This is an optimization exercise on Yosys and OpenROAD, whose aim is small area, not a production implementation. RTL that was checked went through simulation tests only; none was proved equivalent to the original. Some runs may be left out. An edit can pass the tests and still lose a function that they never use. The RTL of runs 6 and 7 was laid out without a check of its function. No activity file was given, so power comes from the tool's default toggle rates.

===== run.sh =====
#!/bin/bash
# synth_recipe.tcl (not shown) runs the flow's synth.tcl, then flattens the netlist and writes it again
# the make line also repeats each setting of config.mk as NAME=value (left out here)
make -C /OpenROAD-flow-scripts/flow DESIGN_CONFIG=/design/flow/config.mk WORK_HOME=/design/flow/orfs CLKGATE_MAP_FILE= SYNTH_SCRIPT=/design/flow/synth_recipe.tcl finish

===== config.mk =====
export PLATFORM = sky130hd
export DESIGN_NAME = ipmb_watchdog
export DESIGN_NICKNAME = ipmb_watchdog
export VERILOG_FILES = /design/flow/design.v
export SDC_FILE = /design/flow/constraint.sdc
export NUM_CORES = 4
export LEC_CHECK = 0
export CAP_MARGIN = 20
export CORE_MARGIN = 2
export CORE_UTILIZATION = 40
export SLEW_MARGIN = 20

===== constraint.sdc =====
create_clock -name core_clock -period 10.0 [get_ports {clk}]
set_input_delay 2.0000 -clock core_clock [delete_from_list [all_inputs] [get_ports {clk}]]
set_output_delay 2.0000 -clock core_clock [all_outputs]
set_load 0.01 [all_outputs]

===== design.v =====
`timescale 1ns / 1ps
module ipmb_watchdog # (
   parameter integer TIMEOUT = 5000
)
(
    input clk,
    input rst,
    output [29:0] gpio_0,
    output [31:0] gpio_1,
    input [1:0] scl_i_in,
    input [1:0] scl_t_in,
    input [1:0] sda_i_in,
    input [1:0] sda_t_in,
    input [1:0] sv_scl_o,
    input [1:0] sv_scl_t,
    input ms_scl_o,
    input ms_scl_t,
    input [1:0] sv_sda_o,
    input [1:0] sv_sda_t,
    input ms_sda_o,
    input ms_sda_t
);
    localparam [12:0] MATCH_MSK = 13'h07fe;
    localparam [12:0] MATCH_VAL = 13'h06be;
    wire [19:0] x = {ms_sda_t, ms_sda_o, sv_sda_t[1], sv_sda_o[1], sv_sda_t[0], sv_sda_o[0],
                     ms_scl_t, ms_scl_o, sv_scl_t[1], sv_scl_o[1], sv_scl_t[0], sv_scl_o[0],
                     sda_t_in[1], sda_i_in[1], sda_t_in[0], sda_i_in[0],
                     scl_t_in[1], scl_i_in[1], scl_t_in[0], scl_i_in[0]};
    reg  [12:0] cnt [0:19];
    reg  [19:0] sflag;      
    wire [19:0] hit;        
    wire [19:0] ev;         
    genvar i;
    generate
        for (i = 0; i < 20; i = i + 1) begin : g_single
            assign hit[i] = (cnt[i] & MATCH_MSK) == MATCH_VAL;
            assign ev[i]  = ~x[i] & hit[i];
            always @(posedge clk) begin
                if (rst | x[i] | hit[i])
                    cnt[i] <= 13'd0;
                else
                    cnt[i] <= {~cnt[i][11:0], cnt[i][12] ^ cnt[i][2]};
                if (rst)
                    sflag[i] <= 1'b1;
                else if (ev[i])
                    sflag[i] <= 1'b0;
            end
        end
    endgenerate
    reg  [9:0] sel;         
    wire [9:0] pev;         
    reg  [9:4] pflag;       
    reg  [7:0] gcnt [0:3];
    generate
        for (i = 0; i < 10; i = i + 1) begin : g_pair
            assign pev[i] = ~x[2*i] & ~x[2*i+1] & (sel[i] ? hit[2*i] : hit[2*i+1]);
            always @(posedge clk) begin
                if (rst)
                    sel[i] <= 1'b1;
                else
                    sel[i] <= x[2*i] | (~x[2*i+1] & sel[i]);
            end
            if (i < 4) begin : g_cnt
                always @(posedge clk) begin
                    if (rst)
                        gcnt[i] <= 8'd0;
                    else if (pev[i] && gcnt[i] != 8'hff)
                        gcnt[i] <= gcnt[i] + 8'd1;
                end
            end else begin : g_flag
                always @(posedge clk) begin
                    if (rst)
                        pflag[i] <= 1'b1;
                    else if (pev[i])
                        pflag[i] <= 1'b0;
                end
            end
        end
    endgenerate
    wire [3:0] cflag;
    assign cflag[0] = ~|gcnt[0];
    assign cflag[1] = ~|gcnt[1];
    assign cflag[2] = ~|gcnt[2];
    assign cflag[3] = ~|gcnt[3];
    assign gpio_0 = {pflag[9:7], sflag[19:14], pflag[6:4], sflag[13:8],
                     cflag[3:2], sflag[7:4], cflag[1:0], sflag[3:0]};
    assign gpio_1 = {gcnt[3], gcnt[2], gcnt[1], gcnt[0]};
endmodule

run_1/cell_classes.png
Fill, decap, tap and diode cells in gray.
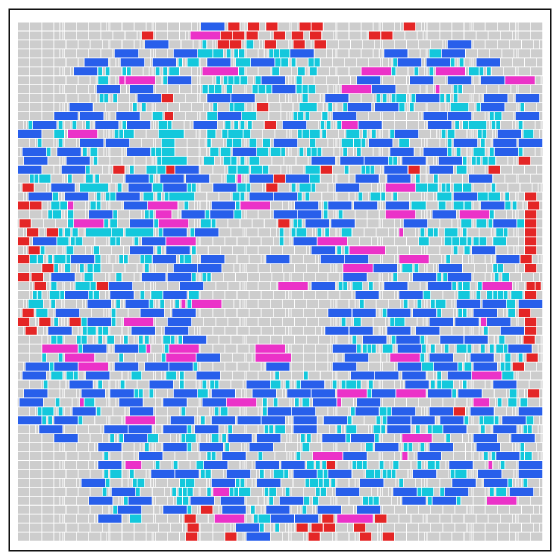
Blue is flops, cells 328, share of their area 54%. Cyan is all other logic, cells 671, share of their area 29%. Magenta is clock drivers and dummy loads, cells 59, share of their area 9.8%. Red is other buffers and delay cells, cells 87, share of their area 7.0%.

run_1/registers.png
Other sequential cells in the stronger gray, the rest of the logic in the fainter gray.
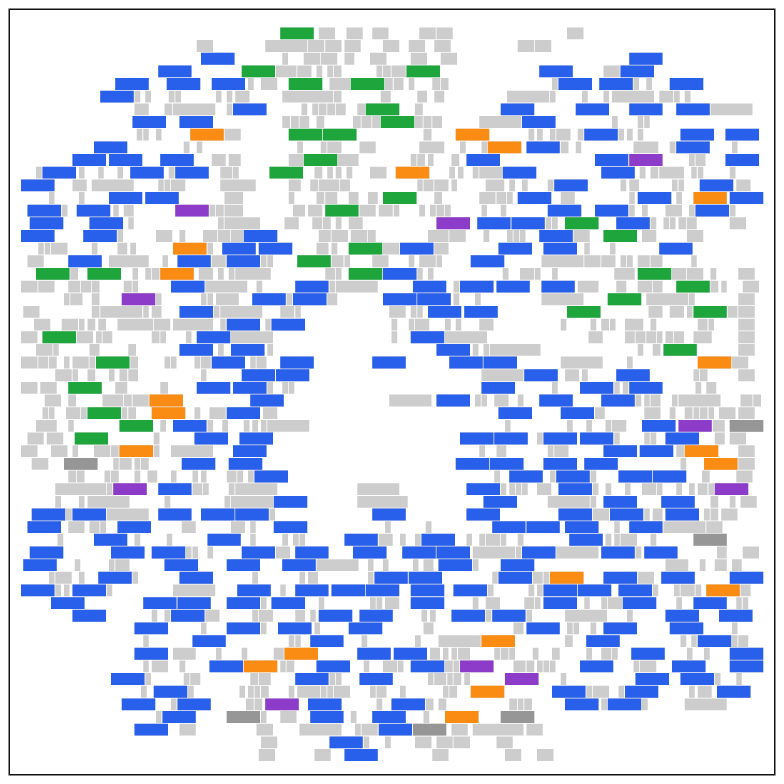
Purple is sel, sequential cells 10, where spread over the die. Green is gcnt, sequential cells 32. Blue is cnt, sequential cells 260, where spread over the die. Orange is sflag, sequential cells 20, where spread over the die.
Another 6 sequential cells are not colored.

==> run_results.csv, run 1 <==
group,metric,value,unit
placed_design,postPlaceCellArea,0.0114,mm^2
global_route,antenna_found_initial,0,
yosys,syn_nets,1059,
cells_and_area,n_antenna_cell,0,
cts,ctsHoldBuffers,0,
cells_and_area,buffers,87,
routing,wl_met2,7.82,mm
power,combPwrFrac,2.7,%
worst_setup_path,cpPeakStageDelay,0.61,ns
cells_and_area,dominant_cells,"sequential cells",
yosys,ys_top_cells_by_area,"dfxtp_1, nor2_1, xnor2_1",
placed_design,io_buffer_count,83,
global_route,first_global_vias,6599,
sta,worst_slew_pin_slew,0.767,ns
yosys,yosysWarnings,3,
die,die_w,164,um
yosys,synthArstFlopShare,0,%
sta,maxSlewViolCount,0,
worst_hold_path,min_path_cells,1,
cells_and_area,multi_input_area,0.00343,mm^2
cells_and_area,final_cell_mix,"dfxtp_1, nor2_1, clkdlybuf4s50_1",
placed_design,dp.cells,1416,
die,die_h,164,um
routing,vias,7009,
yosys,synth_area,0.0103,mm^2
yosys,synth_compound_area_share,5.85,%
worst_setup_path,worst-path-max-fanout,5,
worst_hold_path,hold_end,"cnt[7][1]",
worst_setup_path,cp_slowest_cell,"clkdlybuf4s50_1",
job,cap_viol_max_count,0,
power,peakVddDrop,0.176,mV
cells_and_area,fillers,2342,
worst_setup_path,start_kind,"register",
cells_and_area,clock_buffers,50,
placed_design,gp_congestion,0.718,
cells_and_area,multi_input_area_share,27.2,%
yosys,synth_top_family_by_area,"simple AND/OR/NAND/NOR gates",
global_route,met1_usage,18.2,%
sta,setup-violations-final,0,
cells_and_area,layout-drive-gt1-share,6.90,%
cells_and_area,final_cell_area,0.0126,mm^2
worst_setup_path,r2r-start,"gcnt[3][1]",
global_route,grt_pass1_wl,30.7,mm
worst_setup_path,cp_top_family,"simple AND/OR/NAND/NOR gates",
cells_and_area,clkCellAreaFrac,9.49,%
cells_and_area,reg_top3,"cnt x260, gcnt x32, sflag x20",
sta,final_hold_viol_count,0,
cts,post_cts_buffers,0,
cts,cts-root-buf,"clkbuf_16",
yosys,ys.flop_type,"dfxtp_1",
global_route,met2_usage,21.1,%
cells_and_area,buf_share,6.79,%
worst_setup_path,critPathRequiredTime,8.00,ns
worst_setup_path,worst_r2r_path_depth,6,
power,power-top-group,"registers",
yosys,syn_area_per_cell,9.97,um^2
power,leakagePower,5.28,nW
die,dieArea,0.0269,mm^2
placed_design,hpwl,12.1,mm
global_route,met3_usage,4.04,%
die,tap-cell-count,330,
power,clkPwrFrac,47.4,%
cts,ctsResizeCount,0,
power,seq_power_share,49.9,%
cells_and_area,final_util,50.0,%
global_route,top_usage_layer,"met2",
global_route,grt.total_usage,13.7,%
routing,routed_wl,18.2,mm
power,p_sw,0.562,mW
yosys,synthAdderAreaFrac,0.976,%
worst_setup_path,cp_data_arrival_time,2.52,ns
worst_setup_path,worstReg2RegEnd,"gcnt[3][5]",
yosys,synth-edff-count,0,
cells_and_area,mostFrequentLayoutCell,"dfxtp_1",
yosys,synthMuxAreaShare,0.512,%
die,start_util,40.7,%
yosys,synth_seq_cells,328,
worst_setup_path,reg2reg_slack,8.08,ns
cells_and_area,finalNetCount,1152,
worst_setup_path,cp_num_buf_inv,2,
power,comb_power,0.0768,mW
power,p_int,2.24,mW
cells_and_area,area_delta_synth_final,22.8,%
sta,slew_headroom,48.9,%
routing,drt_iter0_drc,345,
power,cellPowerDensity,222,mW/mm^2
outcome,status,"timing/DRC/antenna clean",
worst_hold_path,hold_path.class,"reg2reg",
routing,via_per_inst,4.75,
yosys,yosysMostFrequentCell,"dfxtp_1",
yosys,synth_xor_area_share,2.31,%
worst_hold_path,hold_path.startpoint,"cnt[7][0]",
sta,hold_ws,0.379,ns
global_route,grt_max_degree,69,
sta,finalCriticalPeriod,4.52,ns
placed_design,place_ws,5.93,ns
routing,antenna_left,0,
cells_and_area,multi_input_gates,634,
cells_and_area,regArea,0.00657,mm^2
routing,first_pass_iters,5,
yosys,yosys-top-cells-count,"dfxtp_1, nor2_1, nand2_1, o21ai_0, inv_1",
cts,htree_levels,2,
yosys,synth_cells,1029,
routing,dr_wl_met3,1.02,mm
routing,highest_layer,"met4",
power,power,2.80,mW
cts,clk_path_buf_depth,3,
die,placement_rows,58,
run_1/final_clocks.png
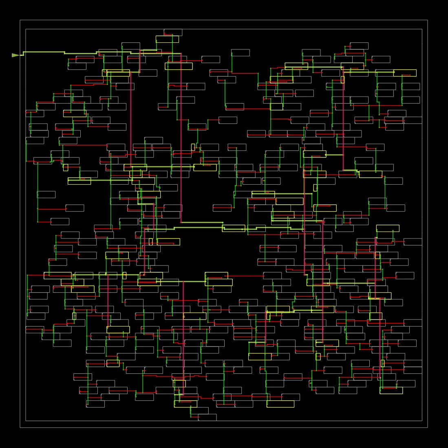
Seq cells: 328
Clock Skew: 0.0170 ns
P_clk: 1.33 mW
worst skew pair latency: 0.50 ns

run_1/drive_strength.png
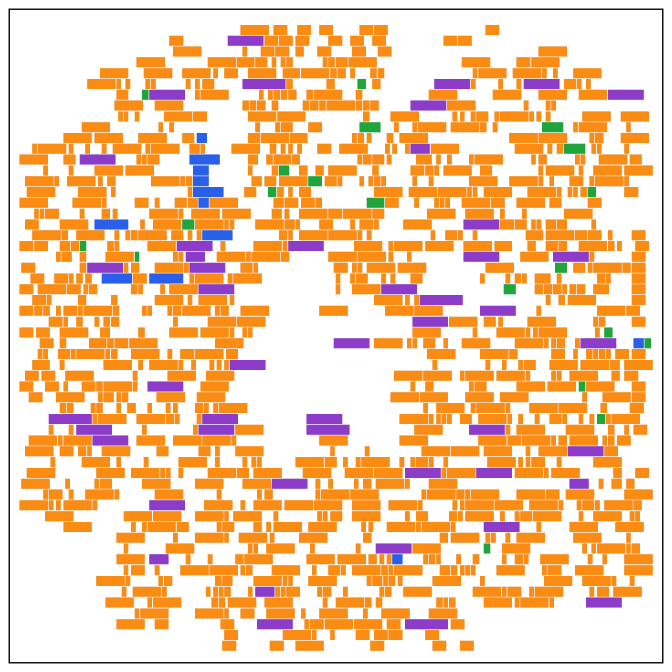
Purple is drive 6 and up, cells 47, share 4.1%. Green is drive 2, cells 20, share 1.7%. Blue is drive 3 to 4, cells 12, share 1.0%. Orange is drive 1 or less, cells 1066, share 93%.

==> run 1 -> run 2 <==
==> flow/run.sh (new file) <==
#!/bin/bash
# Standard ORFS layout, with small port buffers and a lighter clock tree.
set -euo pipefail
export BUFFER_PORTS_ARGS="-buffer_cell sky130_fd_sc_hd__buf_1"
export CTS_ARGS="-sink_clustering_enable -repair_clock_nets -dont_use_dummy_load -buf_list {sky130_fd_sc_hd__clkbuf_4} -root_buf sky130_fd_sc_hd__clkbuf_4"
bash standard.sh finish > flow_make.log 2>&1
==> standard.sh (new file) <==
#!/bin/bash
# synth_recipe.tcl (not shown) runs the flow's synth.tcl, then flattens the netlist and writes it again
# the make line also repeats each setting of config.mk as NAME=value (left out here)
make -C /OpenROAD-flow-scripts/flow DESIGN_CONFIG=/design/flow/config.mk WORK_HOME=/design/flow/orfs CLKGATE_MAP_FILE= SYNTH_SCRIPT=/design/flow/synth_recipe.tcl "${@:-finish}"
--- a/config.mk
+++ b/config.mk
@@ -9,3 +9,4 @@
 export CORE_MARGIN = 2
-export CORE_UTILIZATION = 40
+export CORE_UTILIZATION = 70
+export PLACE_DENSITY = 0.8
 export SLEW_MARGIN = 20
removed: run.sh
run_2/registers.png
Other sequential cells in the stronger gray, the rest of the logic in the fainter gray.
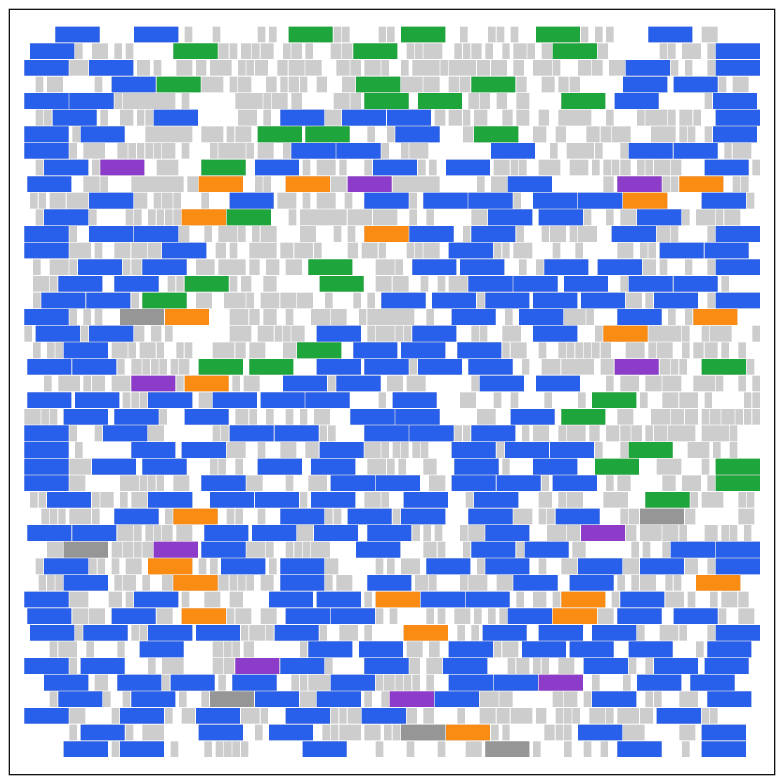
Green is gcnt, sequential cells 32. Blue is cnt, sequential cells 260, where spread over the die. Purple is sel, sequential cells 10, where spread over the die. Orange is sflag, sequential cells 20.
Another 6 sequential cells are not colored.

run_2/cell_classes.png
Fill, decap, tap and diode cells in gray.
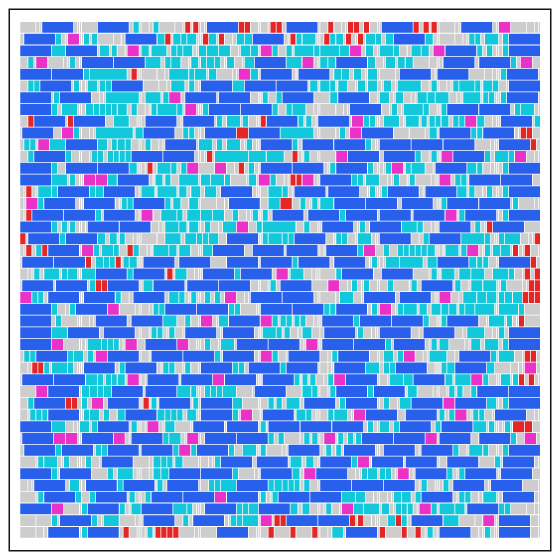
Magenta is cells driving clock nets, cells 80, share of their area 5.4%. Blue is flops, cells 328, share of their area 59%. Red is other buffers and delay cells, cells 86, share of their area 3.0%. Cyan is all other logic, cells 671, share of their area 32%.

==> run_results.csv, run 2 <==
group,metric,value,unit
outcome,status,"timing/DRC/antenna clean",
global_route,met1_usage,29.5,%
yosys,synthArstFlopShare,0,%
global_route,antenna_found_initial,1,
worst_setup_path,cpPeakStageDelay,0.59,ns
power,combPwrFrac,3.1,%
yosys,synth_area,0.0103,mm^2
routing,highest_layer,"met4",
power,switching_share,22.0,%
power,power-top-group,"registers",
cells_and_area,buffers,86,
die,die_h,125,um
worst_setup_path,cp_top_family,"simple AND/OR/NAND/NOR gates",
yosys,synthAdderAreaFrac,0.976,%
cts,htree_levels,3,
yosys,syn_area_per_cell,9.97,um^2
worst_setup_path,reg2reg_slack,8.09,ns
cells_and_area,buf_share,2.97,%
power,clkPwrFrac,34.8,%
cts,cts-root-buf,"clkbuf_4",
yosys,ys_seq_area_share,64.0,%
global_route,grt_max_degree,69,
power,comb_power,0.0710,mW
routing,met1_length,7.96,mm
worst_setup_path,r2r-start,"gcnt[3][0]",
yosys,synth_xor_area_share,2.31,%
power,leakagePower,4.83,nW
cells_and_area,final_cell_mix,"dfxtp_1, nor2_1, buf_1",
cells_and_area,inverters,37,
die,num_io_pins,84,
routing,drt_iter0_drc,297,
placed_design,dp.cells,1269,
worst_setup_path,cp_data_arrival_time,2.37,ns
die,tap-cell-count,184,
cts,ctsHoldBuffers,0,
worst_setup_path,endpoint_kind,"output port",
worst_setup_path,crit_start,"gcnt[2][1]",
sta,clock.fmax,0.229,GHz
yosys,yosysWarnings,3,
cts,clk_pin_slew,0.07,ns
yosys,yosysMostFrequentCell,"dfxtp_1",
worst_setup_path,worst-path-max-fanout,6,
yosys,synth_compound_area_share,5.85,%
sta,final_hold_viol_count,0,
cells_and_area,multi_input_area,0.00343,mm^2
worst_setup_path,worstReg2RegEnd,"gcnt[3][4]",
routing,first_pass_iters,5,
yosys,synth_cells,1029,
power,seq_power,1.40,mW
power,seq_power_share,62.0,%
cells_and_area,dominant_cells,"sequential cells",
cells_and_area,final_util,78.4,%
worst_setup_path,cp_num_buf_inv,2,
placed_design,postPlaceCellArea,0.0107,mm^2
global_route,met2_usage,35.1,%
routing,drcViolationCount,0,
worst_hold_path,hold_end,"cnt[16][1]",
routing,dr_wl_met3,1.07,mm
worst_setup_path,start_kind,"register",
cells_and_area,final_cell_area,0.0113,mm^2
die,dieArea,0.0156,mm^2
sta,worst_slew_pin_slew,0.877,ns
power,p_clk,0.787,mW
sta,tns,0,ns
cells_and_area,n_antenna_cell,2,
cells_and_area,reg_top3,"cnt x260, gcnt x32, sflag x20",
die,die_w,125,um
cells_and_area,mostFrequentLayoutCell,"dfxtp_1",
worst_setup_path,criticalPathCategory,"reg2out",
cells_and_area,area_delta_synth_final,10.2,%
yosys,synth_seq_cells,328,
cts,post_cts_buffers,0,
cells_and_area,clkCellAreaFrac,5.31,%
worst_setup_path,worst_r2r_path_depth,6,
yosys,syn_nets,1059,
global_route,met3_usage,8.34,%
cells_and_area,instances_no_fill,1351,
worst_setup_path,cp-endpoint,"gpio_0[10]",
sta,slew_headroom,41.5,%
yosys,synth_top_family_by_area,"simple AND/OR/NAND/NOR gates",
power,cellPowerDensity,200,mW/mm^2
cts,cts_tree,"built",
global_route,grt-ovfl-total,0,
routing,via_per_inst,5.29,
sta,finalCriticalPeriod,4.37,ns
worst_hold_path,hold_path.startpoint,"cnt[16][0]",
sta,maxSlewViolCount,0,
cells_and_area,regArea,0.00657,mm^2
cells_and_area,multi_input_gates,634,
die,start_util,71.1,%
cells_and_area,seq_share,58.1,%
worst_hold_path,hold_path.class,"reg2reg",
cells_and_area,seq_cells,328,
sta,hold_ws,0.369,ns
worst_setup_path,cp_slowest_cell,"or4b_2",
power,p_sw,0.497,mW
yosys,synthMuxAreaShare,0.512,%
cells_and_area,fillers,1032,
placed_design,io_buffer_count,83,
placed_design,hpwl,11.2,mm
sta,setup-violations-final,0,
worst_hold_path,min_path_cells,1,
routing,vias,7153,
global_route,grt.total_usage,22.8,%
cts,ctsResizeCount,0,
cts,clock_sinks,328,
worst_setup_path,cp.depth,5,
power,power,2.26,mW
sta,grt_setup_unrepaired,"no",
cells_and_area,multi_input_area_share,30.3,%
placed_design,place_ws,6.05,ns
power,peakVddDrop,0.149,mV
cts,cts_made_buffers,80,
placed_design,gp_congestion,0.799,
routing,routed_wl,16.9,mm
global_route,grt_pass1_wl,30.2,mm
worst_setup_path,critPathRequiredTime,8.00,ns
global_route,first_global_vias,7042,
yosys,ys_top_cells_by_area,"dfxtp_1, nor2_1, xnor2_1",
yosys,ys.flop_type,"dfxtp_1",
routing,wl_met2,7.60,mm
cts,clk_path_buf_depth,3,
yosys,yosys-top-cells-count,"dfxtp_1, nor2_1, nand2_1, o21ai_0, inv_1",
die,placement_rows,44,
sta,worst_slack,5.63,ns
routing,antenna_left,0,
job,cap_viol_max_count,0,
power,p_int,1.76,mW
cells_and_area,finalNetCount,1197,
cells_and_area,layout-drive-gt1-share,9.18,%
cells_and_area,regMostFlops,"cnt",
yosys,synth-edff-count,0,
die,core_area,0.0144,mm^2
global_route,top_usage_layer,"met2",
cells_and_area,clock_buffers,80,
yosys,yosys.area_share.simple,23.8,%
run_2/final_clocks.png
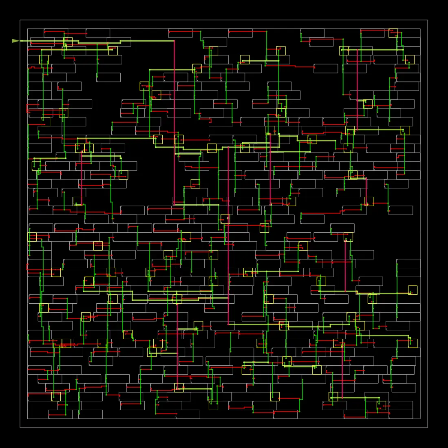
Clock Skew: 0.0567 ns
worst skew pair latency: 0.64 ns

==> run 2 -> run 3 <==
--- a/config.mk
+++ b/config.mk
@@ -9,4 +9,4 @@
 export CORE_MARGIN = 2
-export CORE_UTILIZATION = 70
-export PLACE_DENSITY = 0.8
+export CORE_UTILIZATION = 55
+export PLACE_DENSITY = 0.65
 export SLEW_MARGIN = 20
run_3/final_clocks.png
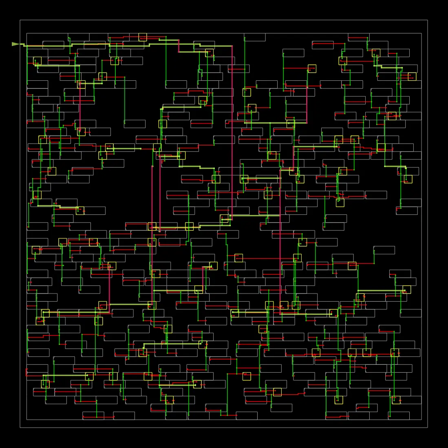
number of CTS-inserted buffers: 82
CTS sink cnt: 328
Clock Skew: 0.0322 ns
P_clk: 0.793 mW

run_3/met3.png
The bar under the picture is 50 um long.
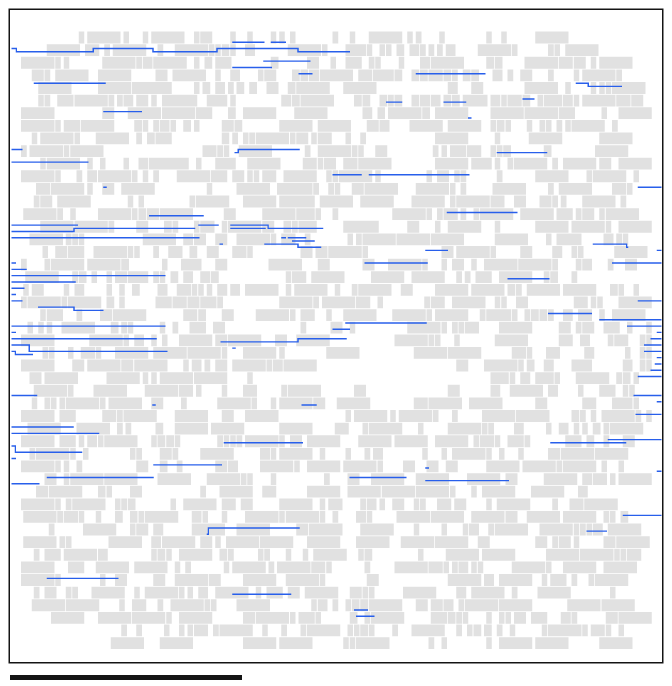
The longest straight run is 40.2 um. The layer carries 990 um of wire.

==> run_results.csv, run 3 <==
group,metric,value,unit
cells_and_area,layout-drive-gt1-share,9.42,%
sta,slew_headroom,62.2,%
sta,final_hold_viol_count,0,
worst_setup_path,r2r-start,"gcnt[3][0]",
sta,worst_slew_pin_slew,0.561,ns
cells_and_area,regMostFlops,"cnt",
cells_and_area,inverters,37,
power,seq_power,1.40,mW
yosys,synth_seq_cells,328,
cells_and_area,multi_input_area,0.00343,mm^2
worst_setup_path,criticalPathCategory,"reg2out",
die,die_w,141,um
cts,ctsResizeCount,0,
worst_hold_path,hold_path.class,"reg2reg",
cts,cts_tree,"built",
yosys,synthArstFlopShare,0,%
placed_design,dp.cells,1315,
sta,hold_ws,0.352,ns
worst_setup_path,worst-path-max-fanout,5,
yosys,ys.flop_type,"dfxtp_1",
cells_and_area,fillers,1627,
yosys,ys_top_cells_by_area,"dfxtp_1, nor2_1, xnor2_1",
routing,routed_wl,17.3,mm
die,tap-cell-count,229,
global_route,met2_usage,26.3,%
worst_setup_path,cpPeakStageDelay,0.57,ns
worst_setup_path,cp_num_buf_inv,2,
cells_and_area,finalNetCount,1200,
power,peakVddDrop,0.138,mV
worst_setup_path,cp_top_family,"simple AND/OR/NAND/NOR gates",
cells_and_area,buf_share,3.01,%
placed_design,postPlaceCellArea,0.0108,mm^2
global_route,grt.total_usage,18.1,%
worst_setup_path,cp-endpoint,"gpio_0[10]",
die,start_util,56.5,%
routing,wl_met2,7.36,mm
cts,htree_levels,3,
worst_setup_path,reg2reg_slack,8.07,ns
global_route,grt-ovfl-total,0,
power,switching_share,21.8,%
placed_design,hpwl,11.6,mm
yosys,synth_top_family_by_area,"simple AND/OR/NAND/NOR gates",
power,cellPowerDensity,199,mW/mm^2
sta,worst_slack,5.69,ns
routing,dr_wl_met3,990,um
routing,drcViolationCount,0,
cells_and_area,clock_buffers,82,
die,dieArea,0.0198,mm^2
worst_setup_path,start_kind,"register",
yosys,yosysMostFrequentCell,"dfxtp_1",
cells_and_area,multi_input_area_share,30.1,%
yosys,synth_compound_area_share,5.85,%
worst_setup_path,cp_data_arrival_time,2.31,ns
power,p_int,1.77,mW
cells_and_area,seq_cells,328,
die,placement_rows,49,
global_route,antenna_found_initial,1,
yosys,synth_area,0.0103,mm^2
routing,met1_length,8.70,mm
cells_and_area,final_cell_area,0.0114,mm^2
die,num_io_pins,84,
cells_and_area,multi_input_gates,634,
yosys,yosysWarnings,3,
cells_and_area,buffers,87,
worst_setup_path,cp.depth,5,
cells_and_area,n_antenna_cell,1,
yosys,ys_seq_area_share,64.0,%
placed_design,io_buffer_count,83,
yosys,yosys-top-cells-count,"dfxtp_1, nor2_1, nand2_1, o21ai_0, inv_1",
cells_and_area,area_delta_synth_final,10.9,%
cts,clk_pin_slew,0.06,ns
outcome,status,"timing/DRC/antenna clean",
cts,ctsHoldBuffers,0,
yosys,syn_area_per_cell,9.97,um^2
global_route,top_usage_layer,"met2",
sta,clock.fmax,0.232,GHz
yosys,synthAdderAreaFrac,0.976,%
global_route,met3_usage,6.01,%
power,power,2.26,mW
yosys,syn_nets,1059,
worst_setup_path,crit_start,"gcnt[2][0]",
cts,post_cts_buffers,0,
global_route,first_global_vias,6775,
power,comb_power,0.0718,mW
power,combPwrFrac,3.2,%
routing,highest_layer,"met4",
cts,clock_latency,0.63,ns
cts,clk_path_buf_depth,3,
cells_and_area,instances_no_fill,1398,
yosys,synth-edff-count,0,
global_route,met1_usage,24.6,%
yosys,synthMuxAreaShare,0.512,%
cells_and_area,mostFrequentLayoutCell,"dfxtp_1",
die,core_area,0.0181,mm^2
worst_hold_path,hold_end,"cnt[13][12]",
cells_and_area,clkCellAreaFrac,5.41,%
placed_design,place_ws,6.33,ns
global_route,grt_pass1_wl,30.1,mm
cells_and_area,regArea,0.00657,mm^2
power,leakagePower,4.85,nW
sta,tns,0,ns
cells_and_area,final_util,62.7,%
run_3/drive_strength.png
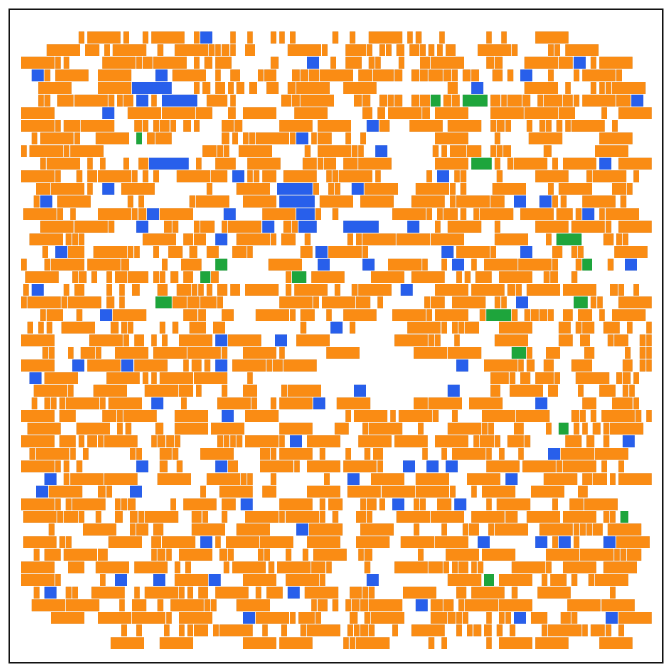
Blue is drive 3 to 4, cells 94, share 8.0%. Green is drive 2, cells 16, share 1.4%. Orange is drive 1 or less, cells 1058, share 91%.

==> run 3 -> run 4 <==
==> flow/run.sh (replaced) <==
#!/bin/bash
# Standard ORFS layout, with small port buffers and a lighter clock tree.
set -euo pipefail
export BUFFER_PORTS_ARGS="-buffer_cell sky130_fd_sc_hd__buf_1"
export CTS_ARGS="-sink_clustering_enable -repair_clock_nets -dont_use_dummy_load -buf_list {sky130_fd_sc_hd__clkbuf_4} -root_buf sky130_fd_sc_hd__clkbuf_8 -sink_clustering_size 11 -sink_clustering_max_diameter 35"
bash standard.sh finish > flow_make.log 2>&1
--- a/config.mk
+++ b/config.mk
@@ -9,4 +9,4 @@
 export CORE_MARGIN = 2
-export CORE_UTILIZATION = 55
-export PLACE_DENSITY = 0.65
+export CORE_UTILIZATION = 70
+export PLACE_DENSITY = 0.8
 export SLEW_MARGIN = 20
run_4/met3.png
The bar under the picture is 50 um long.
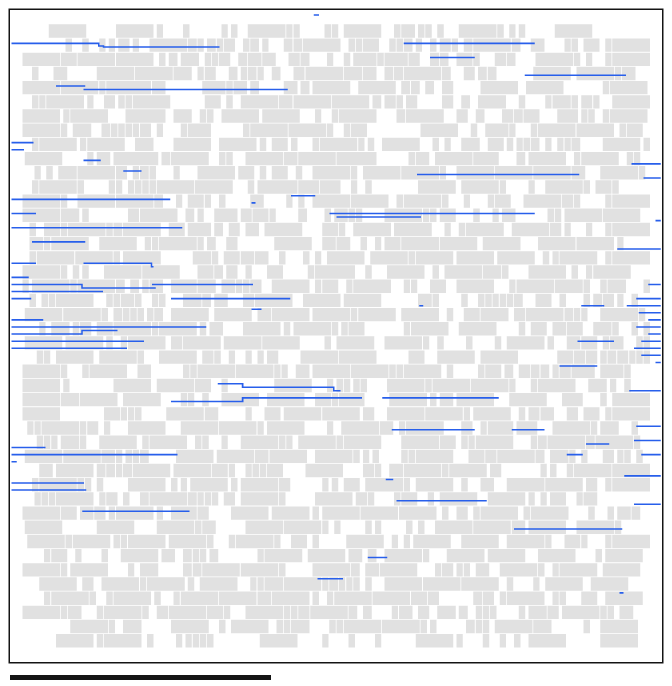
55 nets have wire on it. The wires run mostly horizontal. The layer holds 5.4% of the routed length. The longest straight run is 39.1 um. The layer carries 888 um of wire.

run_4/cell_classes.png
Fill, decap, tap and diode cells in gray.
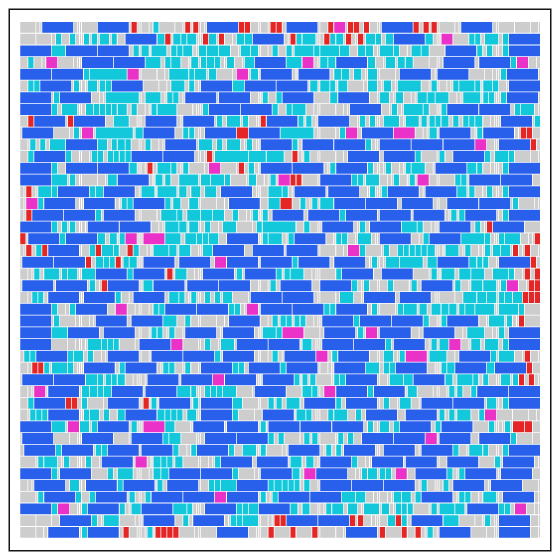
Cyan is all other logic, cells 671, share of their area 33%. Blue is flops, cells 328, share of their area 61%. Red is other buffers and delay cells, cells 86, share of their area 3.1%. Magenta is cells driving clock nets, cells 41, share of their area 3.1%.

==> run_results.csv, run 4 <==
group,metric,value,unit
worst_setup_path,start_kind,"register",
power,combPwrFrac,3.4,%
worst_setup_path,cp_slowest_cell,"or4b_2",
placed_design,dp.cells,1269,
worst_setup_path,r2r-start,"gcnt[3][0]",
worst_setup_path,cpPeakStageDelay,0.59,ns
yosys,synth_seq_cells,328,
worst_setup_path,cp_top_family,"simple AND/OR/NAND/NOR gates",
routing,drcViolationCount,0,
placed_design,place_ws,6.05,ns
sta,finalClockSkew,0.0522,ns
cells_and_area,fillers,1060,
worst_hold_path,hold_path.class,"reg2reg",
yosys,synth_compound_area_share,5.85,%
cells_and_area,seq_cells,328,
cells_and_area,multi_input_area,0.00343,mm^2
routing,routed_wl,16.4,mm
yosys,synthArstFlopShare,0,%
yosys,yosys.area_share.simple,23.8,%
worst_hold_path,min_path_cells,1,
yosys,ys_top_cells_by_area,"dfxtp_1, nor2_1, xnor2_1",
cts,htree_levels,2,
cells_and_area,final_util,76.5,%
cells_and_area,regMostFlops,"cnt",
cts,clk_pin_slew,0.11,ns
sta,hold_ws,0.369,ns
worst_setup_path,reg2reg_slack,8.06,ns
global_route,first_global_vias,6656,
cells_and_area,finalNetCount,1158,
cts,cts_made_buffers,41,
global_route,grt_max_degree,69,
die,start_util,71.1,%
cells_and_area,regArea,0.00657,mm^2
cells_and_area,inverters,37,
sta,tns,0,ns
worst_setup_path,worst_r2r_path_depth,6,
routing,wl_met2,7.26,mm
worst_setup_path,cp.depth,5,
cts,clock_latency,0.54,ns
worst_setup_path,cp_num_buf_inv,2,
yosys,yosysMostFrequentCell,"dfxtp_1",
sta,setup-violations-final,0,
cells_and_area,buf_share,3.04,%
routing,first_pass_iters,5,
routing,via_per_inst,5.31,
die,dieArea,0.0156,mm^2
sta,worst_slack,5.73,ns
cells_and_area,dominant_cells,"sequential cells",
die,tap-cell-count,184,
cts,cts_tree,"built",
yosys,synth_xor_area_share,2.31,%
routing,met1_length,7.98,mm
die,die_h,125,um
routing,drt_iter0_drc,332,
worst_setup_path,crit_start,"gcnt[2][0]",
power,cellPowerDensity,186,mW/mm^2
worst_setup_path,worst-path-max-fanout,5,
die,num_io_pins,84,
power,power,2.06,mW
cells_and_area,buffers,86,
power,seq_power,1.40,mW
placed_design,gp_congestion,0.799,
cts,clk_path_buf_depth,3,
global_route,top_usage_layer,"met2",
worst_setup_path,endpoint_kind,"output port",
worst_setup_path,criticalPathCategory,"reg2out",
yosys,syn_nets,1059,
die,die_w,125,um
sta,maxSlewViolCount,0,
cells_and_area,clock_buffers,41,
global_route,met3_usage,6.03,%
power,comb_power,0.0709,mW
yosys,synth-edff-count,0,
worst_setup_path,critPathRequiredTime,8.00,ns
cells_and_area,seq_share,59.5,%
cells_and_area,mostFrequentLayoutCell,"dfxtp_1",
power,switching_share,21.8,%
yosys,synth_area,0.0103,mm^2
cells_and_area,clkCellAreaFrac,3.07,%
cells_and_area,multi_input_gates,634,
sta,finalCriticalPeriod,4.27,ns
worst_hold_path,hold_end,"cnt[5][1]",
yosys,synth_top_family_by_area,"simple AND/OR/NAND/NOR gates",
cells_and_area,final_cell_area,0.0110,mm^2
job,cap_viol_max_count,0,
power,power-top-group,"registers",
global_route,grt-ovfl-total,0,
power,peakVddDrop,0.135,mV
power,p_int,1.61,mW
worst_hold_path,hold_path.startpoint,"cnt[5][0]",
outcome,status,"timing/DRC/antenna clean",
routing,vias,6962,
cells_and_area,layout-drive-gt1-share,6.04,%
cts,clock_sinks,328,
cells_and_area,n_antenna_cell,0,
sta,clock.fmax,0.234,GHz
sta,final_hold_viol_count,0,
worst_setup_path,cp_data_arrival_time,2.27,ns
cells_and_area,instances_no_fill,1310,
power,leakagePower,4.66,nW
sta,grt_setup_unrepaired,"no",
cells_and_area,multi_input_area_share,31.1,%
routing,antenna_left,0,
yosys,yosysWarnings,3,
yosys,ys_seq_area_share,64.0,%
yosys,yosys-top-cells-count,"dfxtp_1, nor2_1, nand2_1, o21ai_0, inv_1",
routing,highest_layer,"met4",
run_4/registers.png
Other sequential cells in the stronger gray, the rest of the logic in the fainter gray.
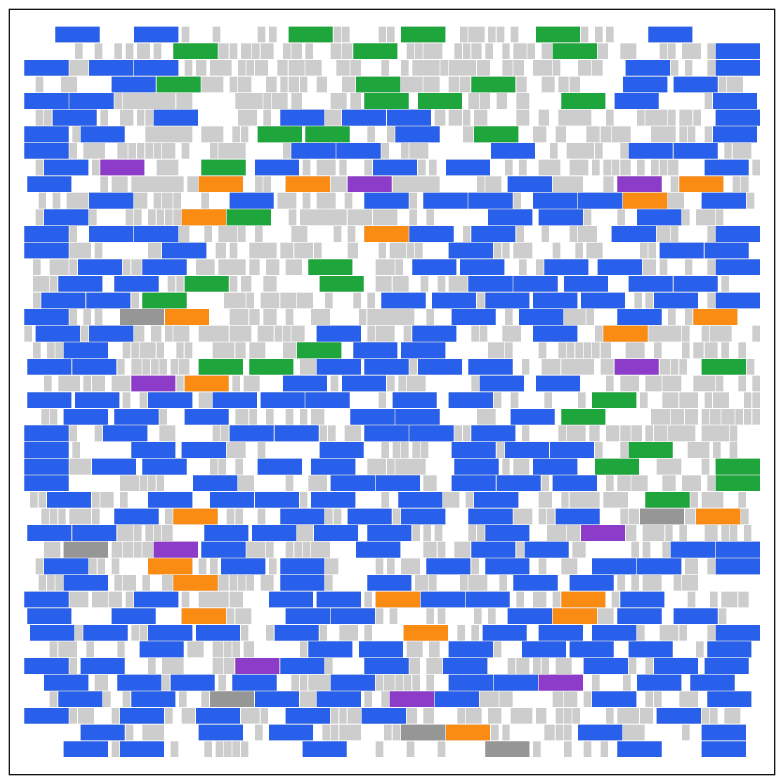
Green is gcnt, sequential cells 32. Orange is sflag, sequential cells 20. Purple is sel, sequential cells 10, where spread over the die. Blue is cnt, sequential cells 260, where spread over the die.
Another 6 sequential cells are not colored.

==> run 4 -> run 5 <==
==> flow/run.sh (replaced) <==
#!/bin/bash
# Standard ORFS layout, with small port buffers and a lighter clock tree.
set -euo pipefail
export BUFFER_PORTS_ARGS="-buffer_cell sky130_fd_sc_hd__buf_1"
export CTS_ARGS="-sink_clustering_enable -repair_clock_nets -dont_use_dummy_load -buf_list {sky130_fd_sc_hd__clkbuf_8} -root_buf sky130_fd_sc_hd__clkbuf_8 -sink_clustering_size 18 -sink_clustering_max_diameter 45"
bash standard.sh finish > flow_make.log 2>&1
run_5/met3.png
The bar under the picture is 50 um long.
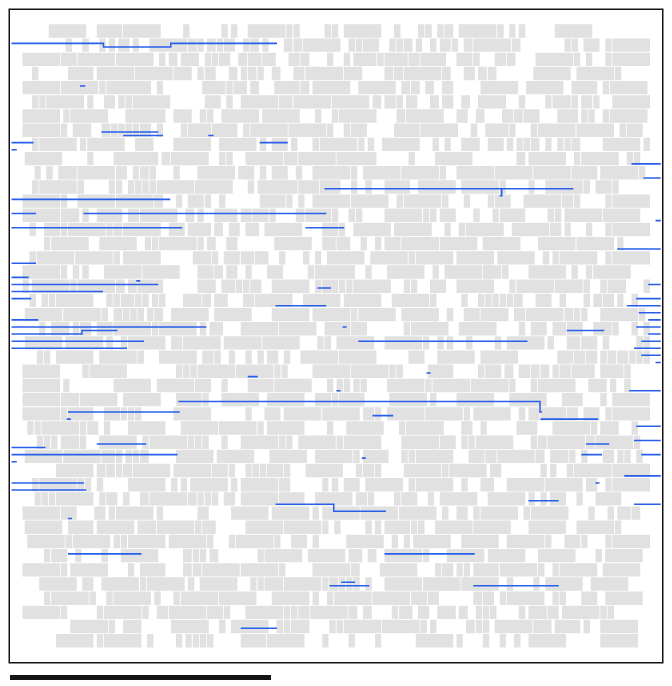
The layer carries 836 um of wire. 58 nets have wire on it. The layer holds 5.1% of the routed length. The wires run mostly horizontal. The longest straight run is 69.2 um.

run_5/cell_classes.png
Fill, decap, tap and diode cells in gray.
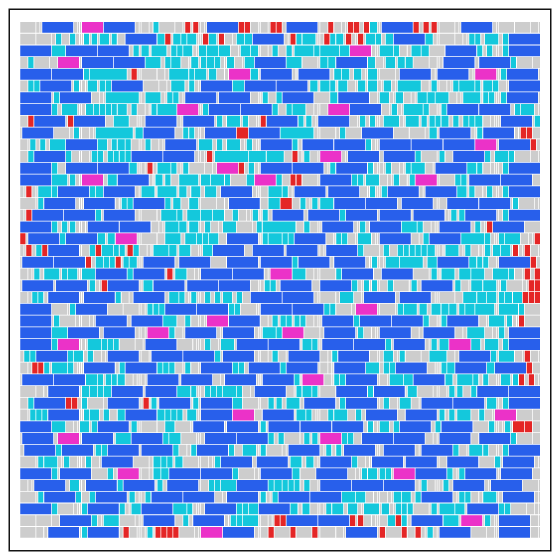
Magenta is cells driving clock nets, cells 30, share of their area 3.8%. Red is other buffers and delay cells, cells 86, share of their area 3.1%. Cyan is all other logic, cells 671, share of their area 33%. Blue is flops, cells 328, share of their area 60%.

==> run_results.csv, run 5 <==
group,metric,value,unit
outcome,status,"timing/DRC/antenna clean",
worst_setup_path,worstReg2RegEnd,"gcnt[3][4]",
yosys,synth_compound_area_share,5.85,%
cts,cts-root-buf,"clkbuf_8",
cells_and_area,fillers,1027,
die,start_util,71.1,%
cells_and_area,final_cell_mix,"dfxtp_1, nor2_1, buf_1",
cells_and_area,instances_no_fill,1299,
cells_and_area,finalNetCount,1147,
power,switching_share,21.2,%
global_route,top_usage_layer,"met2",
routing,drcViolationCount,0,
cells_and_area,multi_input_area,0.00343,mm^2
worst_setup_path,worst-path-max-fanout,5,
global_route,met3_usage,4.58,%
cts,ctsHoldBuffers,0,
yosys,synth_seq_cells,328,
yosys,synth-edff-count,0,
yosys,synthArstFlopShare,0,%
sta,maxSlewViolCount,0,
sta,tns,0,ns
power,leakagePower,4.68,nW
cells_and_area,regArea,0.00657,mm^2
placed_design,hpwl,11.2,mm
worst_setup_path,criticalPathCategory,"reg2out",
cts,clk_path_buf_depth,3,
routing,vias,6913,
yosys,synth_top_family_by_area,"simple AND/OR/NAND/NOR gates",
worst_setup_path,cp_num_buf_inv,2,
routing,wl_met2,7.32,mm
sta,hold_ws,0.351,ns
yosys,synth_cells,1029,
power,cellPowerDensity,190,mW/mm^2
routing,met1_length,7.99,mm
cts,cts_tree,"built",
die,core_area,0.0144,mm^2
die,dieArea,0.0156,mm^2
yosys,ys_top_cells_by_area,"dfxtp_1, nor2_1, xnor2_1",
power,p_sw,0.448,mW
worst_setup_path,start_kind,"register",
cts,clock_latency,0.56,ns
sta,final_hold_viol_count,0,
sta,grt_setup_unrepaired,"no",
power,power,2.11,mW
cells_and_area,area_delta_synth_final,8.32,%
routing,via_per_inst,5.32,
power,comb_power,0.0711,mW
global_route,grt_pass1_wl,28.9,mm
die,placement_rows,44,
die,die_w,125,um
cells_and_area,clkCellAreaFrac,3.72,%
yosys,syn_nets,1059,
cells_and_area,seq_share,59.1,%
placed_design,io_buffer_count,83,
worst_setup_path,r2r-start,"gcnt[3][0]",
sta,worst_slew_pin_slew,0.908,ns
cells_and_area,dominant_cells,"sequential cells",
placed_design,dp.cells,1269,
routing,dr_wl_met3,835,um
cells_and_area,final_cell_area,0.0111,mm^2
yosys,synth_xor_area_share,2.31,%
cells_and_area,regMostFlops,"cnt",
cells_and_area,final_util,77.0,%
global_route,met1_usage,29.3,%
cells_and_area,multi_input_gates,634,
global_route,antenna_found_initial,0,
routing,routed_wl,16.4,mm
worst_setup_path,cp.depth,5,
worst_setup_path,cp_slowest_cell,"or4b_2",
sta,finalClockSkew,0.0516,ns
worst_setup_path,endpoint_kind,"output port",
cts,post_cts_buffers,0,
routing,drt_iter0_drc,329,
power,seq_power,1.40,mW
sta,finalCriticalPeriod,4.26,ns
power,p_clk,0.639,mW
worst_setup_path,cp-endpoint,"gpio_0[10]",
placed_design,gp_congestion,0.799,
worst_setup_path,worst_r2r_path_depth,6,
placed_design,postPlaceCellArea,0.0107,mm^2
cts,htree_levels,1,
die,tap-cell-count,184,
power,seq_power_share,66.3,%
global_route,grt.total_usage,21.3,%
yosys,syn_area_per_cell,9.97,um^2
cells_and_area,n_antenna_cell,0,
worst_setup_path,cp_data_arrival_time,2.26,ns
sta,setup-violations-final,0,
cts,ctsResizeCount,0,
cts,cts_made_buffers,30,
sta,clock.fmax,0.235,GHz
cells_and_area,clock_buffers,30,
power,clkPwrFrac,30.3,%
cells_and_area,mostFrequentLayoutCell,"dfxtp_1",
cells_and_area,seq_cells,328,
cts,clock_sinks,328,
cells_and_area,buffers,86,
power,power-top-group,"registers",
sta,worst_slack,5.74,ns
cells_and_area,multi_input_area_share,30.9,%
worst_setup_path,reg2reg_slack,8.07,ns
power,peakVddDrop,0.155,mV
yosys,ys_seq_area_share,64.0,%
routing,antenna_left,0,
yosys,yosysWarnings,3,
yosys,yosys.area_share.simple,23.8,%
power,p_int,1.66,mW
worst_hold_path,min_path_cells,1,
global_route,first_global_vias,6587,
routing,highest_layer,"met4",
worst_setup_path,cp_top_family,"simple AND/OR/NAND/NOR gates",
global_route,grt_max_degree,69,
global_route,grt-ovfl-total,0,
worst_setup_path,crit_start,"gcnt[2][0]",
placed_design,place_ws,6.05,ns
cells_and_area,reg_top3,"cnt x260, gcnt x32, sflag x20",
job,cap_viol_max_count,0,
worst_setup_path,cpPeakStageDelay,0.59,ns
run_5/drive_strength.png
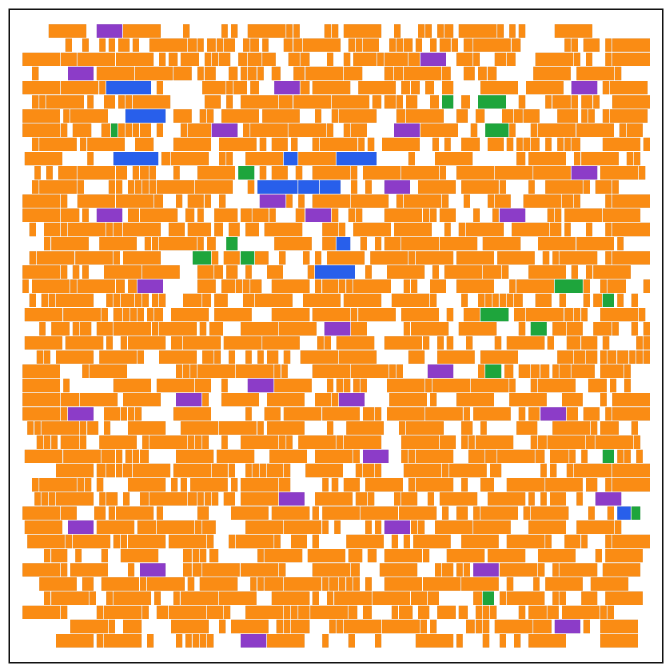
Green is drive 2, cells 16, share 1.4%. Purple is drive 6 and up, cells 30, share 2.7%. Orange is drive 1 or less, cells 1058, share 95%. Blue is drive 3 to 4, cells 11, share 0.99%.

==> run 5 -> run 6 <==
--- a/design.v
+++ b/design.v
@@ -32,3 +32,3 @@
     wire [19:0] ev;         
-    genvar i;
+    genvar i, j;
     generate
@@ -63,2 +63,7 @@
             if (i < 4) begin : g_cnt
+                wire [8:0] k;
+                assign k[0] = pev[i];
+                for (j = 0; j < 8; j = j + 1) begin : g_k
+                    assign k[j+1] = k[j] & gcnt[i][j];
+                end
                 always @(posedge clk) begin
@@ -66,4 +71,4 @@
                         gcnt[i] <= 8'd0;
-                    else if (pev[i] && gcnt[i] != 8'hff)
-                        gcnt[i] <= gcnt[i] + 8'd1;
+                    else if (!k[8])
+                        gcnt[i] <= gcnt[i] ^ k[7:0];
                 end
==> flow/run.sh (replaced) <==
#!/bin/bash
# Standard ORFS layout, with small port buffers and a lighter clock tree.
set -euo pipefail
export BUFFER_PORTS_ARGS="-buffer_cell sky130_fd_sc_hd__buf_1"
export CTS_ARGS="-sink_clustering_enable -repair_clock_nets -dont_use_dummy_load -buf_list {sky130_fd_sc_hd__clkbuf_4} -root_buf sky130_fd_sc_hd__clkbuf_8 -sink_clustering_size 11 -sink_clustering_max_diameter 35"
bash standard.sh finish > flow_make.log 2>&1
--- a/config.mk
+++ b/config.mk
@@ -9,4 +9,4 @@
 export CORE_MARGIN = 2
-export CORE_UTILIZATION = 70
-export PLACE_DENSITY = 0.8
+export CORE_UTILIZATION = 85
+export PLACE_DENSITY = 0.92
 export SLEW_MARGIN = 20
run_6/final_clocks.png
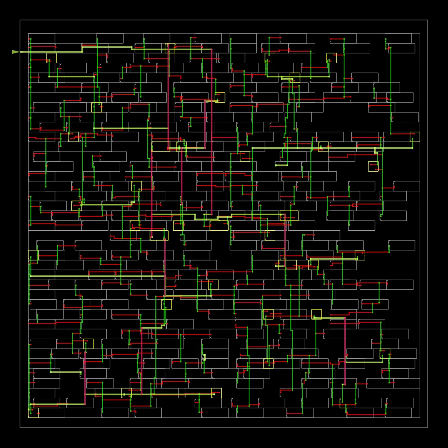
worst skew pair latency: 0.52 ns
P_clk: 0.574 mW
Clock Skew: 0.0615 ns

run_6/cell_classes.png
Fill, decap, tap and diode cells in gray.
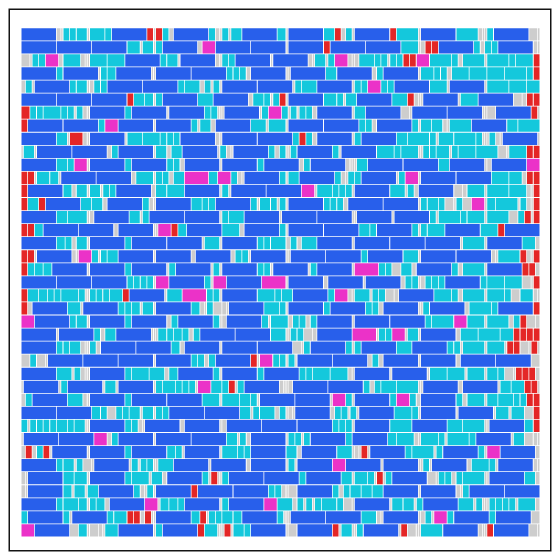
Cyan is all other logic, cells 580, share of their area 31%. Blue is flops, cells 328, share of their area 63%. Red is other buffers and delay cells, cells 84, share of their area 3.1%. Magenta is cells driving clock nets, cells 37, share of their area 2.9%.

==> run_results.csv, run 6 <==
group,metric,value,unit
sta,setup-violations-final,0,
worst_hold_path,min_path_cells,1,
global_route,top_usage_layer,"met2",
placed_design,dp.cells,1135,
worst_setup_path,cp_data_arrival_time,4.73,ns
routing,highest_layer,"met4",
yosys,synth_xor_area_share,1.75,%
placed_design,place_ws,5.21,ns
worst_setup_path,cp-endpoint,"gcnt[2][3]",
cts,cts-root-buf,"clkbuf_8",
cts,cts_tree,"built",
cells_and_area,n_antenna_cell,0,
routing,dr_wl_met3,981,um
placed_design,hpwl,13.3,mm
worst_setup_path,criticalPathCategory,"in2reg",
worst_setup_path,r2r-start,"cnt[5][2]",
worst_setup_path,cp_top_family,"adder cells",
cells_and_area,instances_no_fill,1172,
die,die_h,113,um
worst_setup_path,start_kind,"input port",
worst_setup_path,cp.depth,13,
cells_and_area,finalNetCount,1085,
cells_and_area,final_util,92.9,%
cells_and_area,final_cell_mix,"dfxtp_1, nor2_1, buf_1",
power,power,2.05,mW
die,start_util,87.3,%
worst_setup_path,endpoint_kind,"register",
power,clkPwrFrac,28.0,%
sta,slew_headroom,47.0,%
routing,met1_length,7.81,mm
global_route,met1_usage,36.2,%
global_route,grt-ovfl-total,0,
cells_and_area,reg_top3,"cnt x260, gcnt x32, sflag x20",
power,comb_power,0.0758,mW
yosys,ys_top_cells_by_area,"dfxtp_1, nor2_1, ha_1",
cts,clk_path_buf_depth,3,
yosys,synth-edff-count,0,
worst_setup_path,cpPeakStageDelay,0.46,ns
routing,via_per_inst,5.86,
power,p_int,1.59,mW
sta,hold_ws,0.378,ns
sta,tns,0,ns
global_route,met2_usage,59.4,%
placed_design,postPlaceCellArea,0.0103,mm^2
cts,post_cts_buffers,0,
yosys,syn_area_per_cell,10.6,um^2
worst_setup_path,critPathRequiredTime,10.37,ns
die,core_area,0.0115,mm^2
worst_setup_path,worst-path-max-fanout,8,
cells_and_area,multi_input_area,0.00324,mm^2
worst_setup_path,cp_num_buf_inv,1,
sta,worst_slew_pin_slew,0.795,ns
power,combPwrFrac,3.7,%
yosys,synth_seq_cells,328,
worst_setup_path,reg2reg_slack,6.46,ns
cells_and_area,final_cell_area,0.0107,mm^2
die,num_io_pins,84,
cells_and_area,layout-drive-gt1-share,4.96,%
global_route,met3_usage,5.56,%
cells_and_area,area_delta_synth_final,6.46,%
cts,clock_sinks,328,
cts,clk_pin_slew,0.12,ns
placed_design,io_buffer_count,83,
cells_and_area,clkCellAreaFrac,2.90,%
yosys,ys_seq_area_share,65.6,%
cells_and_area,seq_cells,328,
die,tap-cell-count,143,
worst_hold_path,hold_path.class,"reg2reg",
power,seq_power,1.40,mW
cells_and_area,multi_input_gates,570,
job,cap_viol_max_count,0,
sta,finalCriticalPeriod,4.36,ns
cts,ctsResizeCount,0,
cts,ctsHoldBuffers,0,
routing,wl_met2,10.5,mm
worst_hold_path,hold_path.startpoint,"cnt[16][4]",
outcome,status,"timing/DRC/antenna clean",
power,seq_power_share,68.3,%
global_route,first_global_vias,7227,
routing,drt_iter0_drc,382,
die,die_w,113,um
worst_hold_path,hold_end,"cnt[16][5]",
cells_and_area,clock_buffers,37,
cells_and_area,regMostFlops,"cnt",
yosys,yosys.area_share.simple,20.7,%
cells_and_area,mostFrequentLayoutCell,"dfxtp_1",
yosys,syn_nets,995,
cells_and_area,buf_share,3.01,%
run_6/drive_strength.png
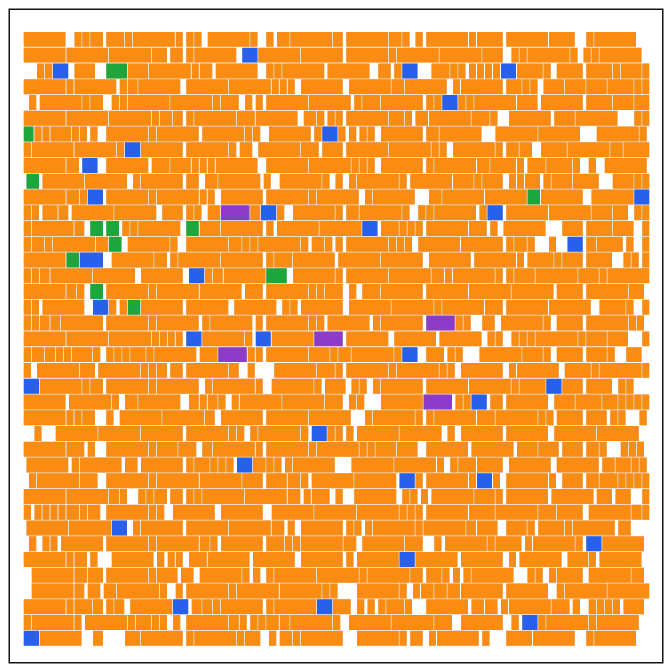
Green is drive 2, cells 12, share 1.2%. Blue is drive 3 to 4, cells 34, share 3.3%. Orange is drive 1 or less, cells 978, share 95%. Purple is drive 6 and up, cells 5, share 0.49%.

==> run 6 -> run 7 <==
--- a/config.mk
+++ b/config.mk
@@ -9,4 +9,4 @@
 export CORE_MARGIN = 2
-export CORE_UTILIZATION = 85
-export PLACE_DENSITY = 0.92
+export CORE_UTILIZATION = 70
+export PLACE_DENSITY = 0.8
 export SLEW_MARGIN = 20
run_7/cell_classes.png
Fill, decap, tap and diode cells in gray.
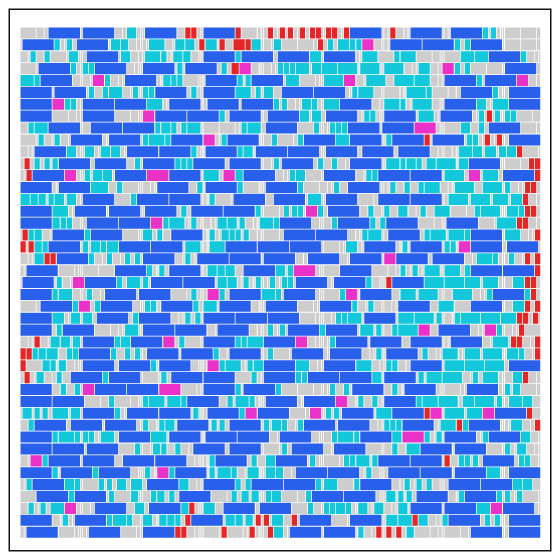
Blue is flops, cells 328, share of their area 63%. Cyan is all other logic, cells 580, share of their area 31%. Magenta is cells driving clock nets, cells 40, share of their area 3.2%. Red is other buffers and delay cells, cells 84, share of their area 3.1%.

run_7/final_clocks.png
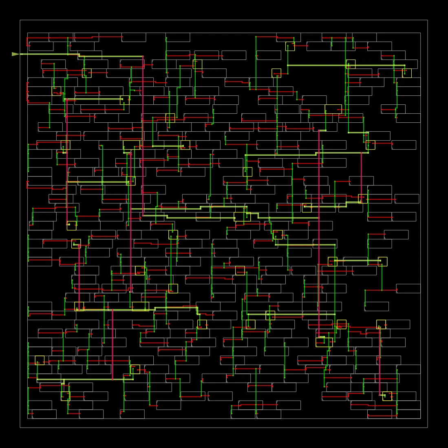
Clock Skew: 0.0494 ns
CLK BUF: 40
P_clk: 0.578 mW
number of CTS-inserted buffers: 40

==> run_results.csv, run 7 <==
group,metric,value,unit
sta,final_hold_viol_count,0,
worst_setup_path,cp_data_arrival_time,4.49,ns
global_route,top_usage_layer,"met2",
power,switching_share,21.5,%
die,tap-cell-count,180,
worst_hold_path,hold_path.class,"reg2reg",
cells_and_area,buf_share,2.99,%
yosys,synthMuxAreaShare,3.30,%
global_route,first_global_vias,5941,
yosys,synth_area,0.0100,mm^2
power,power,2.04,mW
die,placement_rows,43,
global_route,grt-ovfl-total,0,
worst_setup_path,worst_r2r_path_depth,14,
yosys,syn_area_per_cell,10.6,um^2
yosys,synth_cells,941,
power,power-top-group,"registers",
routing,vias,6318,
die,dieArea,0.0153,mm^2
sta,tns,0,ns
cells_and_area,fillers,999,
worst_setup_path,endpoint_kind,"register",
sta,clock.fmax,0.241,GHz
worst_setup_path,cp-endpoint,"gcnt[2][7]",
cts,ctsHoldBuffers,0,
cts,clock_latency,0.52,ns
cts,clk_path_buf_depth,3,
power,seq_power_share,68.4,%
cells_and_area,finalNetCount,1088,
cells_and_area,multi_input_area_share,30.2,%
cells_and_area,seq_share,61.2,%
yosys,yosysMostFrequentCell,"dfxtp_1",
cts,clock_sinks,328,
routing,drt_iter0_drc,183,
power,leakagePower,4.62,nW
cells_and_area,final_cell_area,0.0107,mm^2
cts,ctsResizeCount,0,
worst_setup_path,critPathRequiredTime,10.34,ns
yosys,yosys-top-cells-count,"dfxtp_1, nor2_1, mux2i_1, ha_1, nand2b_1",
outcome,status,"timing/DRC/antenna clean",
worst_setup_path,reg2reg_slack,6.67,ns
cells_and_area,final_cell_mix,"dfxtp_1, nor2_1, buf_1",
worst_setup_path,cpPeakStageDelay,0.45,ns
placed_design,io_buffer_count,83,
routing,first_pass_iters,4,
placed_design,place_ws,5.36,ns
placed_design,dp.cells,1172,
global_route,met1_usage,26.8,%
sta,worst_slew_pin_slew,0.834,ns
routing,wl_met2,6.54,mm
cells_and_area,n_antenna_cell,0,
cells_and_area,final_util,77.0,%
power,p_sw,0.440,mW
cells_and_area,reg_top3,"cnt x260, gcnt x32, sflag x20",
cells_and_area,seq_cells,328,
power,p_int,1.60,mW
yosys,ys_seq_area_share,65.6,%
routing,met1_length,7.13,mm
sta,grt_setup_unrepaired,"no",
yosys,ys.flop_type,"dfxtp_1",
routing,drcViolationCount,0,
yosys,synth-edff-count,0,
cells_and_area,mostFrequentLayoutCell,"dfxtp_1",
placed_design,postPlaceCellArea,0.0104,mm^2
sta,worst_slack,5.85,ns
yosys,syn_nets,995,
cts,clk_pin_slew,0.10,ns
routing,highest_layer,"met4",
cells_and_area,clkCellAreaFrac,3.09,%
routing,antenna_left,0,
worst_setup_path,cp_top_family,"adder cells",
power,combPwrFrac,3.4,%
power,peakVddDrop,0.145,mV
yosys,synth_xor_area_share,1.75,%
yosys,synth_top_family_by_area,"simple AND/OR/NAND/NOR gates",
yosys,synthAdderAreaFrac,4.00,%
placed_design,hpwl,10.0,mm
cells_and_area,layout-drive-gt1-share,5.23,%
worst_setup_path,r2r-start,"cnt[5][2]",
worst_hold_path,hold_end,"cnt[8][12]",
die,die_h,124,um
global_route,antenna_found_initial,0,
worst_setup_path,start_kind,"input port",
die,die_w,124,um
cells_and_area,inverters,10,
cells_and_area,instances_no_fill,1212,
yosys,synthArstFlopShare,0,%
yosys,yosysWarnings,3,
placed_design,gp_congestion,0.749,
routing,dr_wl_met3,699,um
sta,maxSlewViolCount,0,
worst_hold_path,min_path_cells,1,
worst_setup_path,worstReg2RegEnd,"gcnt[2][7]",
run_7/drive_strength.png
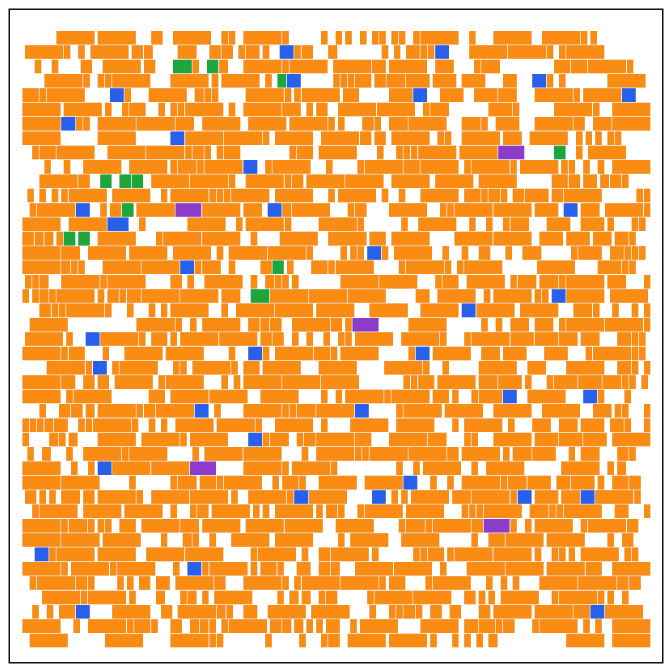
Purple is drive 6 and up, cells 5, share 0.48%. Blue is drive 3 to 4, cells 37, share 3.6%. Green is drive 2, cells 12, share 1.2%. Orange is drive 1 or less, cells 978, share 95%.

==> run 7 -> run 8 <==
--- a/design.v
+++ b/design.v
@@ -64,3 +64,3 @@
                 wire [8:0] k;
-                assign k[0] = pev[i];
+                assign k[0] = pev[i] & ~&gcnt[i];
                 for (j = 0; j < 8; j = j + 1) begin : g_k
@@ -71,3 +71,3 @@
                         gcnt[i] <= 8'd0;
-                    else if (!k[8])
+                    else
                         gcnt[i] <= gcnt[i] ^ k[7:0];
--- a/flow/run.sh
+++ b/flow/run.sh
@@ -1,4 +1,7 @@
 #!/bin/bash
-# Standard ORFS layout, with small port buffers and a lighter clock tree.
+# Standard ORFS layout, with small port buffers, a lighter clock tree, and
+# synthesis cells brought to their smallest drive strength before floorplanning.
 set -euo pipefail
+here=$(pwd)
+export PRE_FLOORPLAN_TCL="$here/flow/downsize.tcl"
 export BUFFER_PORTS_ARGS="-buffer_cell sky130_fd_sc_hd__buf_1"
==> flow/downsize.tcl (new file) <==
set_dont_use $::env(DONT_USE_CELLS)
# Give every combinational cell the smallest drive strength of its function
# (timing has several ns of slack; repair_design re-buffers any net that needs it).
set n 0
set saved 0.0
foreach inst [get_cells *] {
  set master [get_property $inst ref_name]
  if { ![regexp {^(sky130_fd_sc_hd__[a-z0-9]+)_([0-9]+)$} $master -> base drv] } { continue }
  if { [string match "*__df*" $base] || [string match "*__sdf*" $base] || [string match "*__edf*" $base] } { continue }
  if { [string match "*__conb*" $base] || [string match "*tap*" $base] || [string match "*__clk*" $base] } { continue }
  set best ""
  set best_area [get_property [get_lib_cells */$master] area]
  foreach d {0 1 2} {
    if { $d >= $drv } { break }
    set cand [get_lib_cells -quiet */${base}_$d]
    if { [llength $cand] == 0 } { continue }
    if { [get_property $cand dont_use] } { continue }
    set a [get_property $cand area]
    if { $a < $best_area } { set best ${base}_$d; set best_area $a }
  }
  if { $best ne "" } {
    set saved [expr { $saved + [get_property [get_lib_cells */$master] area] - $best_area }]
    replace_cell $inst [get_lib_cells */$best]
    incr n
  }
}
puts "downsize: resized $n cells, saving [format %.1f $saved] um2"
remove_buffers
--- a/config.mk
+++ b/config.mk
@@ -9,4 +9,4 @@
 export CORE_MARGIN = 2
-export CORE_UTILIZATION = 70
-export PLACE_DENSITY = 0.8
+export CORE_UTILIZATION = 85
+export PLACE_DENSITY = 0.92
 export SLEW_MARGIN = 20
run_8/drive_strength.png
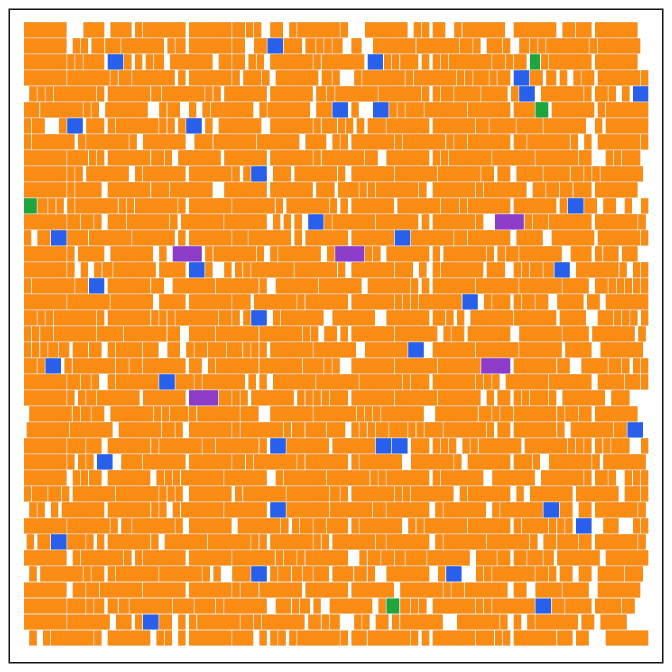
Green is drive 2, cells 4, share 0.39%. Blue is drive 3 to 4, cells 36, share 3.5%. Purple is drive 6 and up, cells 5, share 0.49%. Orange is drive 1 or less, cells 978, share 96%.

run_8/met3.png
The bar under the picture is 20 um long.
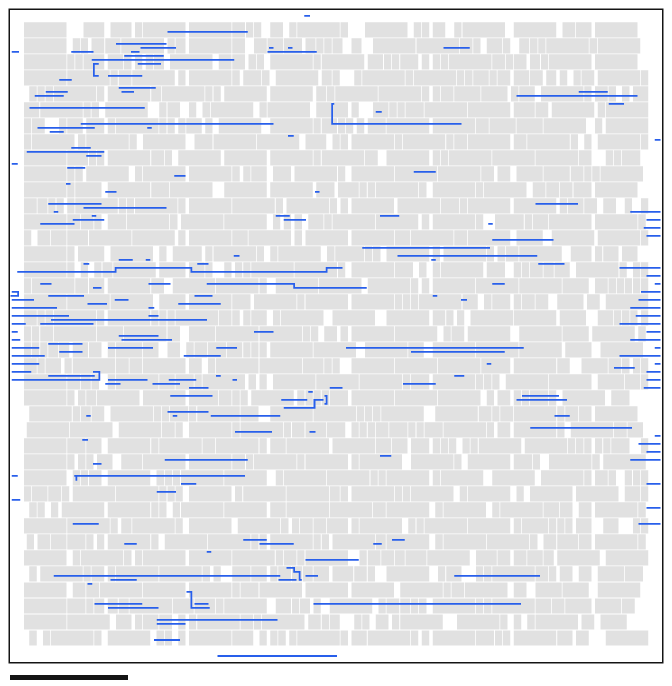
The wires run mostly horizontal. The longest straight run is 38.2 um.

==> run_results.csv, run 8 <==
group,metric,value,unit
outcome,status,"timing/DRC/antenna clean",
cells_and_area,regMostFlops,"cnt",
worst_setup_path,crit_start,"gcnt[0][3]",
cells_and_area,final_cell_area,0.0105,mm^2
routing,wl_met2,11.0,mm
die,placement_rows,39,
die,core_area,0.0113,mm^2
routing,met1_length,7.98,mm
cells_and_area,clock_buffers,39,
sta,finalClockSkew,0.0421,ns
global_route,grt_max_degree,80,
cells_and_area,reg_top3,"cnt x260, gcnt x32, sflag x20",
global_route,grt_pass1_wl,34.3,mm
cells_and_area,buf_share,3.11,%
yosys,synth_area,0.00970,mm^2
worst_setup_path,cp_data_arrival_time,1.78,ns
die,die_w,111,um
power,leakagePower,4.58,nW
cts,htree_levels,2,
placed_design,place_ws,6.09,ns
power,p_clk,0.585,mW
cells_and_area,multi_input_gates,554,
power,power-top-group,"registers",
worst_setup_path,worstReg2RegEnd,"gcnt[0][7]",
die,num_io_pins,84,
worst_hold_path,hold_path.startpoint,"cnt[7][0]",
cts,ctsHoldBuffers,0,
worst_hold_path,hold_end,"cnt[7][1]",
cells_and_area,dominant_cells,"sequential cells",
cells_and_area,mostFrequentLayoutCell,"dfxtp_1",
power,power,2.06,mW
power,combPwrFrac,3.6,%
cells_and_area,finalNetCount,1075,
cells_and_area,n_antenna_cell,0,
cts,clk_path_buf_depth,3,
worst_setup_path,reg2reg_slack,6.88,ns
die,dieArea,0.0123,mm^2
routing,via_per_inst,5.93,
worst_setup_path,cp_num_buf_inv,1,
cells_and_area,seq_cells,328,
global_route,grt.total_usage,34.4,%
routing,first_pass_iters,5,
worst_hold_path,min_path_cells,1,
global_route,met2_usage,63.9,%
die,start_util,86.0,%
yosys,synth_cells,899,
job,cap_viol_max_count,0,
sta,worst_slew_pin_slew,0.831,ns
cells_and_area,clkCellAreaFrac,3.08,%
worst_setup_path,cp_top_family,"simple AND/OR/NAND/NOR gates",
cells_and_area,buffers,85,
global_route,grt-ovfl-total,0,
worst_setup_path,worst_r2r_path_depth,13,
power,switching_share,22.6,%
sta,final_hold_viol_count,0,
global_route,first_global_vias,7206,
cts,clk_pin_slew,0.11,ns
sta,setup-violations-final,0,
worst_setup_path,critPathRequiredTime,8.00,ns
cts,ctsResizeCount,0,
global_route,top_usage_layer,"met2",
cells_and_area,area_delta_synth_final,8.57,%
cells_and_area,instances_no_fill,1166,
placed_design,dp.cells,1127,
placed_design,gp_congestion,0.808,
worst_setup_path,start_kind,"register",
sta,clock.fmax,0.265,GHz
placed_design,postPlaceCellArea,0.0102,mm^2
power,cellPowerDensity,196,mW/mm^2
power,peakVddDrop,0.156,mV
cts,cts_tree,"built",
worst_setup_path,cp_slowest_cell,"or4_1",
worst_hold_path,hold_path.class,"reg2reg",
routing,dr_wl_met3,1.13,mm
cells_and_area,fillers,363,
cells_and_area,final_cell_mix,"dfxtp_1, nor2_1, buf_1",
power,seq_power,1.40,mW
worst_setup_path,cp-endpoint,"gpio_0[4]",
worst_setup_path,cp.depth,3,
routing,vias,6914,
yosys,yosysWarnings,3,
power,clkPwrFrac,28.4,%
cells_and_area,final_util,93.4,%
die,tap-cell-count,143,
global_route,met3_usage,5.90,%
cts,clock_sinks,328,
run_8/registers.png
Other sequential cells in the stronger gray, the rest of the logic in the fainter gray.
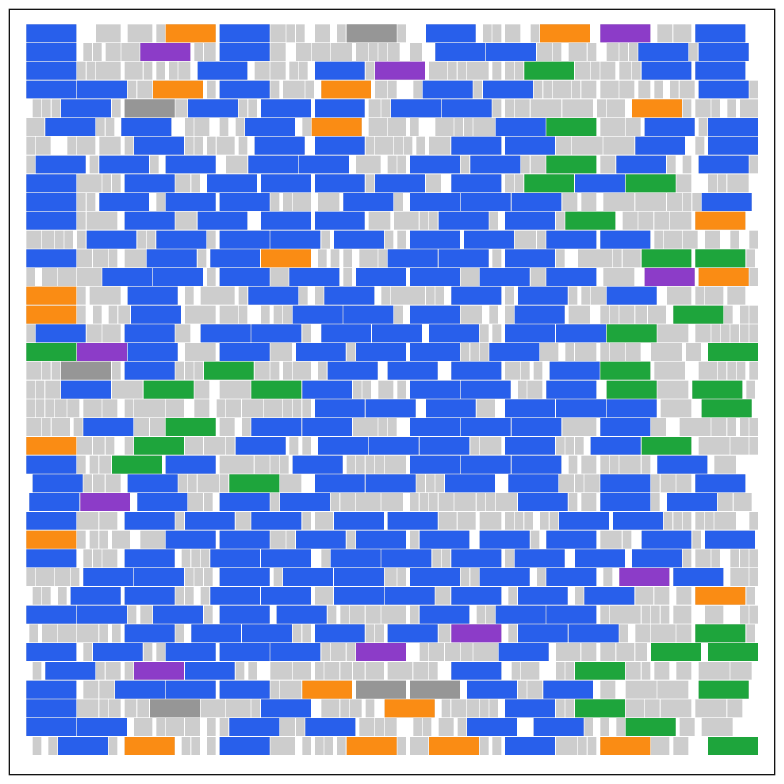
Purple is sel, sequential cells 10, where spread over the die. Blue is cnt, sequential cells 260, where spread over the die. Green is gcnt, sequential cells 32, where spread over the die. Orange is sflag, sequential cells 20, where spread over the die.
Another 6 sequential cells are not colored.

==> run 8 -> run 9 <==
--- a/config.mk
+++ b/config.mk
@@ -9,4 +9,4 @@
 export CORE_MARGIN = 2
-export CORE_UTILIZATION = 85
-export PLACE_DENSITY = 0.92
+export CORE_UTILIZATION = 70
+export PLACE_DENSITY = 0.8
 export SLEW_MARGIN = 20
run_9/registers.png
Other sequential cells in the stronger gray, the rest of the logic in the fainter gray.
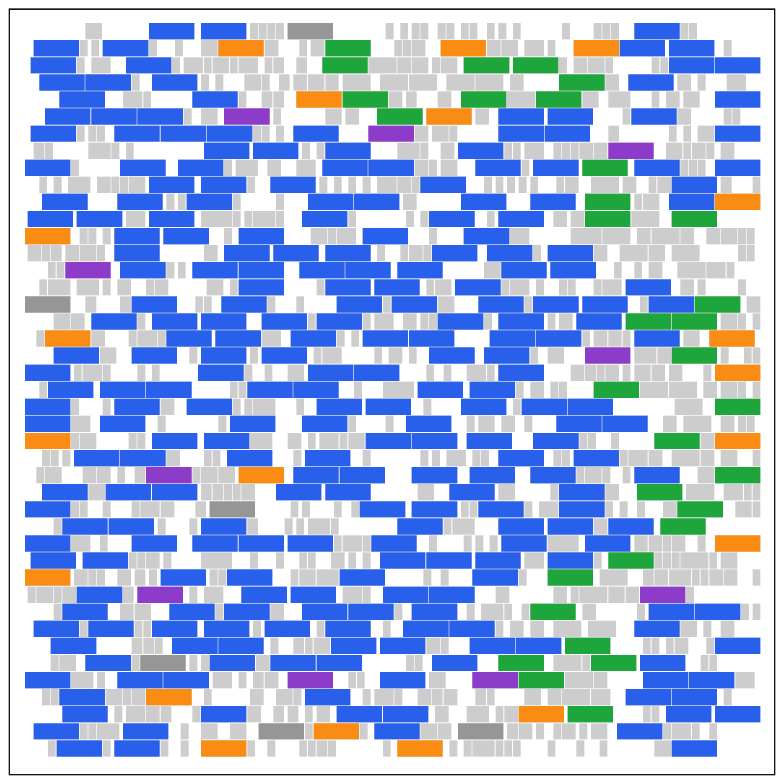
Orange is sflag, sequential cells 20, where spread over the die. Green is gcnt, sequential cells 32. Purple is sel, sequential cells 10, where spread over the die. Blue is cnt, sequential cells 260, where spread over the die.

run_9/met3.png
The bar under the picture is 20 um long.
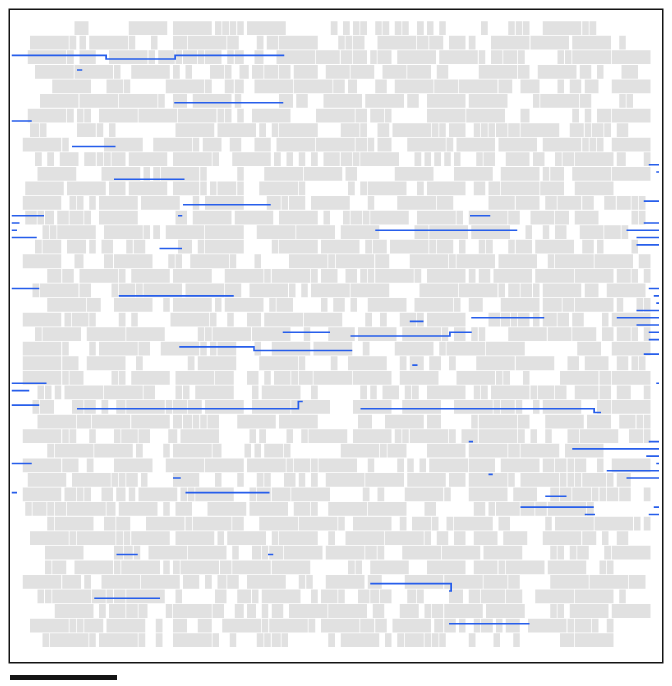
The wires run mostly horizontal. The longest straight run is 43.5 um. 46 nets have wire on it. The layer carries 537 um of wire. The layer holds 3.7% of the routed length.

==> run_results.csv, run 9 <==
group,metric,value,unit
cts,clock_latency,0.53,ns
global_route,grt_pass1_wl,24.8,mm
die,start_util,70.7,%
sta,hold_ws,0.336,ns
cts,cts_tree,"built",
cells_and_area,layout-drive-gt1-share,4.68,%
worst_setup_path,cpPeakStageDelay,0.55,ns
worst_setup_path,crit_start,"gcnt[3][1]",
cells_and_area,mostFrequentLayoutCell,"dfxtp_1",
sta,clock.fmax,0.272,GHz
cells_and_area,area_delta_synth_final,9.28,%
yosys,syn_area_per_cell,10.8,um^2
routing,dr_wl_met3,536,um
cells_and_area,reg_top3,"cnt x260, gcnt x32, sflag x20",
routing,vias,6168,
routing,antenna_left,0,
cells_and_area,buffers,85,
cells_and_area,fillers,959,
cells_and_area,final_cell_mix,"dfxtp_1, nor2_1, buf_1",
power,peakVddDrop,0.120,mV
cells_and_area,n_antenna_cell,0,
global_route,grt-ovfl-total,0,
worst_setup_path,cp_num_buf_inv,1,
placed_design,place_ws,6.14,ns
die,die_w,122,um
placed_design,io_buffer_count,83,
routing,wl_per_cell,11.9,um
die,die_h,122,um
power,clkPwrFrac,28.8,%
worst_setup_path,start_kind,"register",
yosys,synth_cells,899,
power,comb_power,0.0670,mW
die,dieArea,0.0148,mm^2
cells_and_area,regMostFlops,"cnt",
cts,clk_path_buf_depth,3,
placed_design,postPlaceCellArea,0.0102,mm^2
cells_and_area,final_util,77.2,%
worst_setup_path,cp_top_family,"simple AND/OR/NAND/NOR gates",
cells_and_area,buf_share,3.09,%
die,tap-cell-count,180,
power,switching_share,21.5,%
cts,post_cts_buffers,0,
routing,highest_layer,"met4",
routing,wl_met2,6.39,mm
worst_setup_path,critPathRequiredTime,8.00,ns
routing,first_pass_iters,4,
routing,met1_length,7.23,mm
cells_and_area,multi_input_area_share,28.9,%
cells_and_area,inverters,17,
power,p_int,1.61,mW
worst_hold_path,min_path_cells,1,
cells_and_area,seq_share,62.0,%
die,placement_rows,43,
power,p_sw,0.442,mW
placed_design,gp_congestion,0.720,
placed_design,dp.cells,1164,
yosys,yosysWarnings,3,
cells_and_area,clock_buffers,42,
worst_setup_path,cp.depth,3,
global_route,grt_max_degree,48,
worst_setup_path,endpoint_kind,"output port",
global_route,met1_usage,27.4,%
cts,ctsResizeCount,0,
power,cellPowerDensity,194,mW/mm^2
cts,clk_pin_slew,0.11,ns
sta,slew_headroom,49.5,%
cells_and_area,instances_no_fill,1206,
power,combPwrFrac,3.3,%
global_route,top_usage_layer,"met2",
sta,setup-violations-final,0,
power,seq_power_share,68.0,%
cells_and_area,finalNetCount,1078,
cells_and_area,final_cell_area,0.0106,mm^2
cts,cts-root-buf,"clkbuf_8",
placed_design,hpwl,9.82,mm
global_route,grt.total_usage,20.3,%
worst_hold_path,hold_path.class,"reg2reg",
worst_setup_path,worstReg2RegEnd,"gcnt[1][6]",
power,leakagePower,4.59,nW
die,num_io_pins,84,
worst_hold_path,hold_path.startpoint,"cnt[12][0]",
yosys,synth_area,0.00970,mm^2
global_route,met3_usage,4.35,%
power,power-top-group,"registers",
sta,final_hold_viol_count,0,
sta,maxSlewViolCount,0,
die,core_area,0.0137,mm^2
yosys,syn_nets,949,
routing,drcViolationCount,0,
cts,htree_levels,2,
cells_and_area,regArea,0.00657,mm^2
cells_and_area,multi_input_area,0.00307,mm^2
power,power,2.05,mW
cells_and_area,largest_register_ffs,260,
cells_and_area,dominant_cells,"sequential cells",
sta,post-route-period-util,36.8,%
global_route,first_global_vias,5840,
cells_and_area,clkCellAreaFrac,3.27,%
cells_and_area,multi_input_gates,554,
worst_setup_path,worst_r2r_path_depth,12,
worst_hold_path,hold_end,"cnt[12][1]",
global_route,met2_usage,32.3,%
cts,clock_sinks,328,
routing,drt_iter0_drc,249,
worst_setup_path,worst-path-max-fanout,4,
global_route,antenna_found_initial,0,
sta,worst_slew_pin_slew,0.757,ns
outcome,status,"timing/DRC/antenna clean",
worst_setup_path,cp-endpoint,"gpio_0[11]",
job,cap_viol_max_count,0,
worst_setup_path,criticalPathCategory,"reg2out",
worst_setup_path,cp_data_arrival_time,1.68,ns
cts,ctsHoldBuffers,0,
sta,grt_setup_unrepaired,"no",
sta,finalCriticalPeriod,3.68,ns
sta,finalClockSkew,0.0536,ns
worst_setup_path,cp_slowest_cell,"or4_1",
cells_and_area,seq_cells,328,
sta,tns,0,ns
sta,worst_slack,6.32,ns
worst_setup_path,reg2reg_slack,7.24,ns
worst_setup_path,r2r-start,"cnt[3][9]",
power,seq_power,1.40,mW
routing,via_per_inst,5.11,
routing,routed_wl,14.4,mm
run_9/final_clocks.png
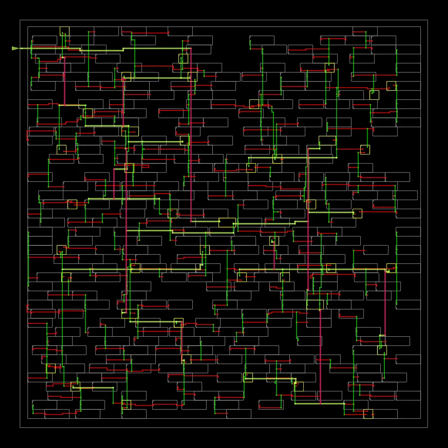
number of CTS-inserted buffers: 42
P_clk: 0.590 mW

==> run 9 -> run 10 <==
--- a/flow/downsize.tcl
+++ b/flow/downsize.tcl
@@ -1,2 +1,14 @@
+# Run before floorplanning, on the standard synthesis netlist. Registers are
+# left as they are; only the combinational cells change.
 set_dont_use $::env(DONT_USE_CELLS)
+
+# drop synthesis buffers, then re-map the combinational logic for area
+remove_buffers
+file mkdir $::env(OBJECTS_DIR)/rmp
+restructure -liberty_file [lindex $::env(LIB_FILES) 0] -target area \
+  -tielo_port [join $::env(TIELO_CELL_AND_PORT) /] \
+  -tiehi_port [join $::env(TIEHI_CELL_AND_PORT) /] \
+  -work_dir $::env(OBJECTS_DIR)/rmp
+report_design_area
+
 # Give every combinational cell the smallest drive strength of its function
@@ -27,2 +39,2 @@
 puts "downsize: resized $n cells, saving [format %.1f $saved] um2"
-remove_buffers
+report_design_area
run_10/drive_strength.png
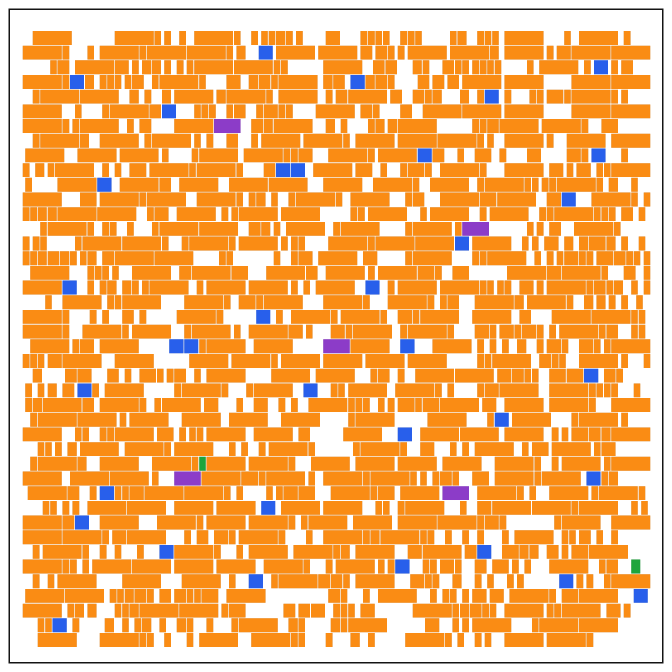
Purple is drive 6 and up, cells 5, share 0.46%. Orange is drive 1 or less, cells 1040, share 96%. Green is drive 2, cells 2, share 0.18%. Blue is drive 3 to 4, cells 35, share 3.2%.

run_10/cell_classes.png
Fill, decap, tap and diode cells in gray.
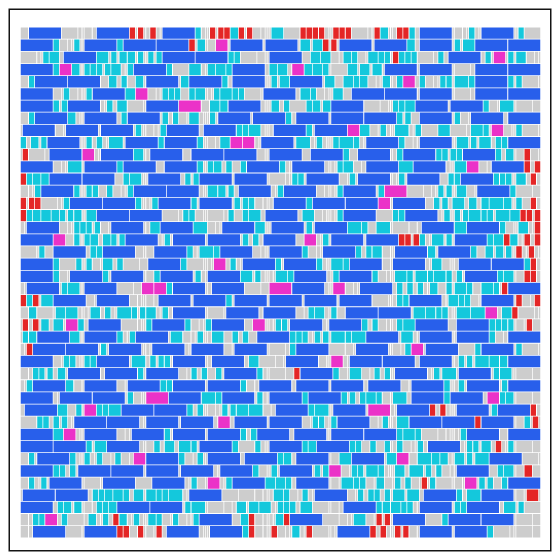
Red is other buffers and delay cells, cells 84, share of their area 3.1%. Blue is flops, cells 328, share of their area 64%. Cyan is all other logic, cells 631, share of their area 29%. Magenta is cells driving clock nets, cells 39, share of their area 3.2%.

==> run_results.csv, run 10 <==
group,metric,value,unit
cells_and_area,final_cell_area,0.0104,mm^2
outcome,status,"timing/DRC/antenna clean",
cts,cts_made_buffers,39,
cells_and_area,reg_top3,"cnt x260, gcnt x32, sflag x20",
cells_and_area,finalNetCount,1106,
cells_and_area,final_cell_mix,"dfxtp_1, nor2_1, clkinv_1",
worst_setup_path,endpoint_kind,"register",
worst_setup_path,start_kind,"input port",
global_route,grt.total_usage,22.2,%
sta,tns,0,ns
placed_design,place_ws,5.65,ns
sta,post-route-period-util,38.7,%
sta,maxSlewViolCount,0,
sta,worst_slack,6.13,ns
worst_setup_path,critPathRequiredTime,10.34,ns
cells_and_area,largest_register_ffs,260,
worst_setup_path,r2r-start,"cnt[1][8]",
die,core_area,0.0133,mm^2
power,cellPowerDensity,196,mW/mm^2
sta,finalCriticalPeriod,3.87,ns
power,power-top-group,"registers",
routing,drt_iter0_drc,305,
cells_and_area,mostFrequentLayoutCell,"dfxtp_1",
power,seq_power,1.40,mW
routing,first_pass_iters,4,
worst_setup_path,cp-endpoint,"gcnt[2][6]",
cells_and_area,instances_no_fill,1258,
sta,grt_setup_unrepaired,"no",
worst_hold_path,hold_path.startpoint,"cnt[15][0]",
sta,hold_ws,0.357,ns
worst_setup_path,worst-path-max-fanout,3,
routing,drcViolationCount,0,
die,start_util,71.8,%
worst_setup_path,cp_data_arrival_time,4.21,ns
yosys,syn_area_per_cell,9.95,um^2
routing,routed_wl,15.6,mm
die,die_w,121,um
worst_setup_path,cp_num_buf_inv,7,
worst_hold_path,hold_end,"cnt[15][1]",
sta,setup-violations-final,0,
power,clkPwrFrac,28.0,%
worst_setup_path,cpPeakStageDelay,0.24,ns
yosys,syn_nets,981,
sta,worst_slew_pin_slew,0.731,ns
global_route,grt_pass1_wl,26.7,mm
yosys,synth_area,0.00955,mm^2
cells_and_area,multi_input_area_share,25.5,%
die,placement_rows,42,
routing,vias,6631,
cells_and_area,inverters,86,
cells_and_area,seq_cells,328,
yosys,yosysWarnings,3,
cells_and_area,regArea,0.00657,mm^2
power,power,2.04,mW
sta,clock.fmax,0.259,GHz
cells_and_area,dominant_cells,"sequential cells",
worst_setup_path,crit_start,"sda_i_in[0]",
global_route,grt_max_degree,53,
power,p_sw,0.442,mW
cells_and_area,buffers,84,
power,seq_power_share,68.7,%
cells_and_area,seq_share,63.1,%
power,p_clk,0.570,mW
worst_setup_path,worst_r2r_path_depth,17,
cells_and_area,area_delta_synth_final,9.06,%
placed_design,gp_congestion,0.768,
sta,final_hold_viol_count,0,
routing,wl_per_cell,12.4,um
die,tap-cell-count,176,
sta,slew_headroom,50.6,%
cells_and_area,clkCellAreaFrac,3.11,%
global_route,met2_usage,35.1,%
die,die_h,121,um
cts,post_cts_buffers,0,
job,cap_viol_max_count,0,
routing,highest_layer,"met4",
global_route,antenna_found_initial,0,
placed_design,dp.cells,1219,
cells_and_area,regMostFlops,"cnt",
placed_design,io_buffer_count,83,
power,combPwrFrac,3.3,%
cts,cts-root-buf,"clkbuf_8",
cells_and_area,multi_input_area,0.00266,mm^2
cts,ctsResizeCount,0,
power,comb_power,0.0669,mW
power,peakVddDrop,0.131,mV
placed_design,postPlaceCellArea,0.0101,mm^2
yosys,synth_cells,959,
power,leakagePower,4.15,nW
die,dieArea,0.0146,mm^2
worst_hold_path,min_path_cells,1,
die,num_io_pins,84,
cts,clock_sinks,328,
cells_and_area,final_util,78.3,%
routing,dr_wl_met3,654,um
run_10/registers.png
Other sequential cells in the stronger gray, the rest of the logic in the fainter gray.
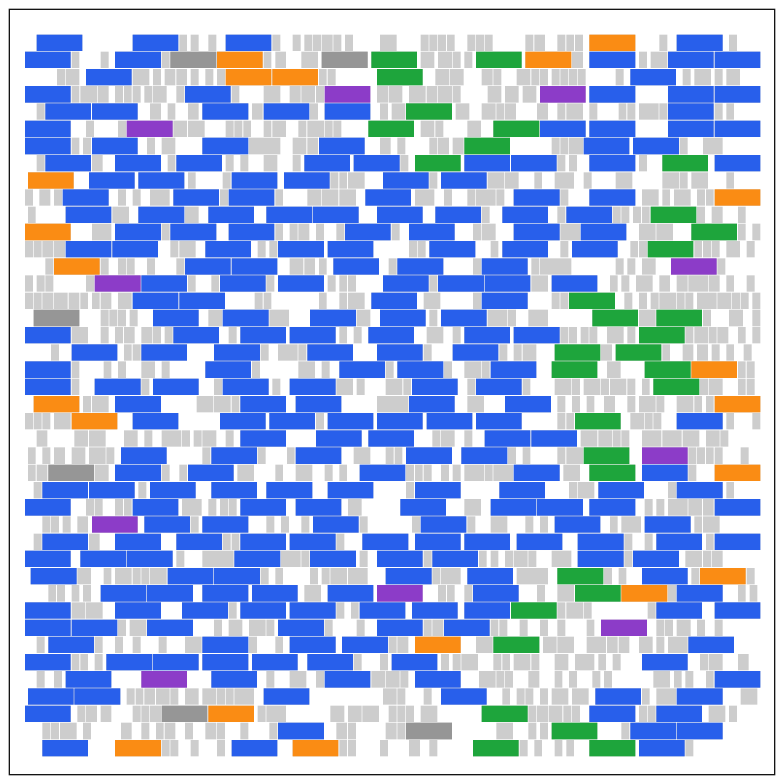
Green is gcnt, sequential cells 32. Blue is cnt, sequential cells 260, where spread over the die. Purple is sel, sequential cells 10, where spread over the die. Orange is sflag, sequential cells 20, where spread over the die.
Another 6 sequential cells are not colored.

==> run 10 -> run 11 <==
==> flow/run.sh (replaced) <==
#!/bin/bash
# Standard ORFS layout, with small port buffers, a lighter clock tree, and
# synthesis cells brought to their smallest drive strength before floorplanning.
set -euo pipefail
here=$(pwd)
export PRE_FLOORPLAN_TCL="$here/flow/downsize.tcl"
export BUFFER_PORTS_ARGS="-buffer_cell sky130_fd_sc_hd__buf_1"
export CTS_ARGS="-sink_clustering_enable -repair_clock_nets -dont_use_dummy_load -buf_list {sky130_fd_sc_hd__clkbuf_4} -root_buf sky130_fd_sc_hd__clkbuf_4 -sink_clustering_size 12 -sink_clustering_max_diameter 60"
bash standard.sh finish > flow_make.log 2>&1
run_11/cell_classes.png
Fill, decap, tap and diode cells in gray.
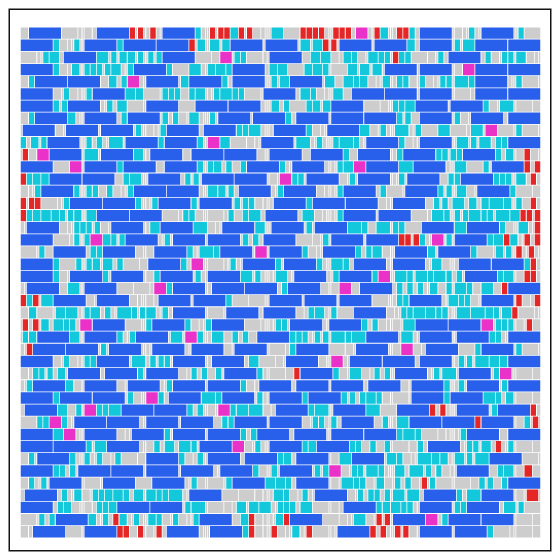
Red is other buffers and delay cells, cells 84, share of their area 3.2%. Blue is flops, cells 328, share of their area 65%. Magenta is cells driving clock nets, cells 31, share of their area 2.3%. Cyan is all other logic, cells 631, share of their area 30%.

run_11/met3.png
The bar under the picture is 20 um long.
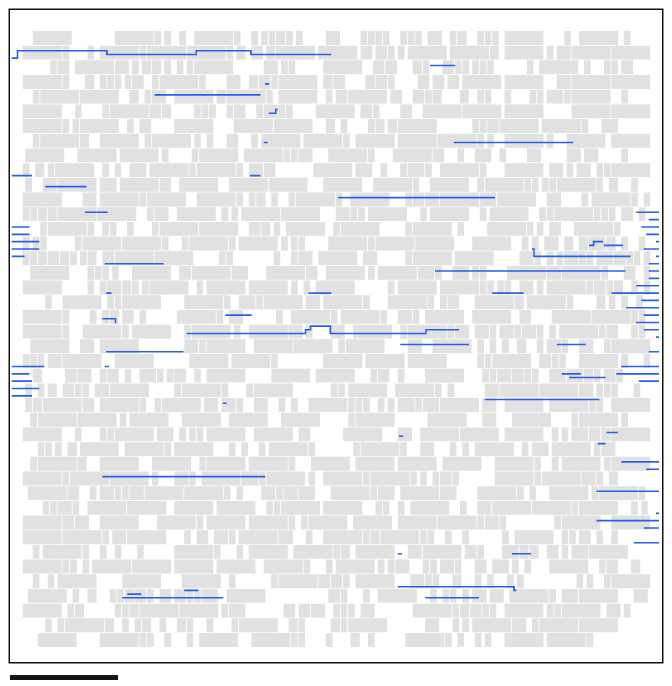
The layer holds 3.9% of the routed length. The wires run mostly horizontal.

==> run_results.csv, run 11 <==
group,metric,value,unit
worst_setup_path,r2r-start,"cnt[1][2]",
worst_setup_path,critPathRequiredTime,8.00,ns
cells_and_area,area_delta_synth_final,8.10,%
placed_design,postPlaceCellArea,0.0101,mm^2
cells_and_area,multi_input_area,0.00266,mm^2
worst_setup_path,cpPeakStageDelay,0.38,ns
sta,worst_slew_pin_slew,0.757,ns
cells_and_area,layout-drive-gt1-share,3.17,%
die,die_h,121,um
cells_and_area,instances_no_fill,1250,
worst_setup_path,criticalPathCategory,"reg2out",
routing,vias,6567,
cells_and_area,final_cell_area,0.0103,mm^2
cells_and_area,inverters,86,
worst_setup_path,cp_top_family,"simple AND/OR/NAND/NOR gates",
cells_and_area,buffers,84,
outcome,status,"timing/DRC/antenna clean",
power,peakVddDrop,0.175,mV
global_route,grt_max_degree,53,
worst_setup_path,cp-endpoint,"gpio_0[4]",
placed_design,io_buffer_count,83,
cts,ctsHoldBuffers,0,
worst_hold_path,min_path_cells,1,
cells_and_area,fillers,951,
cts,clk_path_buf_depth,3,
worst_setup_path,cp.depth,3,
cells_and_area,final_util,77.6,%
power,seq_power,1.40,mW
sta,maxSlewViolCount,0,
worst_setup_path,worst_r2r_path_depth,17,
worst_setup_path,reg2reg_slack,6.79,ns
sta,slew_headroom,48.8,%
worst_hold_path,hold_end,"cnt[16][6]",
die,placement_rows,42,
placed_design,hpwl,10.4,mm
routing,dr_wl_met3,596,um
routing,highest_layer,"met4",
cts,clock_sinks,328,
sta,finalCriticalPeriod,3.95,ns
cells_and_area,seq_share,63.6,%
sta,final_hold_viol_count,0,
sta,grt_setup_unrepaired,"no",
routing,first_pass_iters,4,
cells_and_area,mostFrequentLayoutCell,"dfxtp_1",
power,p_int,1.53,mW
routing,met1_length,7.77,mm
worst_setup_path,cp_slowest_cell,"or3_1",
power,p_clk,0.497,mW
cts,cts-root-buf,"clkbuf_4",
die,tap-cell-count,176,
sta,clock.fmax,0.253,GHz
sta,setup-violations-final,0,
cells_and_area,finalNetCount,1098,
cells_and_area,dominant_cells,"sequential cells",
cts,htree_levels,1,
job,cap_viol_max_count,0,
power,clkPwrFrac,25.3,%
yosys,synth_area,0.00955,mm^2
cells_and_area,reg_top3,"cnt x260, gcnt x32, sflag x20",
worst_setup_path,worst-path-max-fanout,3,
cts,ctsResizeCount,0,
die,core_area,0.0133,mm^2
global_route,grt_pass1_wl,26.3,mm
sta,tns,0,ns
global_route,top_usage_layer,"met2",
die,dieArea,0.0146,mm^2
cells_and_area,clkCellAreaFrac,2.26,%
power,power-top-group,"registers",
yosys,syn_area_per_cell,9.95,um^2
placed_design,place_ws,5.65,ns
routing,wl_met2,6.87,mm
die,die_w,121,um
cells_and_area,multi_input_gates,545,
cells_and_area,final_cell_mix,"dfxtp_1, nor2_1, clkinv_1",
global_route,first_global_vias,6019,
placed_design,dp.cells,1219,
worst_hold_path,hold_path.class,"reg2reg",
worst_setup_path,cp_num_buf_inv,1,
die,num_io_pins,84,
cells_and_area,seq_cells,328,
die,start_util,71.8,%
sta,hold_ws,0.356,ns
placed_design,gp_congestion,0.768,
cts,post_cts_buffers,0,
worst_setup_path,cp_data_arrival_time,1.95,ns
sta,post-route-period-util,39.5,%
run_11/final_clocks.png
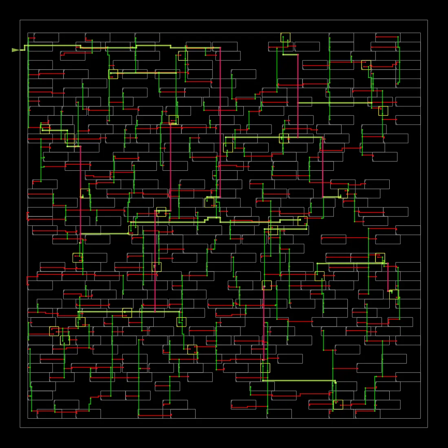
CLK BUF: 31
Clock Skew: 0.0554 ns
worst skew pair latency: 0.65 ns

==> run 11 -> run 12 <==
==> flow/run.sh (replaced) <==
#!/bin/bash
# Standard ORFS layout, with small port buffers, a lighter clock tree, and
# synthesis cells brought to their smallest drive strength before floorplanning.
set -euo pipefail
here=$(pwd)
export PRE_FLOORPLAN_TCL="$here/flow/downsize.tcl"
export BUFFER_PORTS_ARGS="-buffer_cell sky130_fd_sc_hd__buf_1"
export CTS_ARGS="-sink_clustering_enable -repair_clock_nets -dont_use_dummy_load -buf_list {sky130_fd_sc_hd__clkbuf_4} -root_buf sky130_fd_sc_hd__clkbuf_4 -sink_clustering_size 11 -sink_clustering_max_diameter 60"
bash standard.sh finish > flow_make.log 2>&1
--- a/config.mk
+++ b/config.mk
@@ -7,2 +7,3 @@
 export LEC_CHECK = 0
+export ABC_AREA = 1
 export CAP_MARGIN = 20
run_12/final_clocks.png
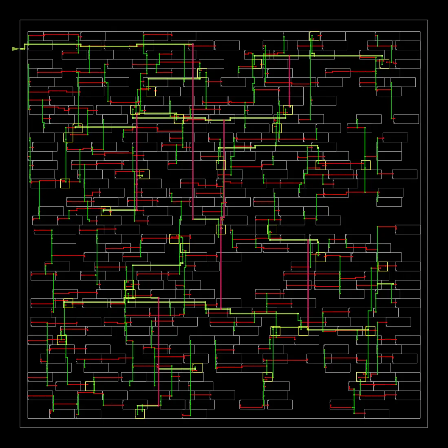
Clock Skew: 0.0232 ns
P_clk: 0.526 mW

run_12/drive_strength.png
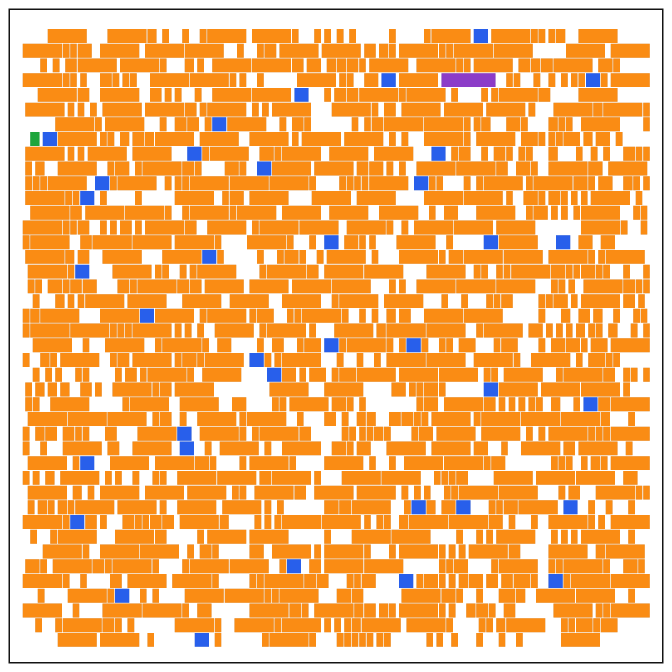
Blue is drive 3 to 4, cells 36, share 3.4%. Green is drive 2, cells 1, share 0.093%. Orange is drive 1 or less, cells 1034, share 96%. Purple is drive 6 and up, cells 1, share 0.093%.

==> run_results.csv, run 12 <==
group,metric,value,unit
cells_and_area,seq_cells,328,
worst_hold_path,hold_path.startpoint,"cnt[12][11]",
yosys,yosysWarnings,3,
yosys,syn_area_per_cell,9.96,um^2
cells_and_area,regMostFlops,"cnt",
routing,wl_per_cell,12.2,um
cells_and_area,largest_register_ffs,260,
placed_design,postPlaceCellArea,0.0100,mm^2
global_route,first_global_vias,6143,
worst_setup_path,r2r-start,"cnt[4][2]",
placed_design,place_ws,5.61,ns
worst_setup_path,worst-path-max-fanout,4,
sta,clock.fmax,0.252,GHz
sta,setup-violations-final,0,
die,dieArea,0.0145,mm^2
power,switching_share,21.9,%
placed_design,dp.cells,1212,
power,p_int,1.55,mW
die,start_util,71.6,%
routing,drt_iter0_drc,274,
cells_and_area,final_cell_area,0.0103,mm^2
power,peakVddDrop,0.145,mV
global_route,grt_max_degree,55,
cells_and_area,clkCellAreaFrac,2.55,%
worst_setup_path,critPathRequiredTime,8.00,ns
worst_setup_path,worstReg2RegEnd,"gcnt[2][6]",
cts,ctsResizeCount,0,
global_route,grt-ovfl-total,0,
worst_setup_path,path_cells,"or3_1 -> nor4_1 -> buf_1",
worst_setup_path,endpoint_kind,"output port",
power,power-top-group,"registers",
global_route,grt_pass1_wl,26.7,mm
worst_setup_path,crit_start,"gcnt[1][7]",
cells_and_area,final_cell_mix,"dfxtp_1, nor2_1, clkinv_1",
power,p_sw,0.437,mW
routing,wl_met2,6.74,mm
cells_and_area,final_util,77.9,%
power,comb_power,0.0654,mW
placed_design,hpwl,10.2,mm
worst_setup_path,cp_top_family,"simple AND/OR/NAND/NOR gates",
cells_and_area,multi_input_area,0.00257,mm^2
power,power,1.99,mW
global_route,met2_usage,35.4,%
power,clkPwrFrac,26.4,%
routing,drcViolationCount,0,
job,cap_viol_max_count,0,
cells_and_area,finalNetCount,1096,
die,die_h,120,um
power,seq_power,1.40,mW
cts,cts_tree,"built",
cts,ctsHoldBuffers,0,
sta,slew_headroom,59.9,%
sta,hold_ws,0.373,ns
worst_setup_path,reg2reg_slack,6.94,ns
cells_and_area,fillers,969,
die,placement_rows,42,
placed_design,gp_congestion,0.787,
worst_setup_path,worst_r2r_path_depth,17,
yosys,syn_nets,974,
cts,clock_latency,0.61,ns
die,num_io_pins,84,
cells_and_area,n_antenna_cell,1,
sta,maxSlewViolCount,0,
cells_and_area,multi_input_area_share,24.9,%
routing,antenna_left,0,
worst_setup_path,start_kind,"register",
worst_setup_path,cp-endpoint,"gpio_0[5]",
die,core_area,0.0132,mm^2
sta,worst_slack,6.04,ns
worst_hold_path,hold_end,"cnt[12][12]",
yosys,synth_cells,952,
cells_and_area,layout-drive-gt1-share,3.54,%
cells_and_area,buffers,85,
global_route,antenna_found_initial,1,
routing,dr_wl_met3,807,um
cells_and_area,inverters,92,
global_route,met3_usage,5.80,%
power,leakagePower,4.08,nW
routing,highest_layer,"met4",
sta,post-route-period-util,39.6,%
worst_setup_path,cpPeakStageDelay,0.44,ns
routing,vias,6503,
cells_and_area,regArea,0.00657,mm^2
cells_and_area,dominant_cells,"sequential cells",
cells_and_area,clock_buffers,35,
placed_design,io_buffer_count,83,
worst_setup_path,cp_num_buf_inv,1,
worst_setup_path,cp_data_arrival_time,1.96,ns
cts,cts-root-buf,"clkbuf_4",
yosys,synth_area,0.00948,mm^2
sta,finalCriticalPeriod,3.96,ns
routing,routed_wl,15.2,mm
power,seq_power_share,70.3,%
cts,clk_path_buf_depth,3,
outcome,status,"timing/DRC/antenna clean",
sta,final_hold_viol_count,0,
worst_hold_path,min_path_cells,1,
die,tap-cell-count,176,
die,die_w,120,um
cells_and_area,instances_no_fill,1249,
routing,met1_length,7.48,mm
routing,via_per_inst,5.21,
worst_hold_path,hold_path.class,"reg2reg",
global_route,top_usage_layer,"met2",
sta,tns,0,ns
cts,post_cts_buffers,0,
sta,grt_setup_unrepaired,"no",
cts,clk_pin_slew,0.11,ns
cells_and_area,buf_share,3.37,%
power,cellPowerDensity,193,mW/mm^2
cells_and_area,multi_input_gates,532,
worst_setup_path,cp.depth,3,
worst_setup_path,criticalPathCategory,"reg2out",
cts,clock_sinks,328,
cells_and_area,seq_share,63.7,%
global_route,met1_usage,29.9,%
power,combPwrFrac,3.3,%
cts,cts_made_buffers,35,
cells_and_area,reg_top3,"cnt x260, gcnt x32, sflag x20",
global_route,grt.total_usage,22.1,%
worst_setup_path,cp_slowest_cell,"nor4_1",
cts,htree_levels,2,
routing,first_pass_iters,7,
sta,worst_slew_pin_slew,0.602,ns
cells_and_area,mostFrequentLayoutCell,"dfxtp_1",
cells_and_area,area_delta_synth_final,8.79,%
run_12/cell_classes.png
Fill, decap, tap and diode cells in gray.
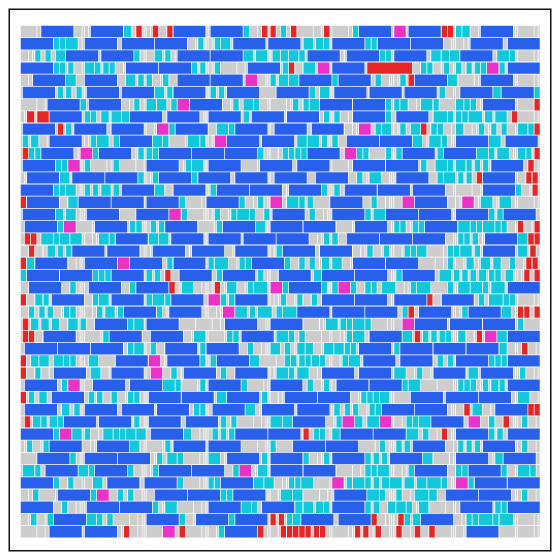
Magenta is cells driving clock nets, cells 35, share of their area 2.6%. Red is other buffers and delay cells, cells 85, share of their area 3.4%. Blue is flops, cells 328, share of their area 65%. Cyan is all other logic, cells 624, share of their area 29%.

==> run 12 -> run 13 <==
==> flow/run.sh (replaced) <==
#!/bin/bash
# Standard ORFS layout, with small port buffers, a lighter clock tree, and
# synthesis cells brought to their smallest drive strength before floorplanning.
set -euo pipefail
here=$(pwd)
export PRE_FLOORPLAN_TCL="$here/flow/downsize.tcl"
export BUFFER_PORTS_ARGS="-buffer_cell sky130_fd_sc_hd__buf_1"
export CTS_ARGS="-sink_clustering_enable -repair_clock_nets -dont_use_dummy_load -buf_list {sky130_fd_sc_hd__clkbuf_8} -root_buf sky130_fd_sc_hd__clkbuf_8 -sink_clustering_size 20 -sink_clustering_max_diameter 60"
bash standard.sh finish > flow_make.log 2>&1
run_13/drive_strength.png
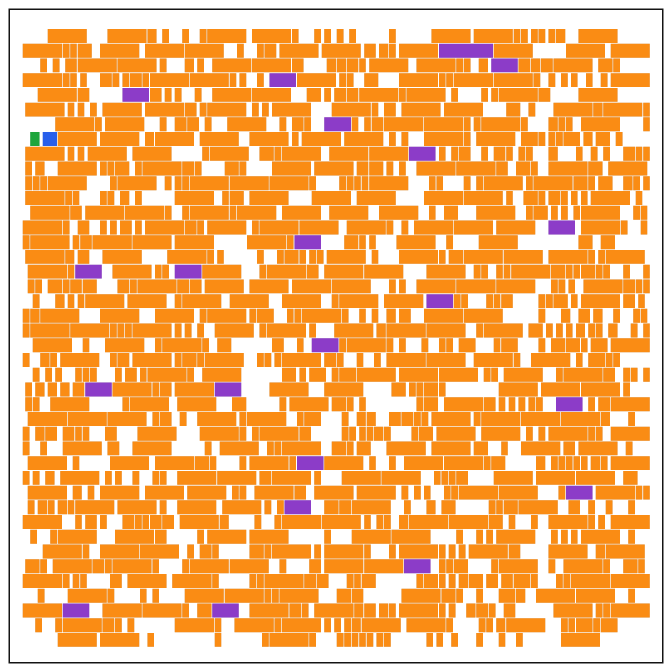
Orange is drive 1 or less, cells 1034, share 98%. Green is drive 2, cells 1, share 0.095%. Blue is drive 3 to 4, cells 1, share 0.095%. Purple is drive 6 and up, cells 21, share 2.0%.

run_13/final_clocks.png
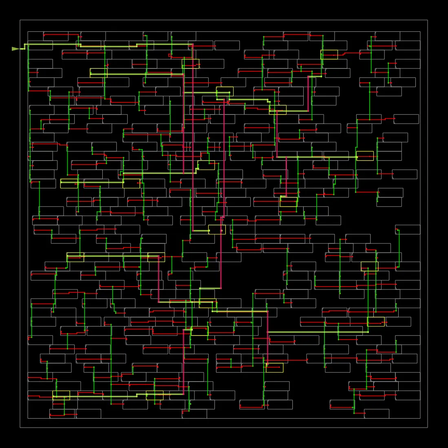
CLK BUF: 20
worst skew pair latency: 0.52 ns
Clock Skew: 0.0462 ns
P_clk: 0.535 mW

==> run_results.csv, run 13 <==
group,metric,value,unit
worst_setup_path,cpPeakStageDelay,0.44,ns
cells_and_area,final_cell_mix,"dfxtp_1, nor2_1, clkinv_1",
worst_setup_path,endpoint_kind,"output port",
worst_setup_path,crit_start,"gcnt[1][7]",
global_route,top_usage_layer,"met2",
die,start_util,71.6,%
cells_and_area,mostFrequentLayoutCell,"dfxtp_1",
power,cellPowerDensity,194,mW/mm^2
worst_setup_path,reg2reg_slack,6.99,ns
sta,clock.fmax,0.257,GHz
cells_and_area,regMostFlops,"cnt",
power,comb_power,0.0658,mW
cts,cts_made_buffers,20,
placed_design,hpwl,10.2,mm
die,dieArea,0.0145,mm^2
die,placement_rows,42,
power,p_int,1.57,mW
routing,vias,6399,
cells_and_area,seq_cells,328,
placed_design,io_buffer_count,83,
die,tap-cell-count,176,
power,peakVddDrop,0.155,mV
worst_hold_path,hold_path.startpoint,"cnt[12][3]",
cts,clk_pin_slew,0.11,ns
power,combPwrFrac,3.3,%
sta,slew_headroom,59.5,%
sta,finalCriticalPeriod,3.90,ns
placed_design,place_ws,5.61,ns
power,power,2.00,mW
worst_setup_path,cp_num_buf_inv,1,
worst_hold_path,hold_end,"cnt[12][4]",
yosys,syn_area_per_cell,9.96,um^2
global_route,grt_pass1_wl,26.4,mm
placed_design,dp.cells,1212,
power,seq_power_share,70.0,%
cells_and_area,area_delta_synth_final,8.89,%
cells_and_area,multi_input_area,0.00257,mm^2
global_route,grt_max_degree,55,
sta,tns,0,ns
power,clkPwrFrac,26.7,%
worst_setup_path,worst_r2r_path_depth,17,
routing,met1_length,7.51,mm
worst_setup_path,critPathRequiredTime,8.00,ns
worst_setup_path,cp_data_arrival_time,1.90,ns
global_route,grt.total_usage,21.6,%
routing,drt_iter0_drc,293,
cts,cts-root-buf,"clkbuf_8",
outcome,status,"timing/DRC/antenna clean",
worst_setup_path,criticalPathCategory,"reg2out",
power,seq_power,1.40,mW
cells_and_area,reg_top3,"cnt x260, gcnt x32, sflag x20",
cts,clk_path_buf_depth,3,
yosys,yosysWarnings,3,
cells_and_area,clkCellAreaFrac,2.67,%
cts,ctsHoldBuffers,0,
cells_and_area,dominant_cells,"sequential cells",
cells_and_area,n_antenna_cell,0,
die,die_w,120,um
worst_setup_path,worstReg2RegEnd,"gcnt[2][6]",
worst_setup_path,cp-endpoint,"gpio_0[5]",
worst_setup_path,cp_slowest_cell,"nor4_1",
cells_and_area,largest_register_ffs,260,
run_13/met3.png
The bar under the picture is 20 um long.
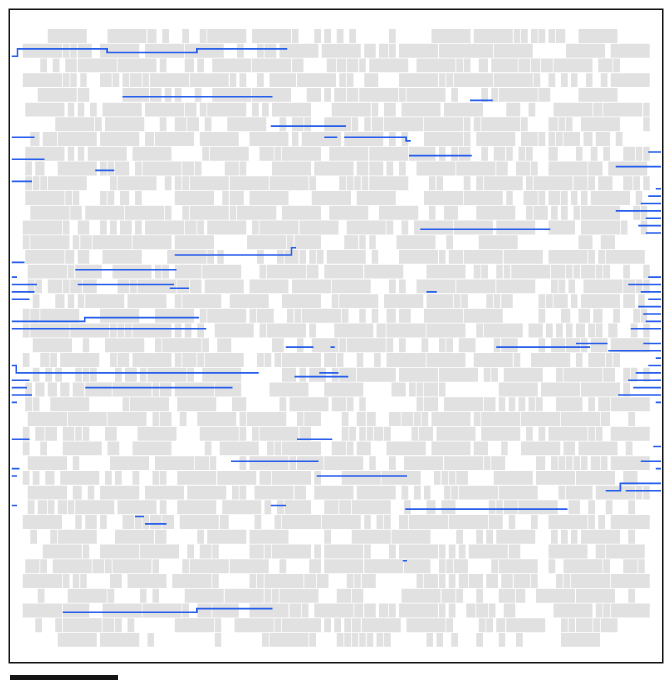
The layer carries 680 um of wire. The longest straight run is 44.6 um. 63 nets have wire on it. The wires run mostly horizontal.

==> run 13 -> run 14 <==
==> flow/run.sh (replaced) <==
#!/bin/bash
# Standard ORFS layout, with small port buffers, a lighter clock tree, and
# synthesis cells brought to their smallest drive strength before floorplanning.
set -euo pipefail
here=$(pwd)
export PRE_FLOORPLAN_TCL="$here/flow/downsize.tcl"
export BUFFER_PORTS_ARGS="-buffer_cell sky130_fd_sc_hd__buf_1"
export CTS_ARGS="-sink_clustering_enable -repair_clock_nets -dont_use_dummy_load -buf_list {sky130_fd_sc_hd__clkbuf_4} -root_buf sky130_fd_sc_hd__clkbuf_4 -sink_clustering_size 12 -sink_clustering_max_diameter 45"
bash standard.sh finish > flow_make.log 2>&1
run_14/met3.png
The bar under the picture is 20 um long.
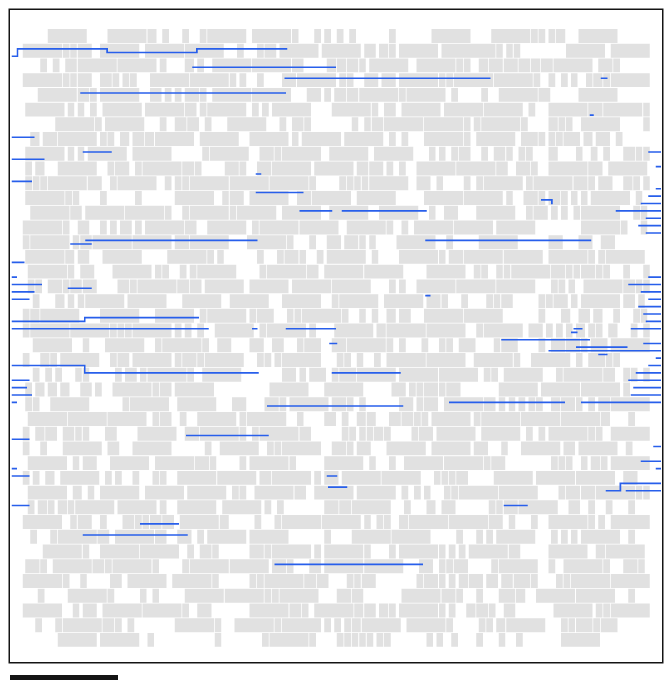
The layer holds 4.9% of the routed length. 68 nets have wire on it. The longest straight run is 37.7 um. The layer carries 742 um of wire. The wires run mostly horizontal.

run_14/cell_classes.png
Fill, decap, tap and diode cells in gray.
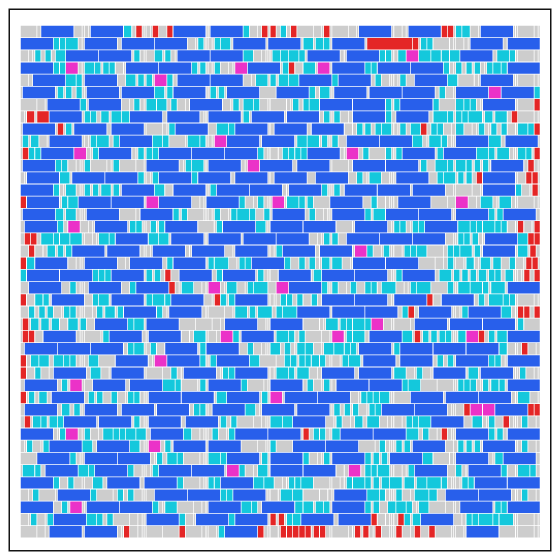
Magenta is cells driving clock nets, cells 31, share of their area 2.3%. Blue is flops, cells 328, share of their area 65%. Red is other buffers and delay cells, cells 85, share of their area 3.5%. Cyan is all other logic, cells 624, share of their area 29%.

==> run_results.csv, run 14 <==
group,metric,value,unit
cells_and_area,instances_no_fill,1245,
global_route,grt_max_degree,55,
power,clkPwrFrac,25.2,%
power,combPwrFrac,3.3,%
outcome,status,"timing/DRC/antenna clean",
worst_setup_path,cp-endpoint,"gpio_0[5]",
worst_setup_path,reg2reg_slack,6.98,ns
cts,clk_pin_slew,0.11,ns
power,power,1.96,mW
worst_hold_path,hold_end,"cnt[13][12]",
cells_and_area,largest_register_ffs,260,
cells_and_area,final_cell_mix,"dfxtp_1, nor2_1, clkinv_1",
cells_and_area,buf_share,3.38,%
power,seq_power_share,71.5,%
worst_setup_path,endpoint_kind,"output port",
cts,clock_sinks,328,
cells_and_area,buffers,85,
routing,via_per_inst,5.18,
power,cellPowerDensity,190,mW/mm^2
die,dieArea,0.0145,mm^2
placed_design,gp_congestion,0.787,
worst_hold_path,min_path_cells,1,
worst_setup_path,criticalPathCategory,"reg2out",
global_route,grt_pass1_wl,26.3,mm
power,p_clk,0.493,mW
power,leakagePower,4.06,nW
routing,routed_wl,15.1,mm
routing,dr_wl_met3,742,um
worst_setup_path,r2r-start,"cnt[4][2]",
routing,first_pass_iters,6,
placed_design,postPlaceCellArea,0.0100,mm^2
placed_design,dp.cells,1212,
cts,cts_made_buffers,31,
die,core_area,0.0132,mm^2
cells_and_area,finalNetCount,1092,
die,tap-cell-count,176,
cells_and_area,multi_input_area,0.00257,mm^2
die,start_util,71.6,%
die,die_h,120,um
routing,antenna_left,0,
cts,clock_latency,0.67,ns
sta,maxSlewViolCount,0,
placed_design,hpwl,10.2,mm
cells_and_area,layout-drive-gt1-share,3.18,%
global_route,antenna_found_initial,1,
die,placement_rows,42,
cells_and_area,reg_top3,"cnt x260, gcnt x32, sflag x20",
worst_setup_path,cp_slowest_cell,"nor4_1",
sta,tns,0,ns
sta,finalClockSkew,0.0490,ns
routing,wl_met2,6.71,mm
power,p_int,1.53,mW
cells_and_area,clkCellAreaFrac,2.26,%
power,seq_power,1.40,mW
global_route,met2_usage,35.2,%
cts,post_cts_buffers,0,
cells_and_area,seq_share,63.8,%
worst_setup_path,cp_data_arrival_time,1.98,ns
cells_and_area,regArea,0.00657,mm^2
die,num_io_pins,84,
cells_and_area,regMostFlops,"cnt",
sta,worst_slack,6.02,ns
cts,clk_path_buf_depth,3,
worst_setup_path,cp_num_buf_inv,1,
worst_hold_path,hold_path.startpoint,"cnt[13][11]",
power,p_sw,0.424,mW
cells_and_area,fillers,984,
cells_and_area,n_antenna_cell,1,
cells_and_area,inverters,92,
sta,final_hold_viol_count,0,
cells_and_area,area_delta_synth_final,8.47,%
yosys,synth_area,0.00948,mm^2
sta,worst_slew_pin_slew,0.600,ns
worst_setup_path,worst-path-max-fanout,4,
cells_and_area,dominant_cells,"sequential cells",
worst_setup_path,path_cells,"or3_1 -> nor4_1 -> buf_1",
worst_setup_path,cp.depth,3,
sta,clock.fmax,0.251,GHz
worst_setup_path,cpPeakStageDelay,0.44,ns
power,power-top-group,"registers",
global_route,top_usage_layer,"met2",
worst_setup_path,worst_r2r_path_depth,17,
placed_design,io_buffer_count,83,
global_route,met1_usage,29.5,%
worst_setup_path,crit_start,"gcnt[1][7]",
die,die_w,120,um
job,cap_viol_max_count,0,
cts,ctsHoldBuffers,0,
yosys,synth_cells,952,
sta,post-route-period-util,39.8,%
cts,cts_tree,"built",
worst_setup_path,cp_top_family,"simple AND/OR/NAND/NOR gates",
yosys,syn_nets,974,
run_14/registers.png
Other sequential cells in the stronger gray, the rest of the logic in the fainter gray.
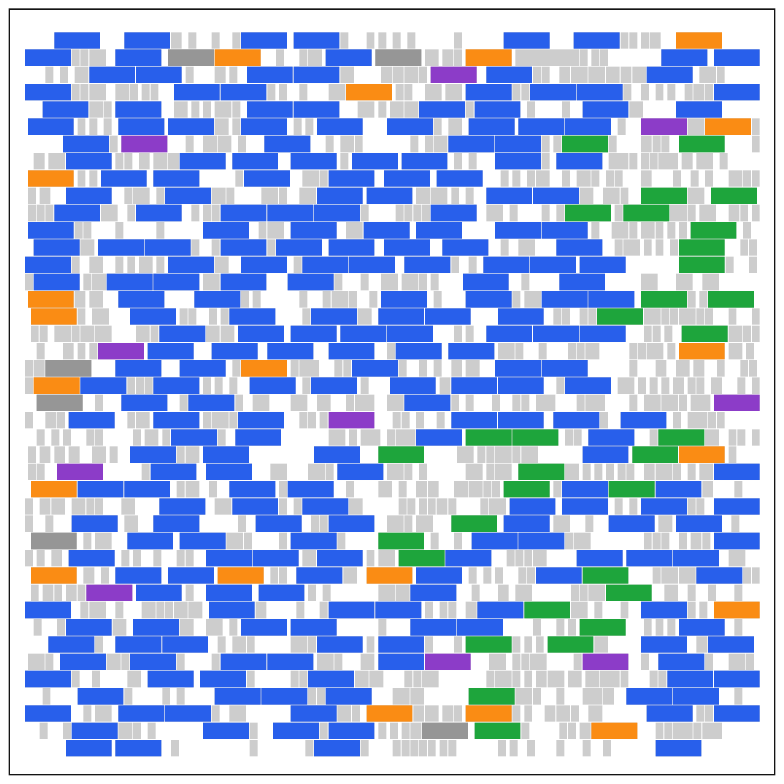
Purple is sel, sequential cells 10, where spread over the die. Orange is sflag, sequential cells 20, where spread over the die. Green is gcnt, sequential cells 32. Blue is cnt, sequential cells 260, where spread over the die.


==> screenshots <==
The clock network.
image #1
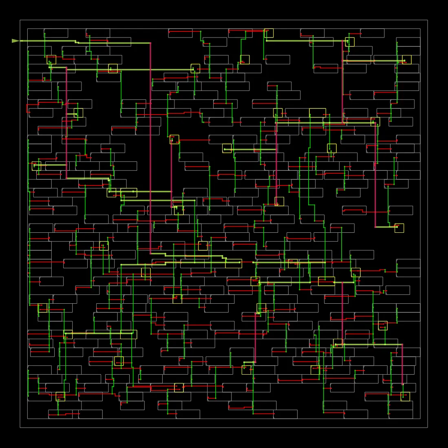
image #2
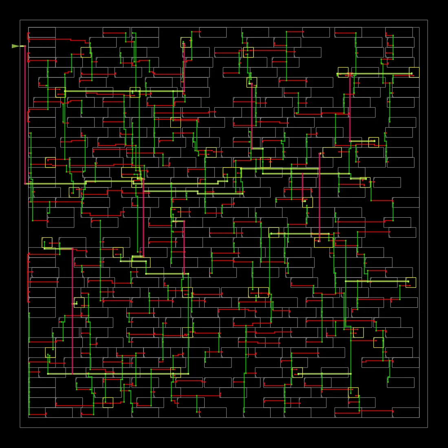
image #3
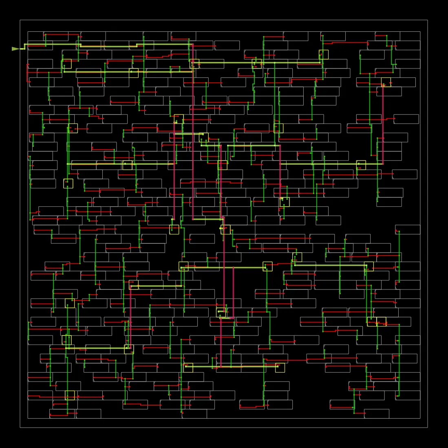
image #4
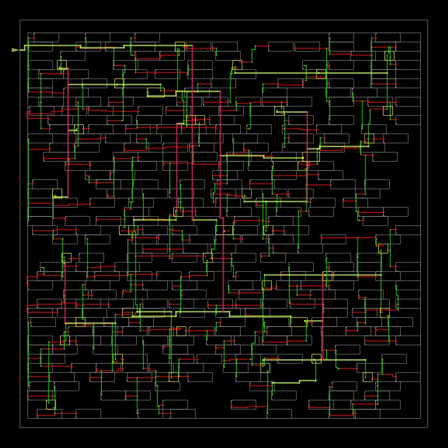
Of these, fewest clock buffers: image #3
| picture | from |
|---|---|
| image #3 | run 14 |
| image #2 | run 8 |
| image #1 | run 4 |
| image #4 | run 10 |


==> gallery <==
Cells by drive strength.
shot_01.png
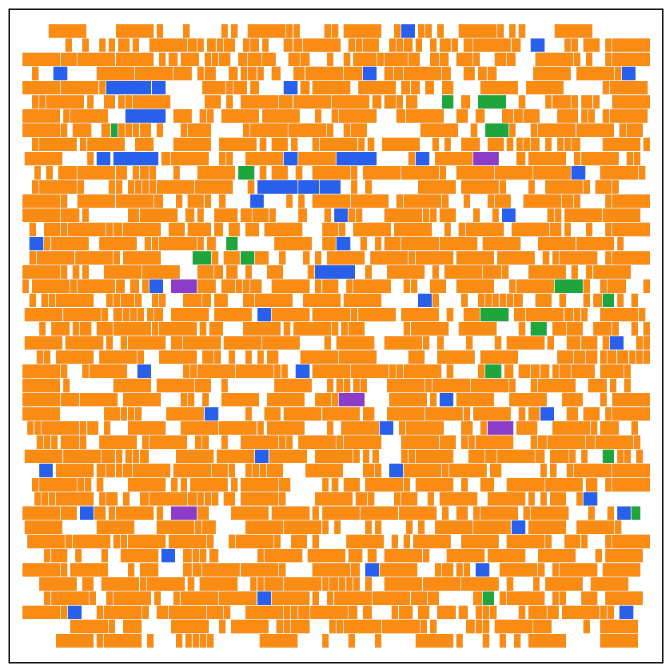
shot_02.png
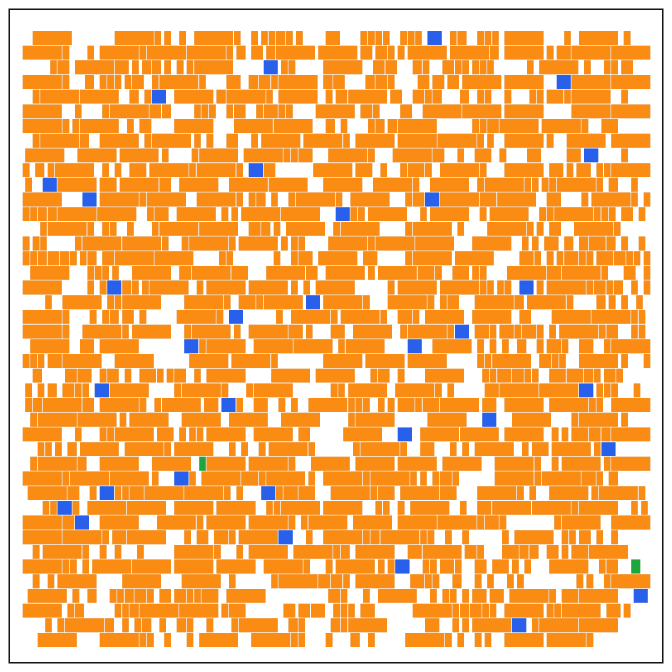
shot_03.png
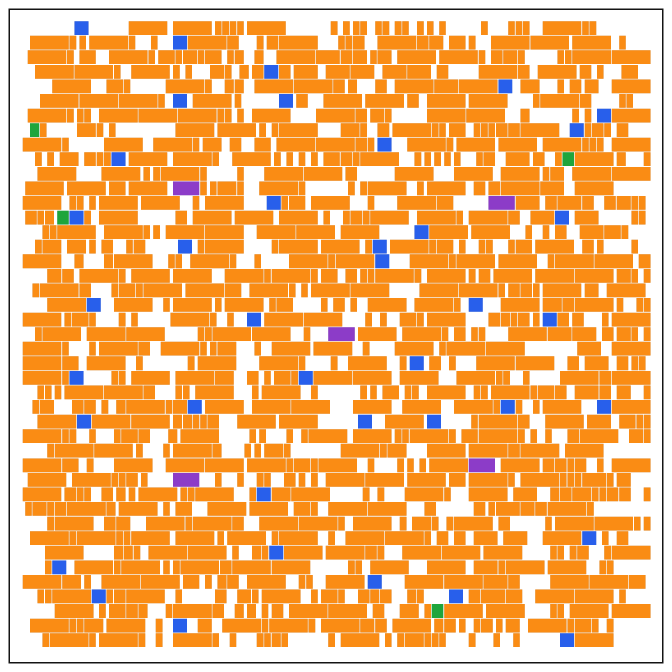
shot_04.png
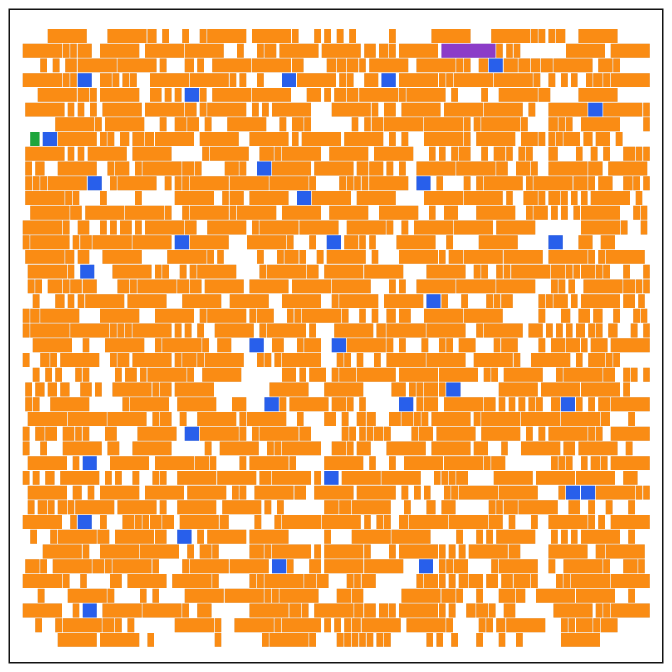
run 4 -> shot_01.png
run 14 -> shot_04.png
run 11 -> shot_02.png
run 9 -> shot_03.png

Key to shot_04.png:
Orange is drive 1 or less, cells 1034, share 97%. Blue is drive 3 to 4, cells 32, share 3.0%. Green is drive 2, cells 1, share 0.094%. Purple is drive 6 and up, cells 1, share 0.094%.

## port drivers added, routing unchanged
In the flow no input, the clock included, has a driving cell. The finished layouts below were timed again as built, in two steps.
Step 1 assumes that a clkbuf_16 drives the clock port and a buf_2 every other input.
Step 2, shift: input delay + t, output delay - t, t = (earliest + latest rising clock arrival at the registers) / 2. This alone moves slack from input paths to output paths.
Three values: ideal, step 1, step 2; two values: the first two.
| run | shift t [ns] | setup slack, ns |
|---|---|---|
| run 1 | 0.538 | 5.476 / 5.430 / 5.968 |
| run 2 | 0.658 | 5.632 / 5.593 / 6.083 |
| run 3 | 0.655 | 5.691 / 5.649 / 6.304 |
| run 4 | 0.549 | 5.729 / 5.690 / 6.054 |
| run 5 | 0.572 | 5.738 / 5.700 / 6.055 |
| run 6 | 0.526 | 5.639 / 5.657 / 5.131 |
| run 7 | 0.533 | 5.850 / 5.869 / 5.336 |
| run 8 | 0.537 | 6.221 / 6.186 / 6.004 |
| run 9 | 0.544 | 6.322 / 6.284 / 6.111 |
| run 10 | 0.540 | 6.134 / 6.143 / 5.602 |
| run 11 | 0.658 | 6.048 / 6.012 / 5.628 |
| run 12 | 0.632 | 6.038 / 6.002 / 5.571 |
| run 13 | 0.534 | 6.104 / 6.067 / 5.612 |
| run 14 | 0.661 | 6.016 / 5.979 / 5.585 |
After both steps every run listed still meets setup and hold.
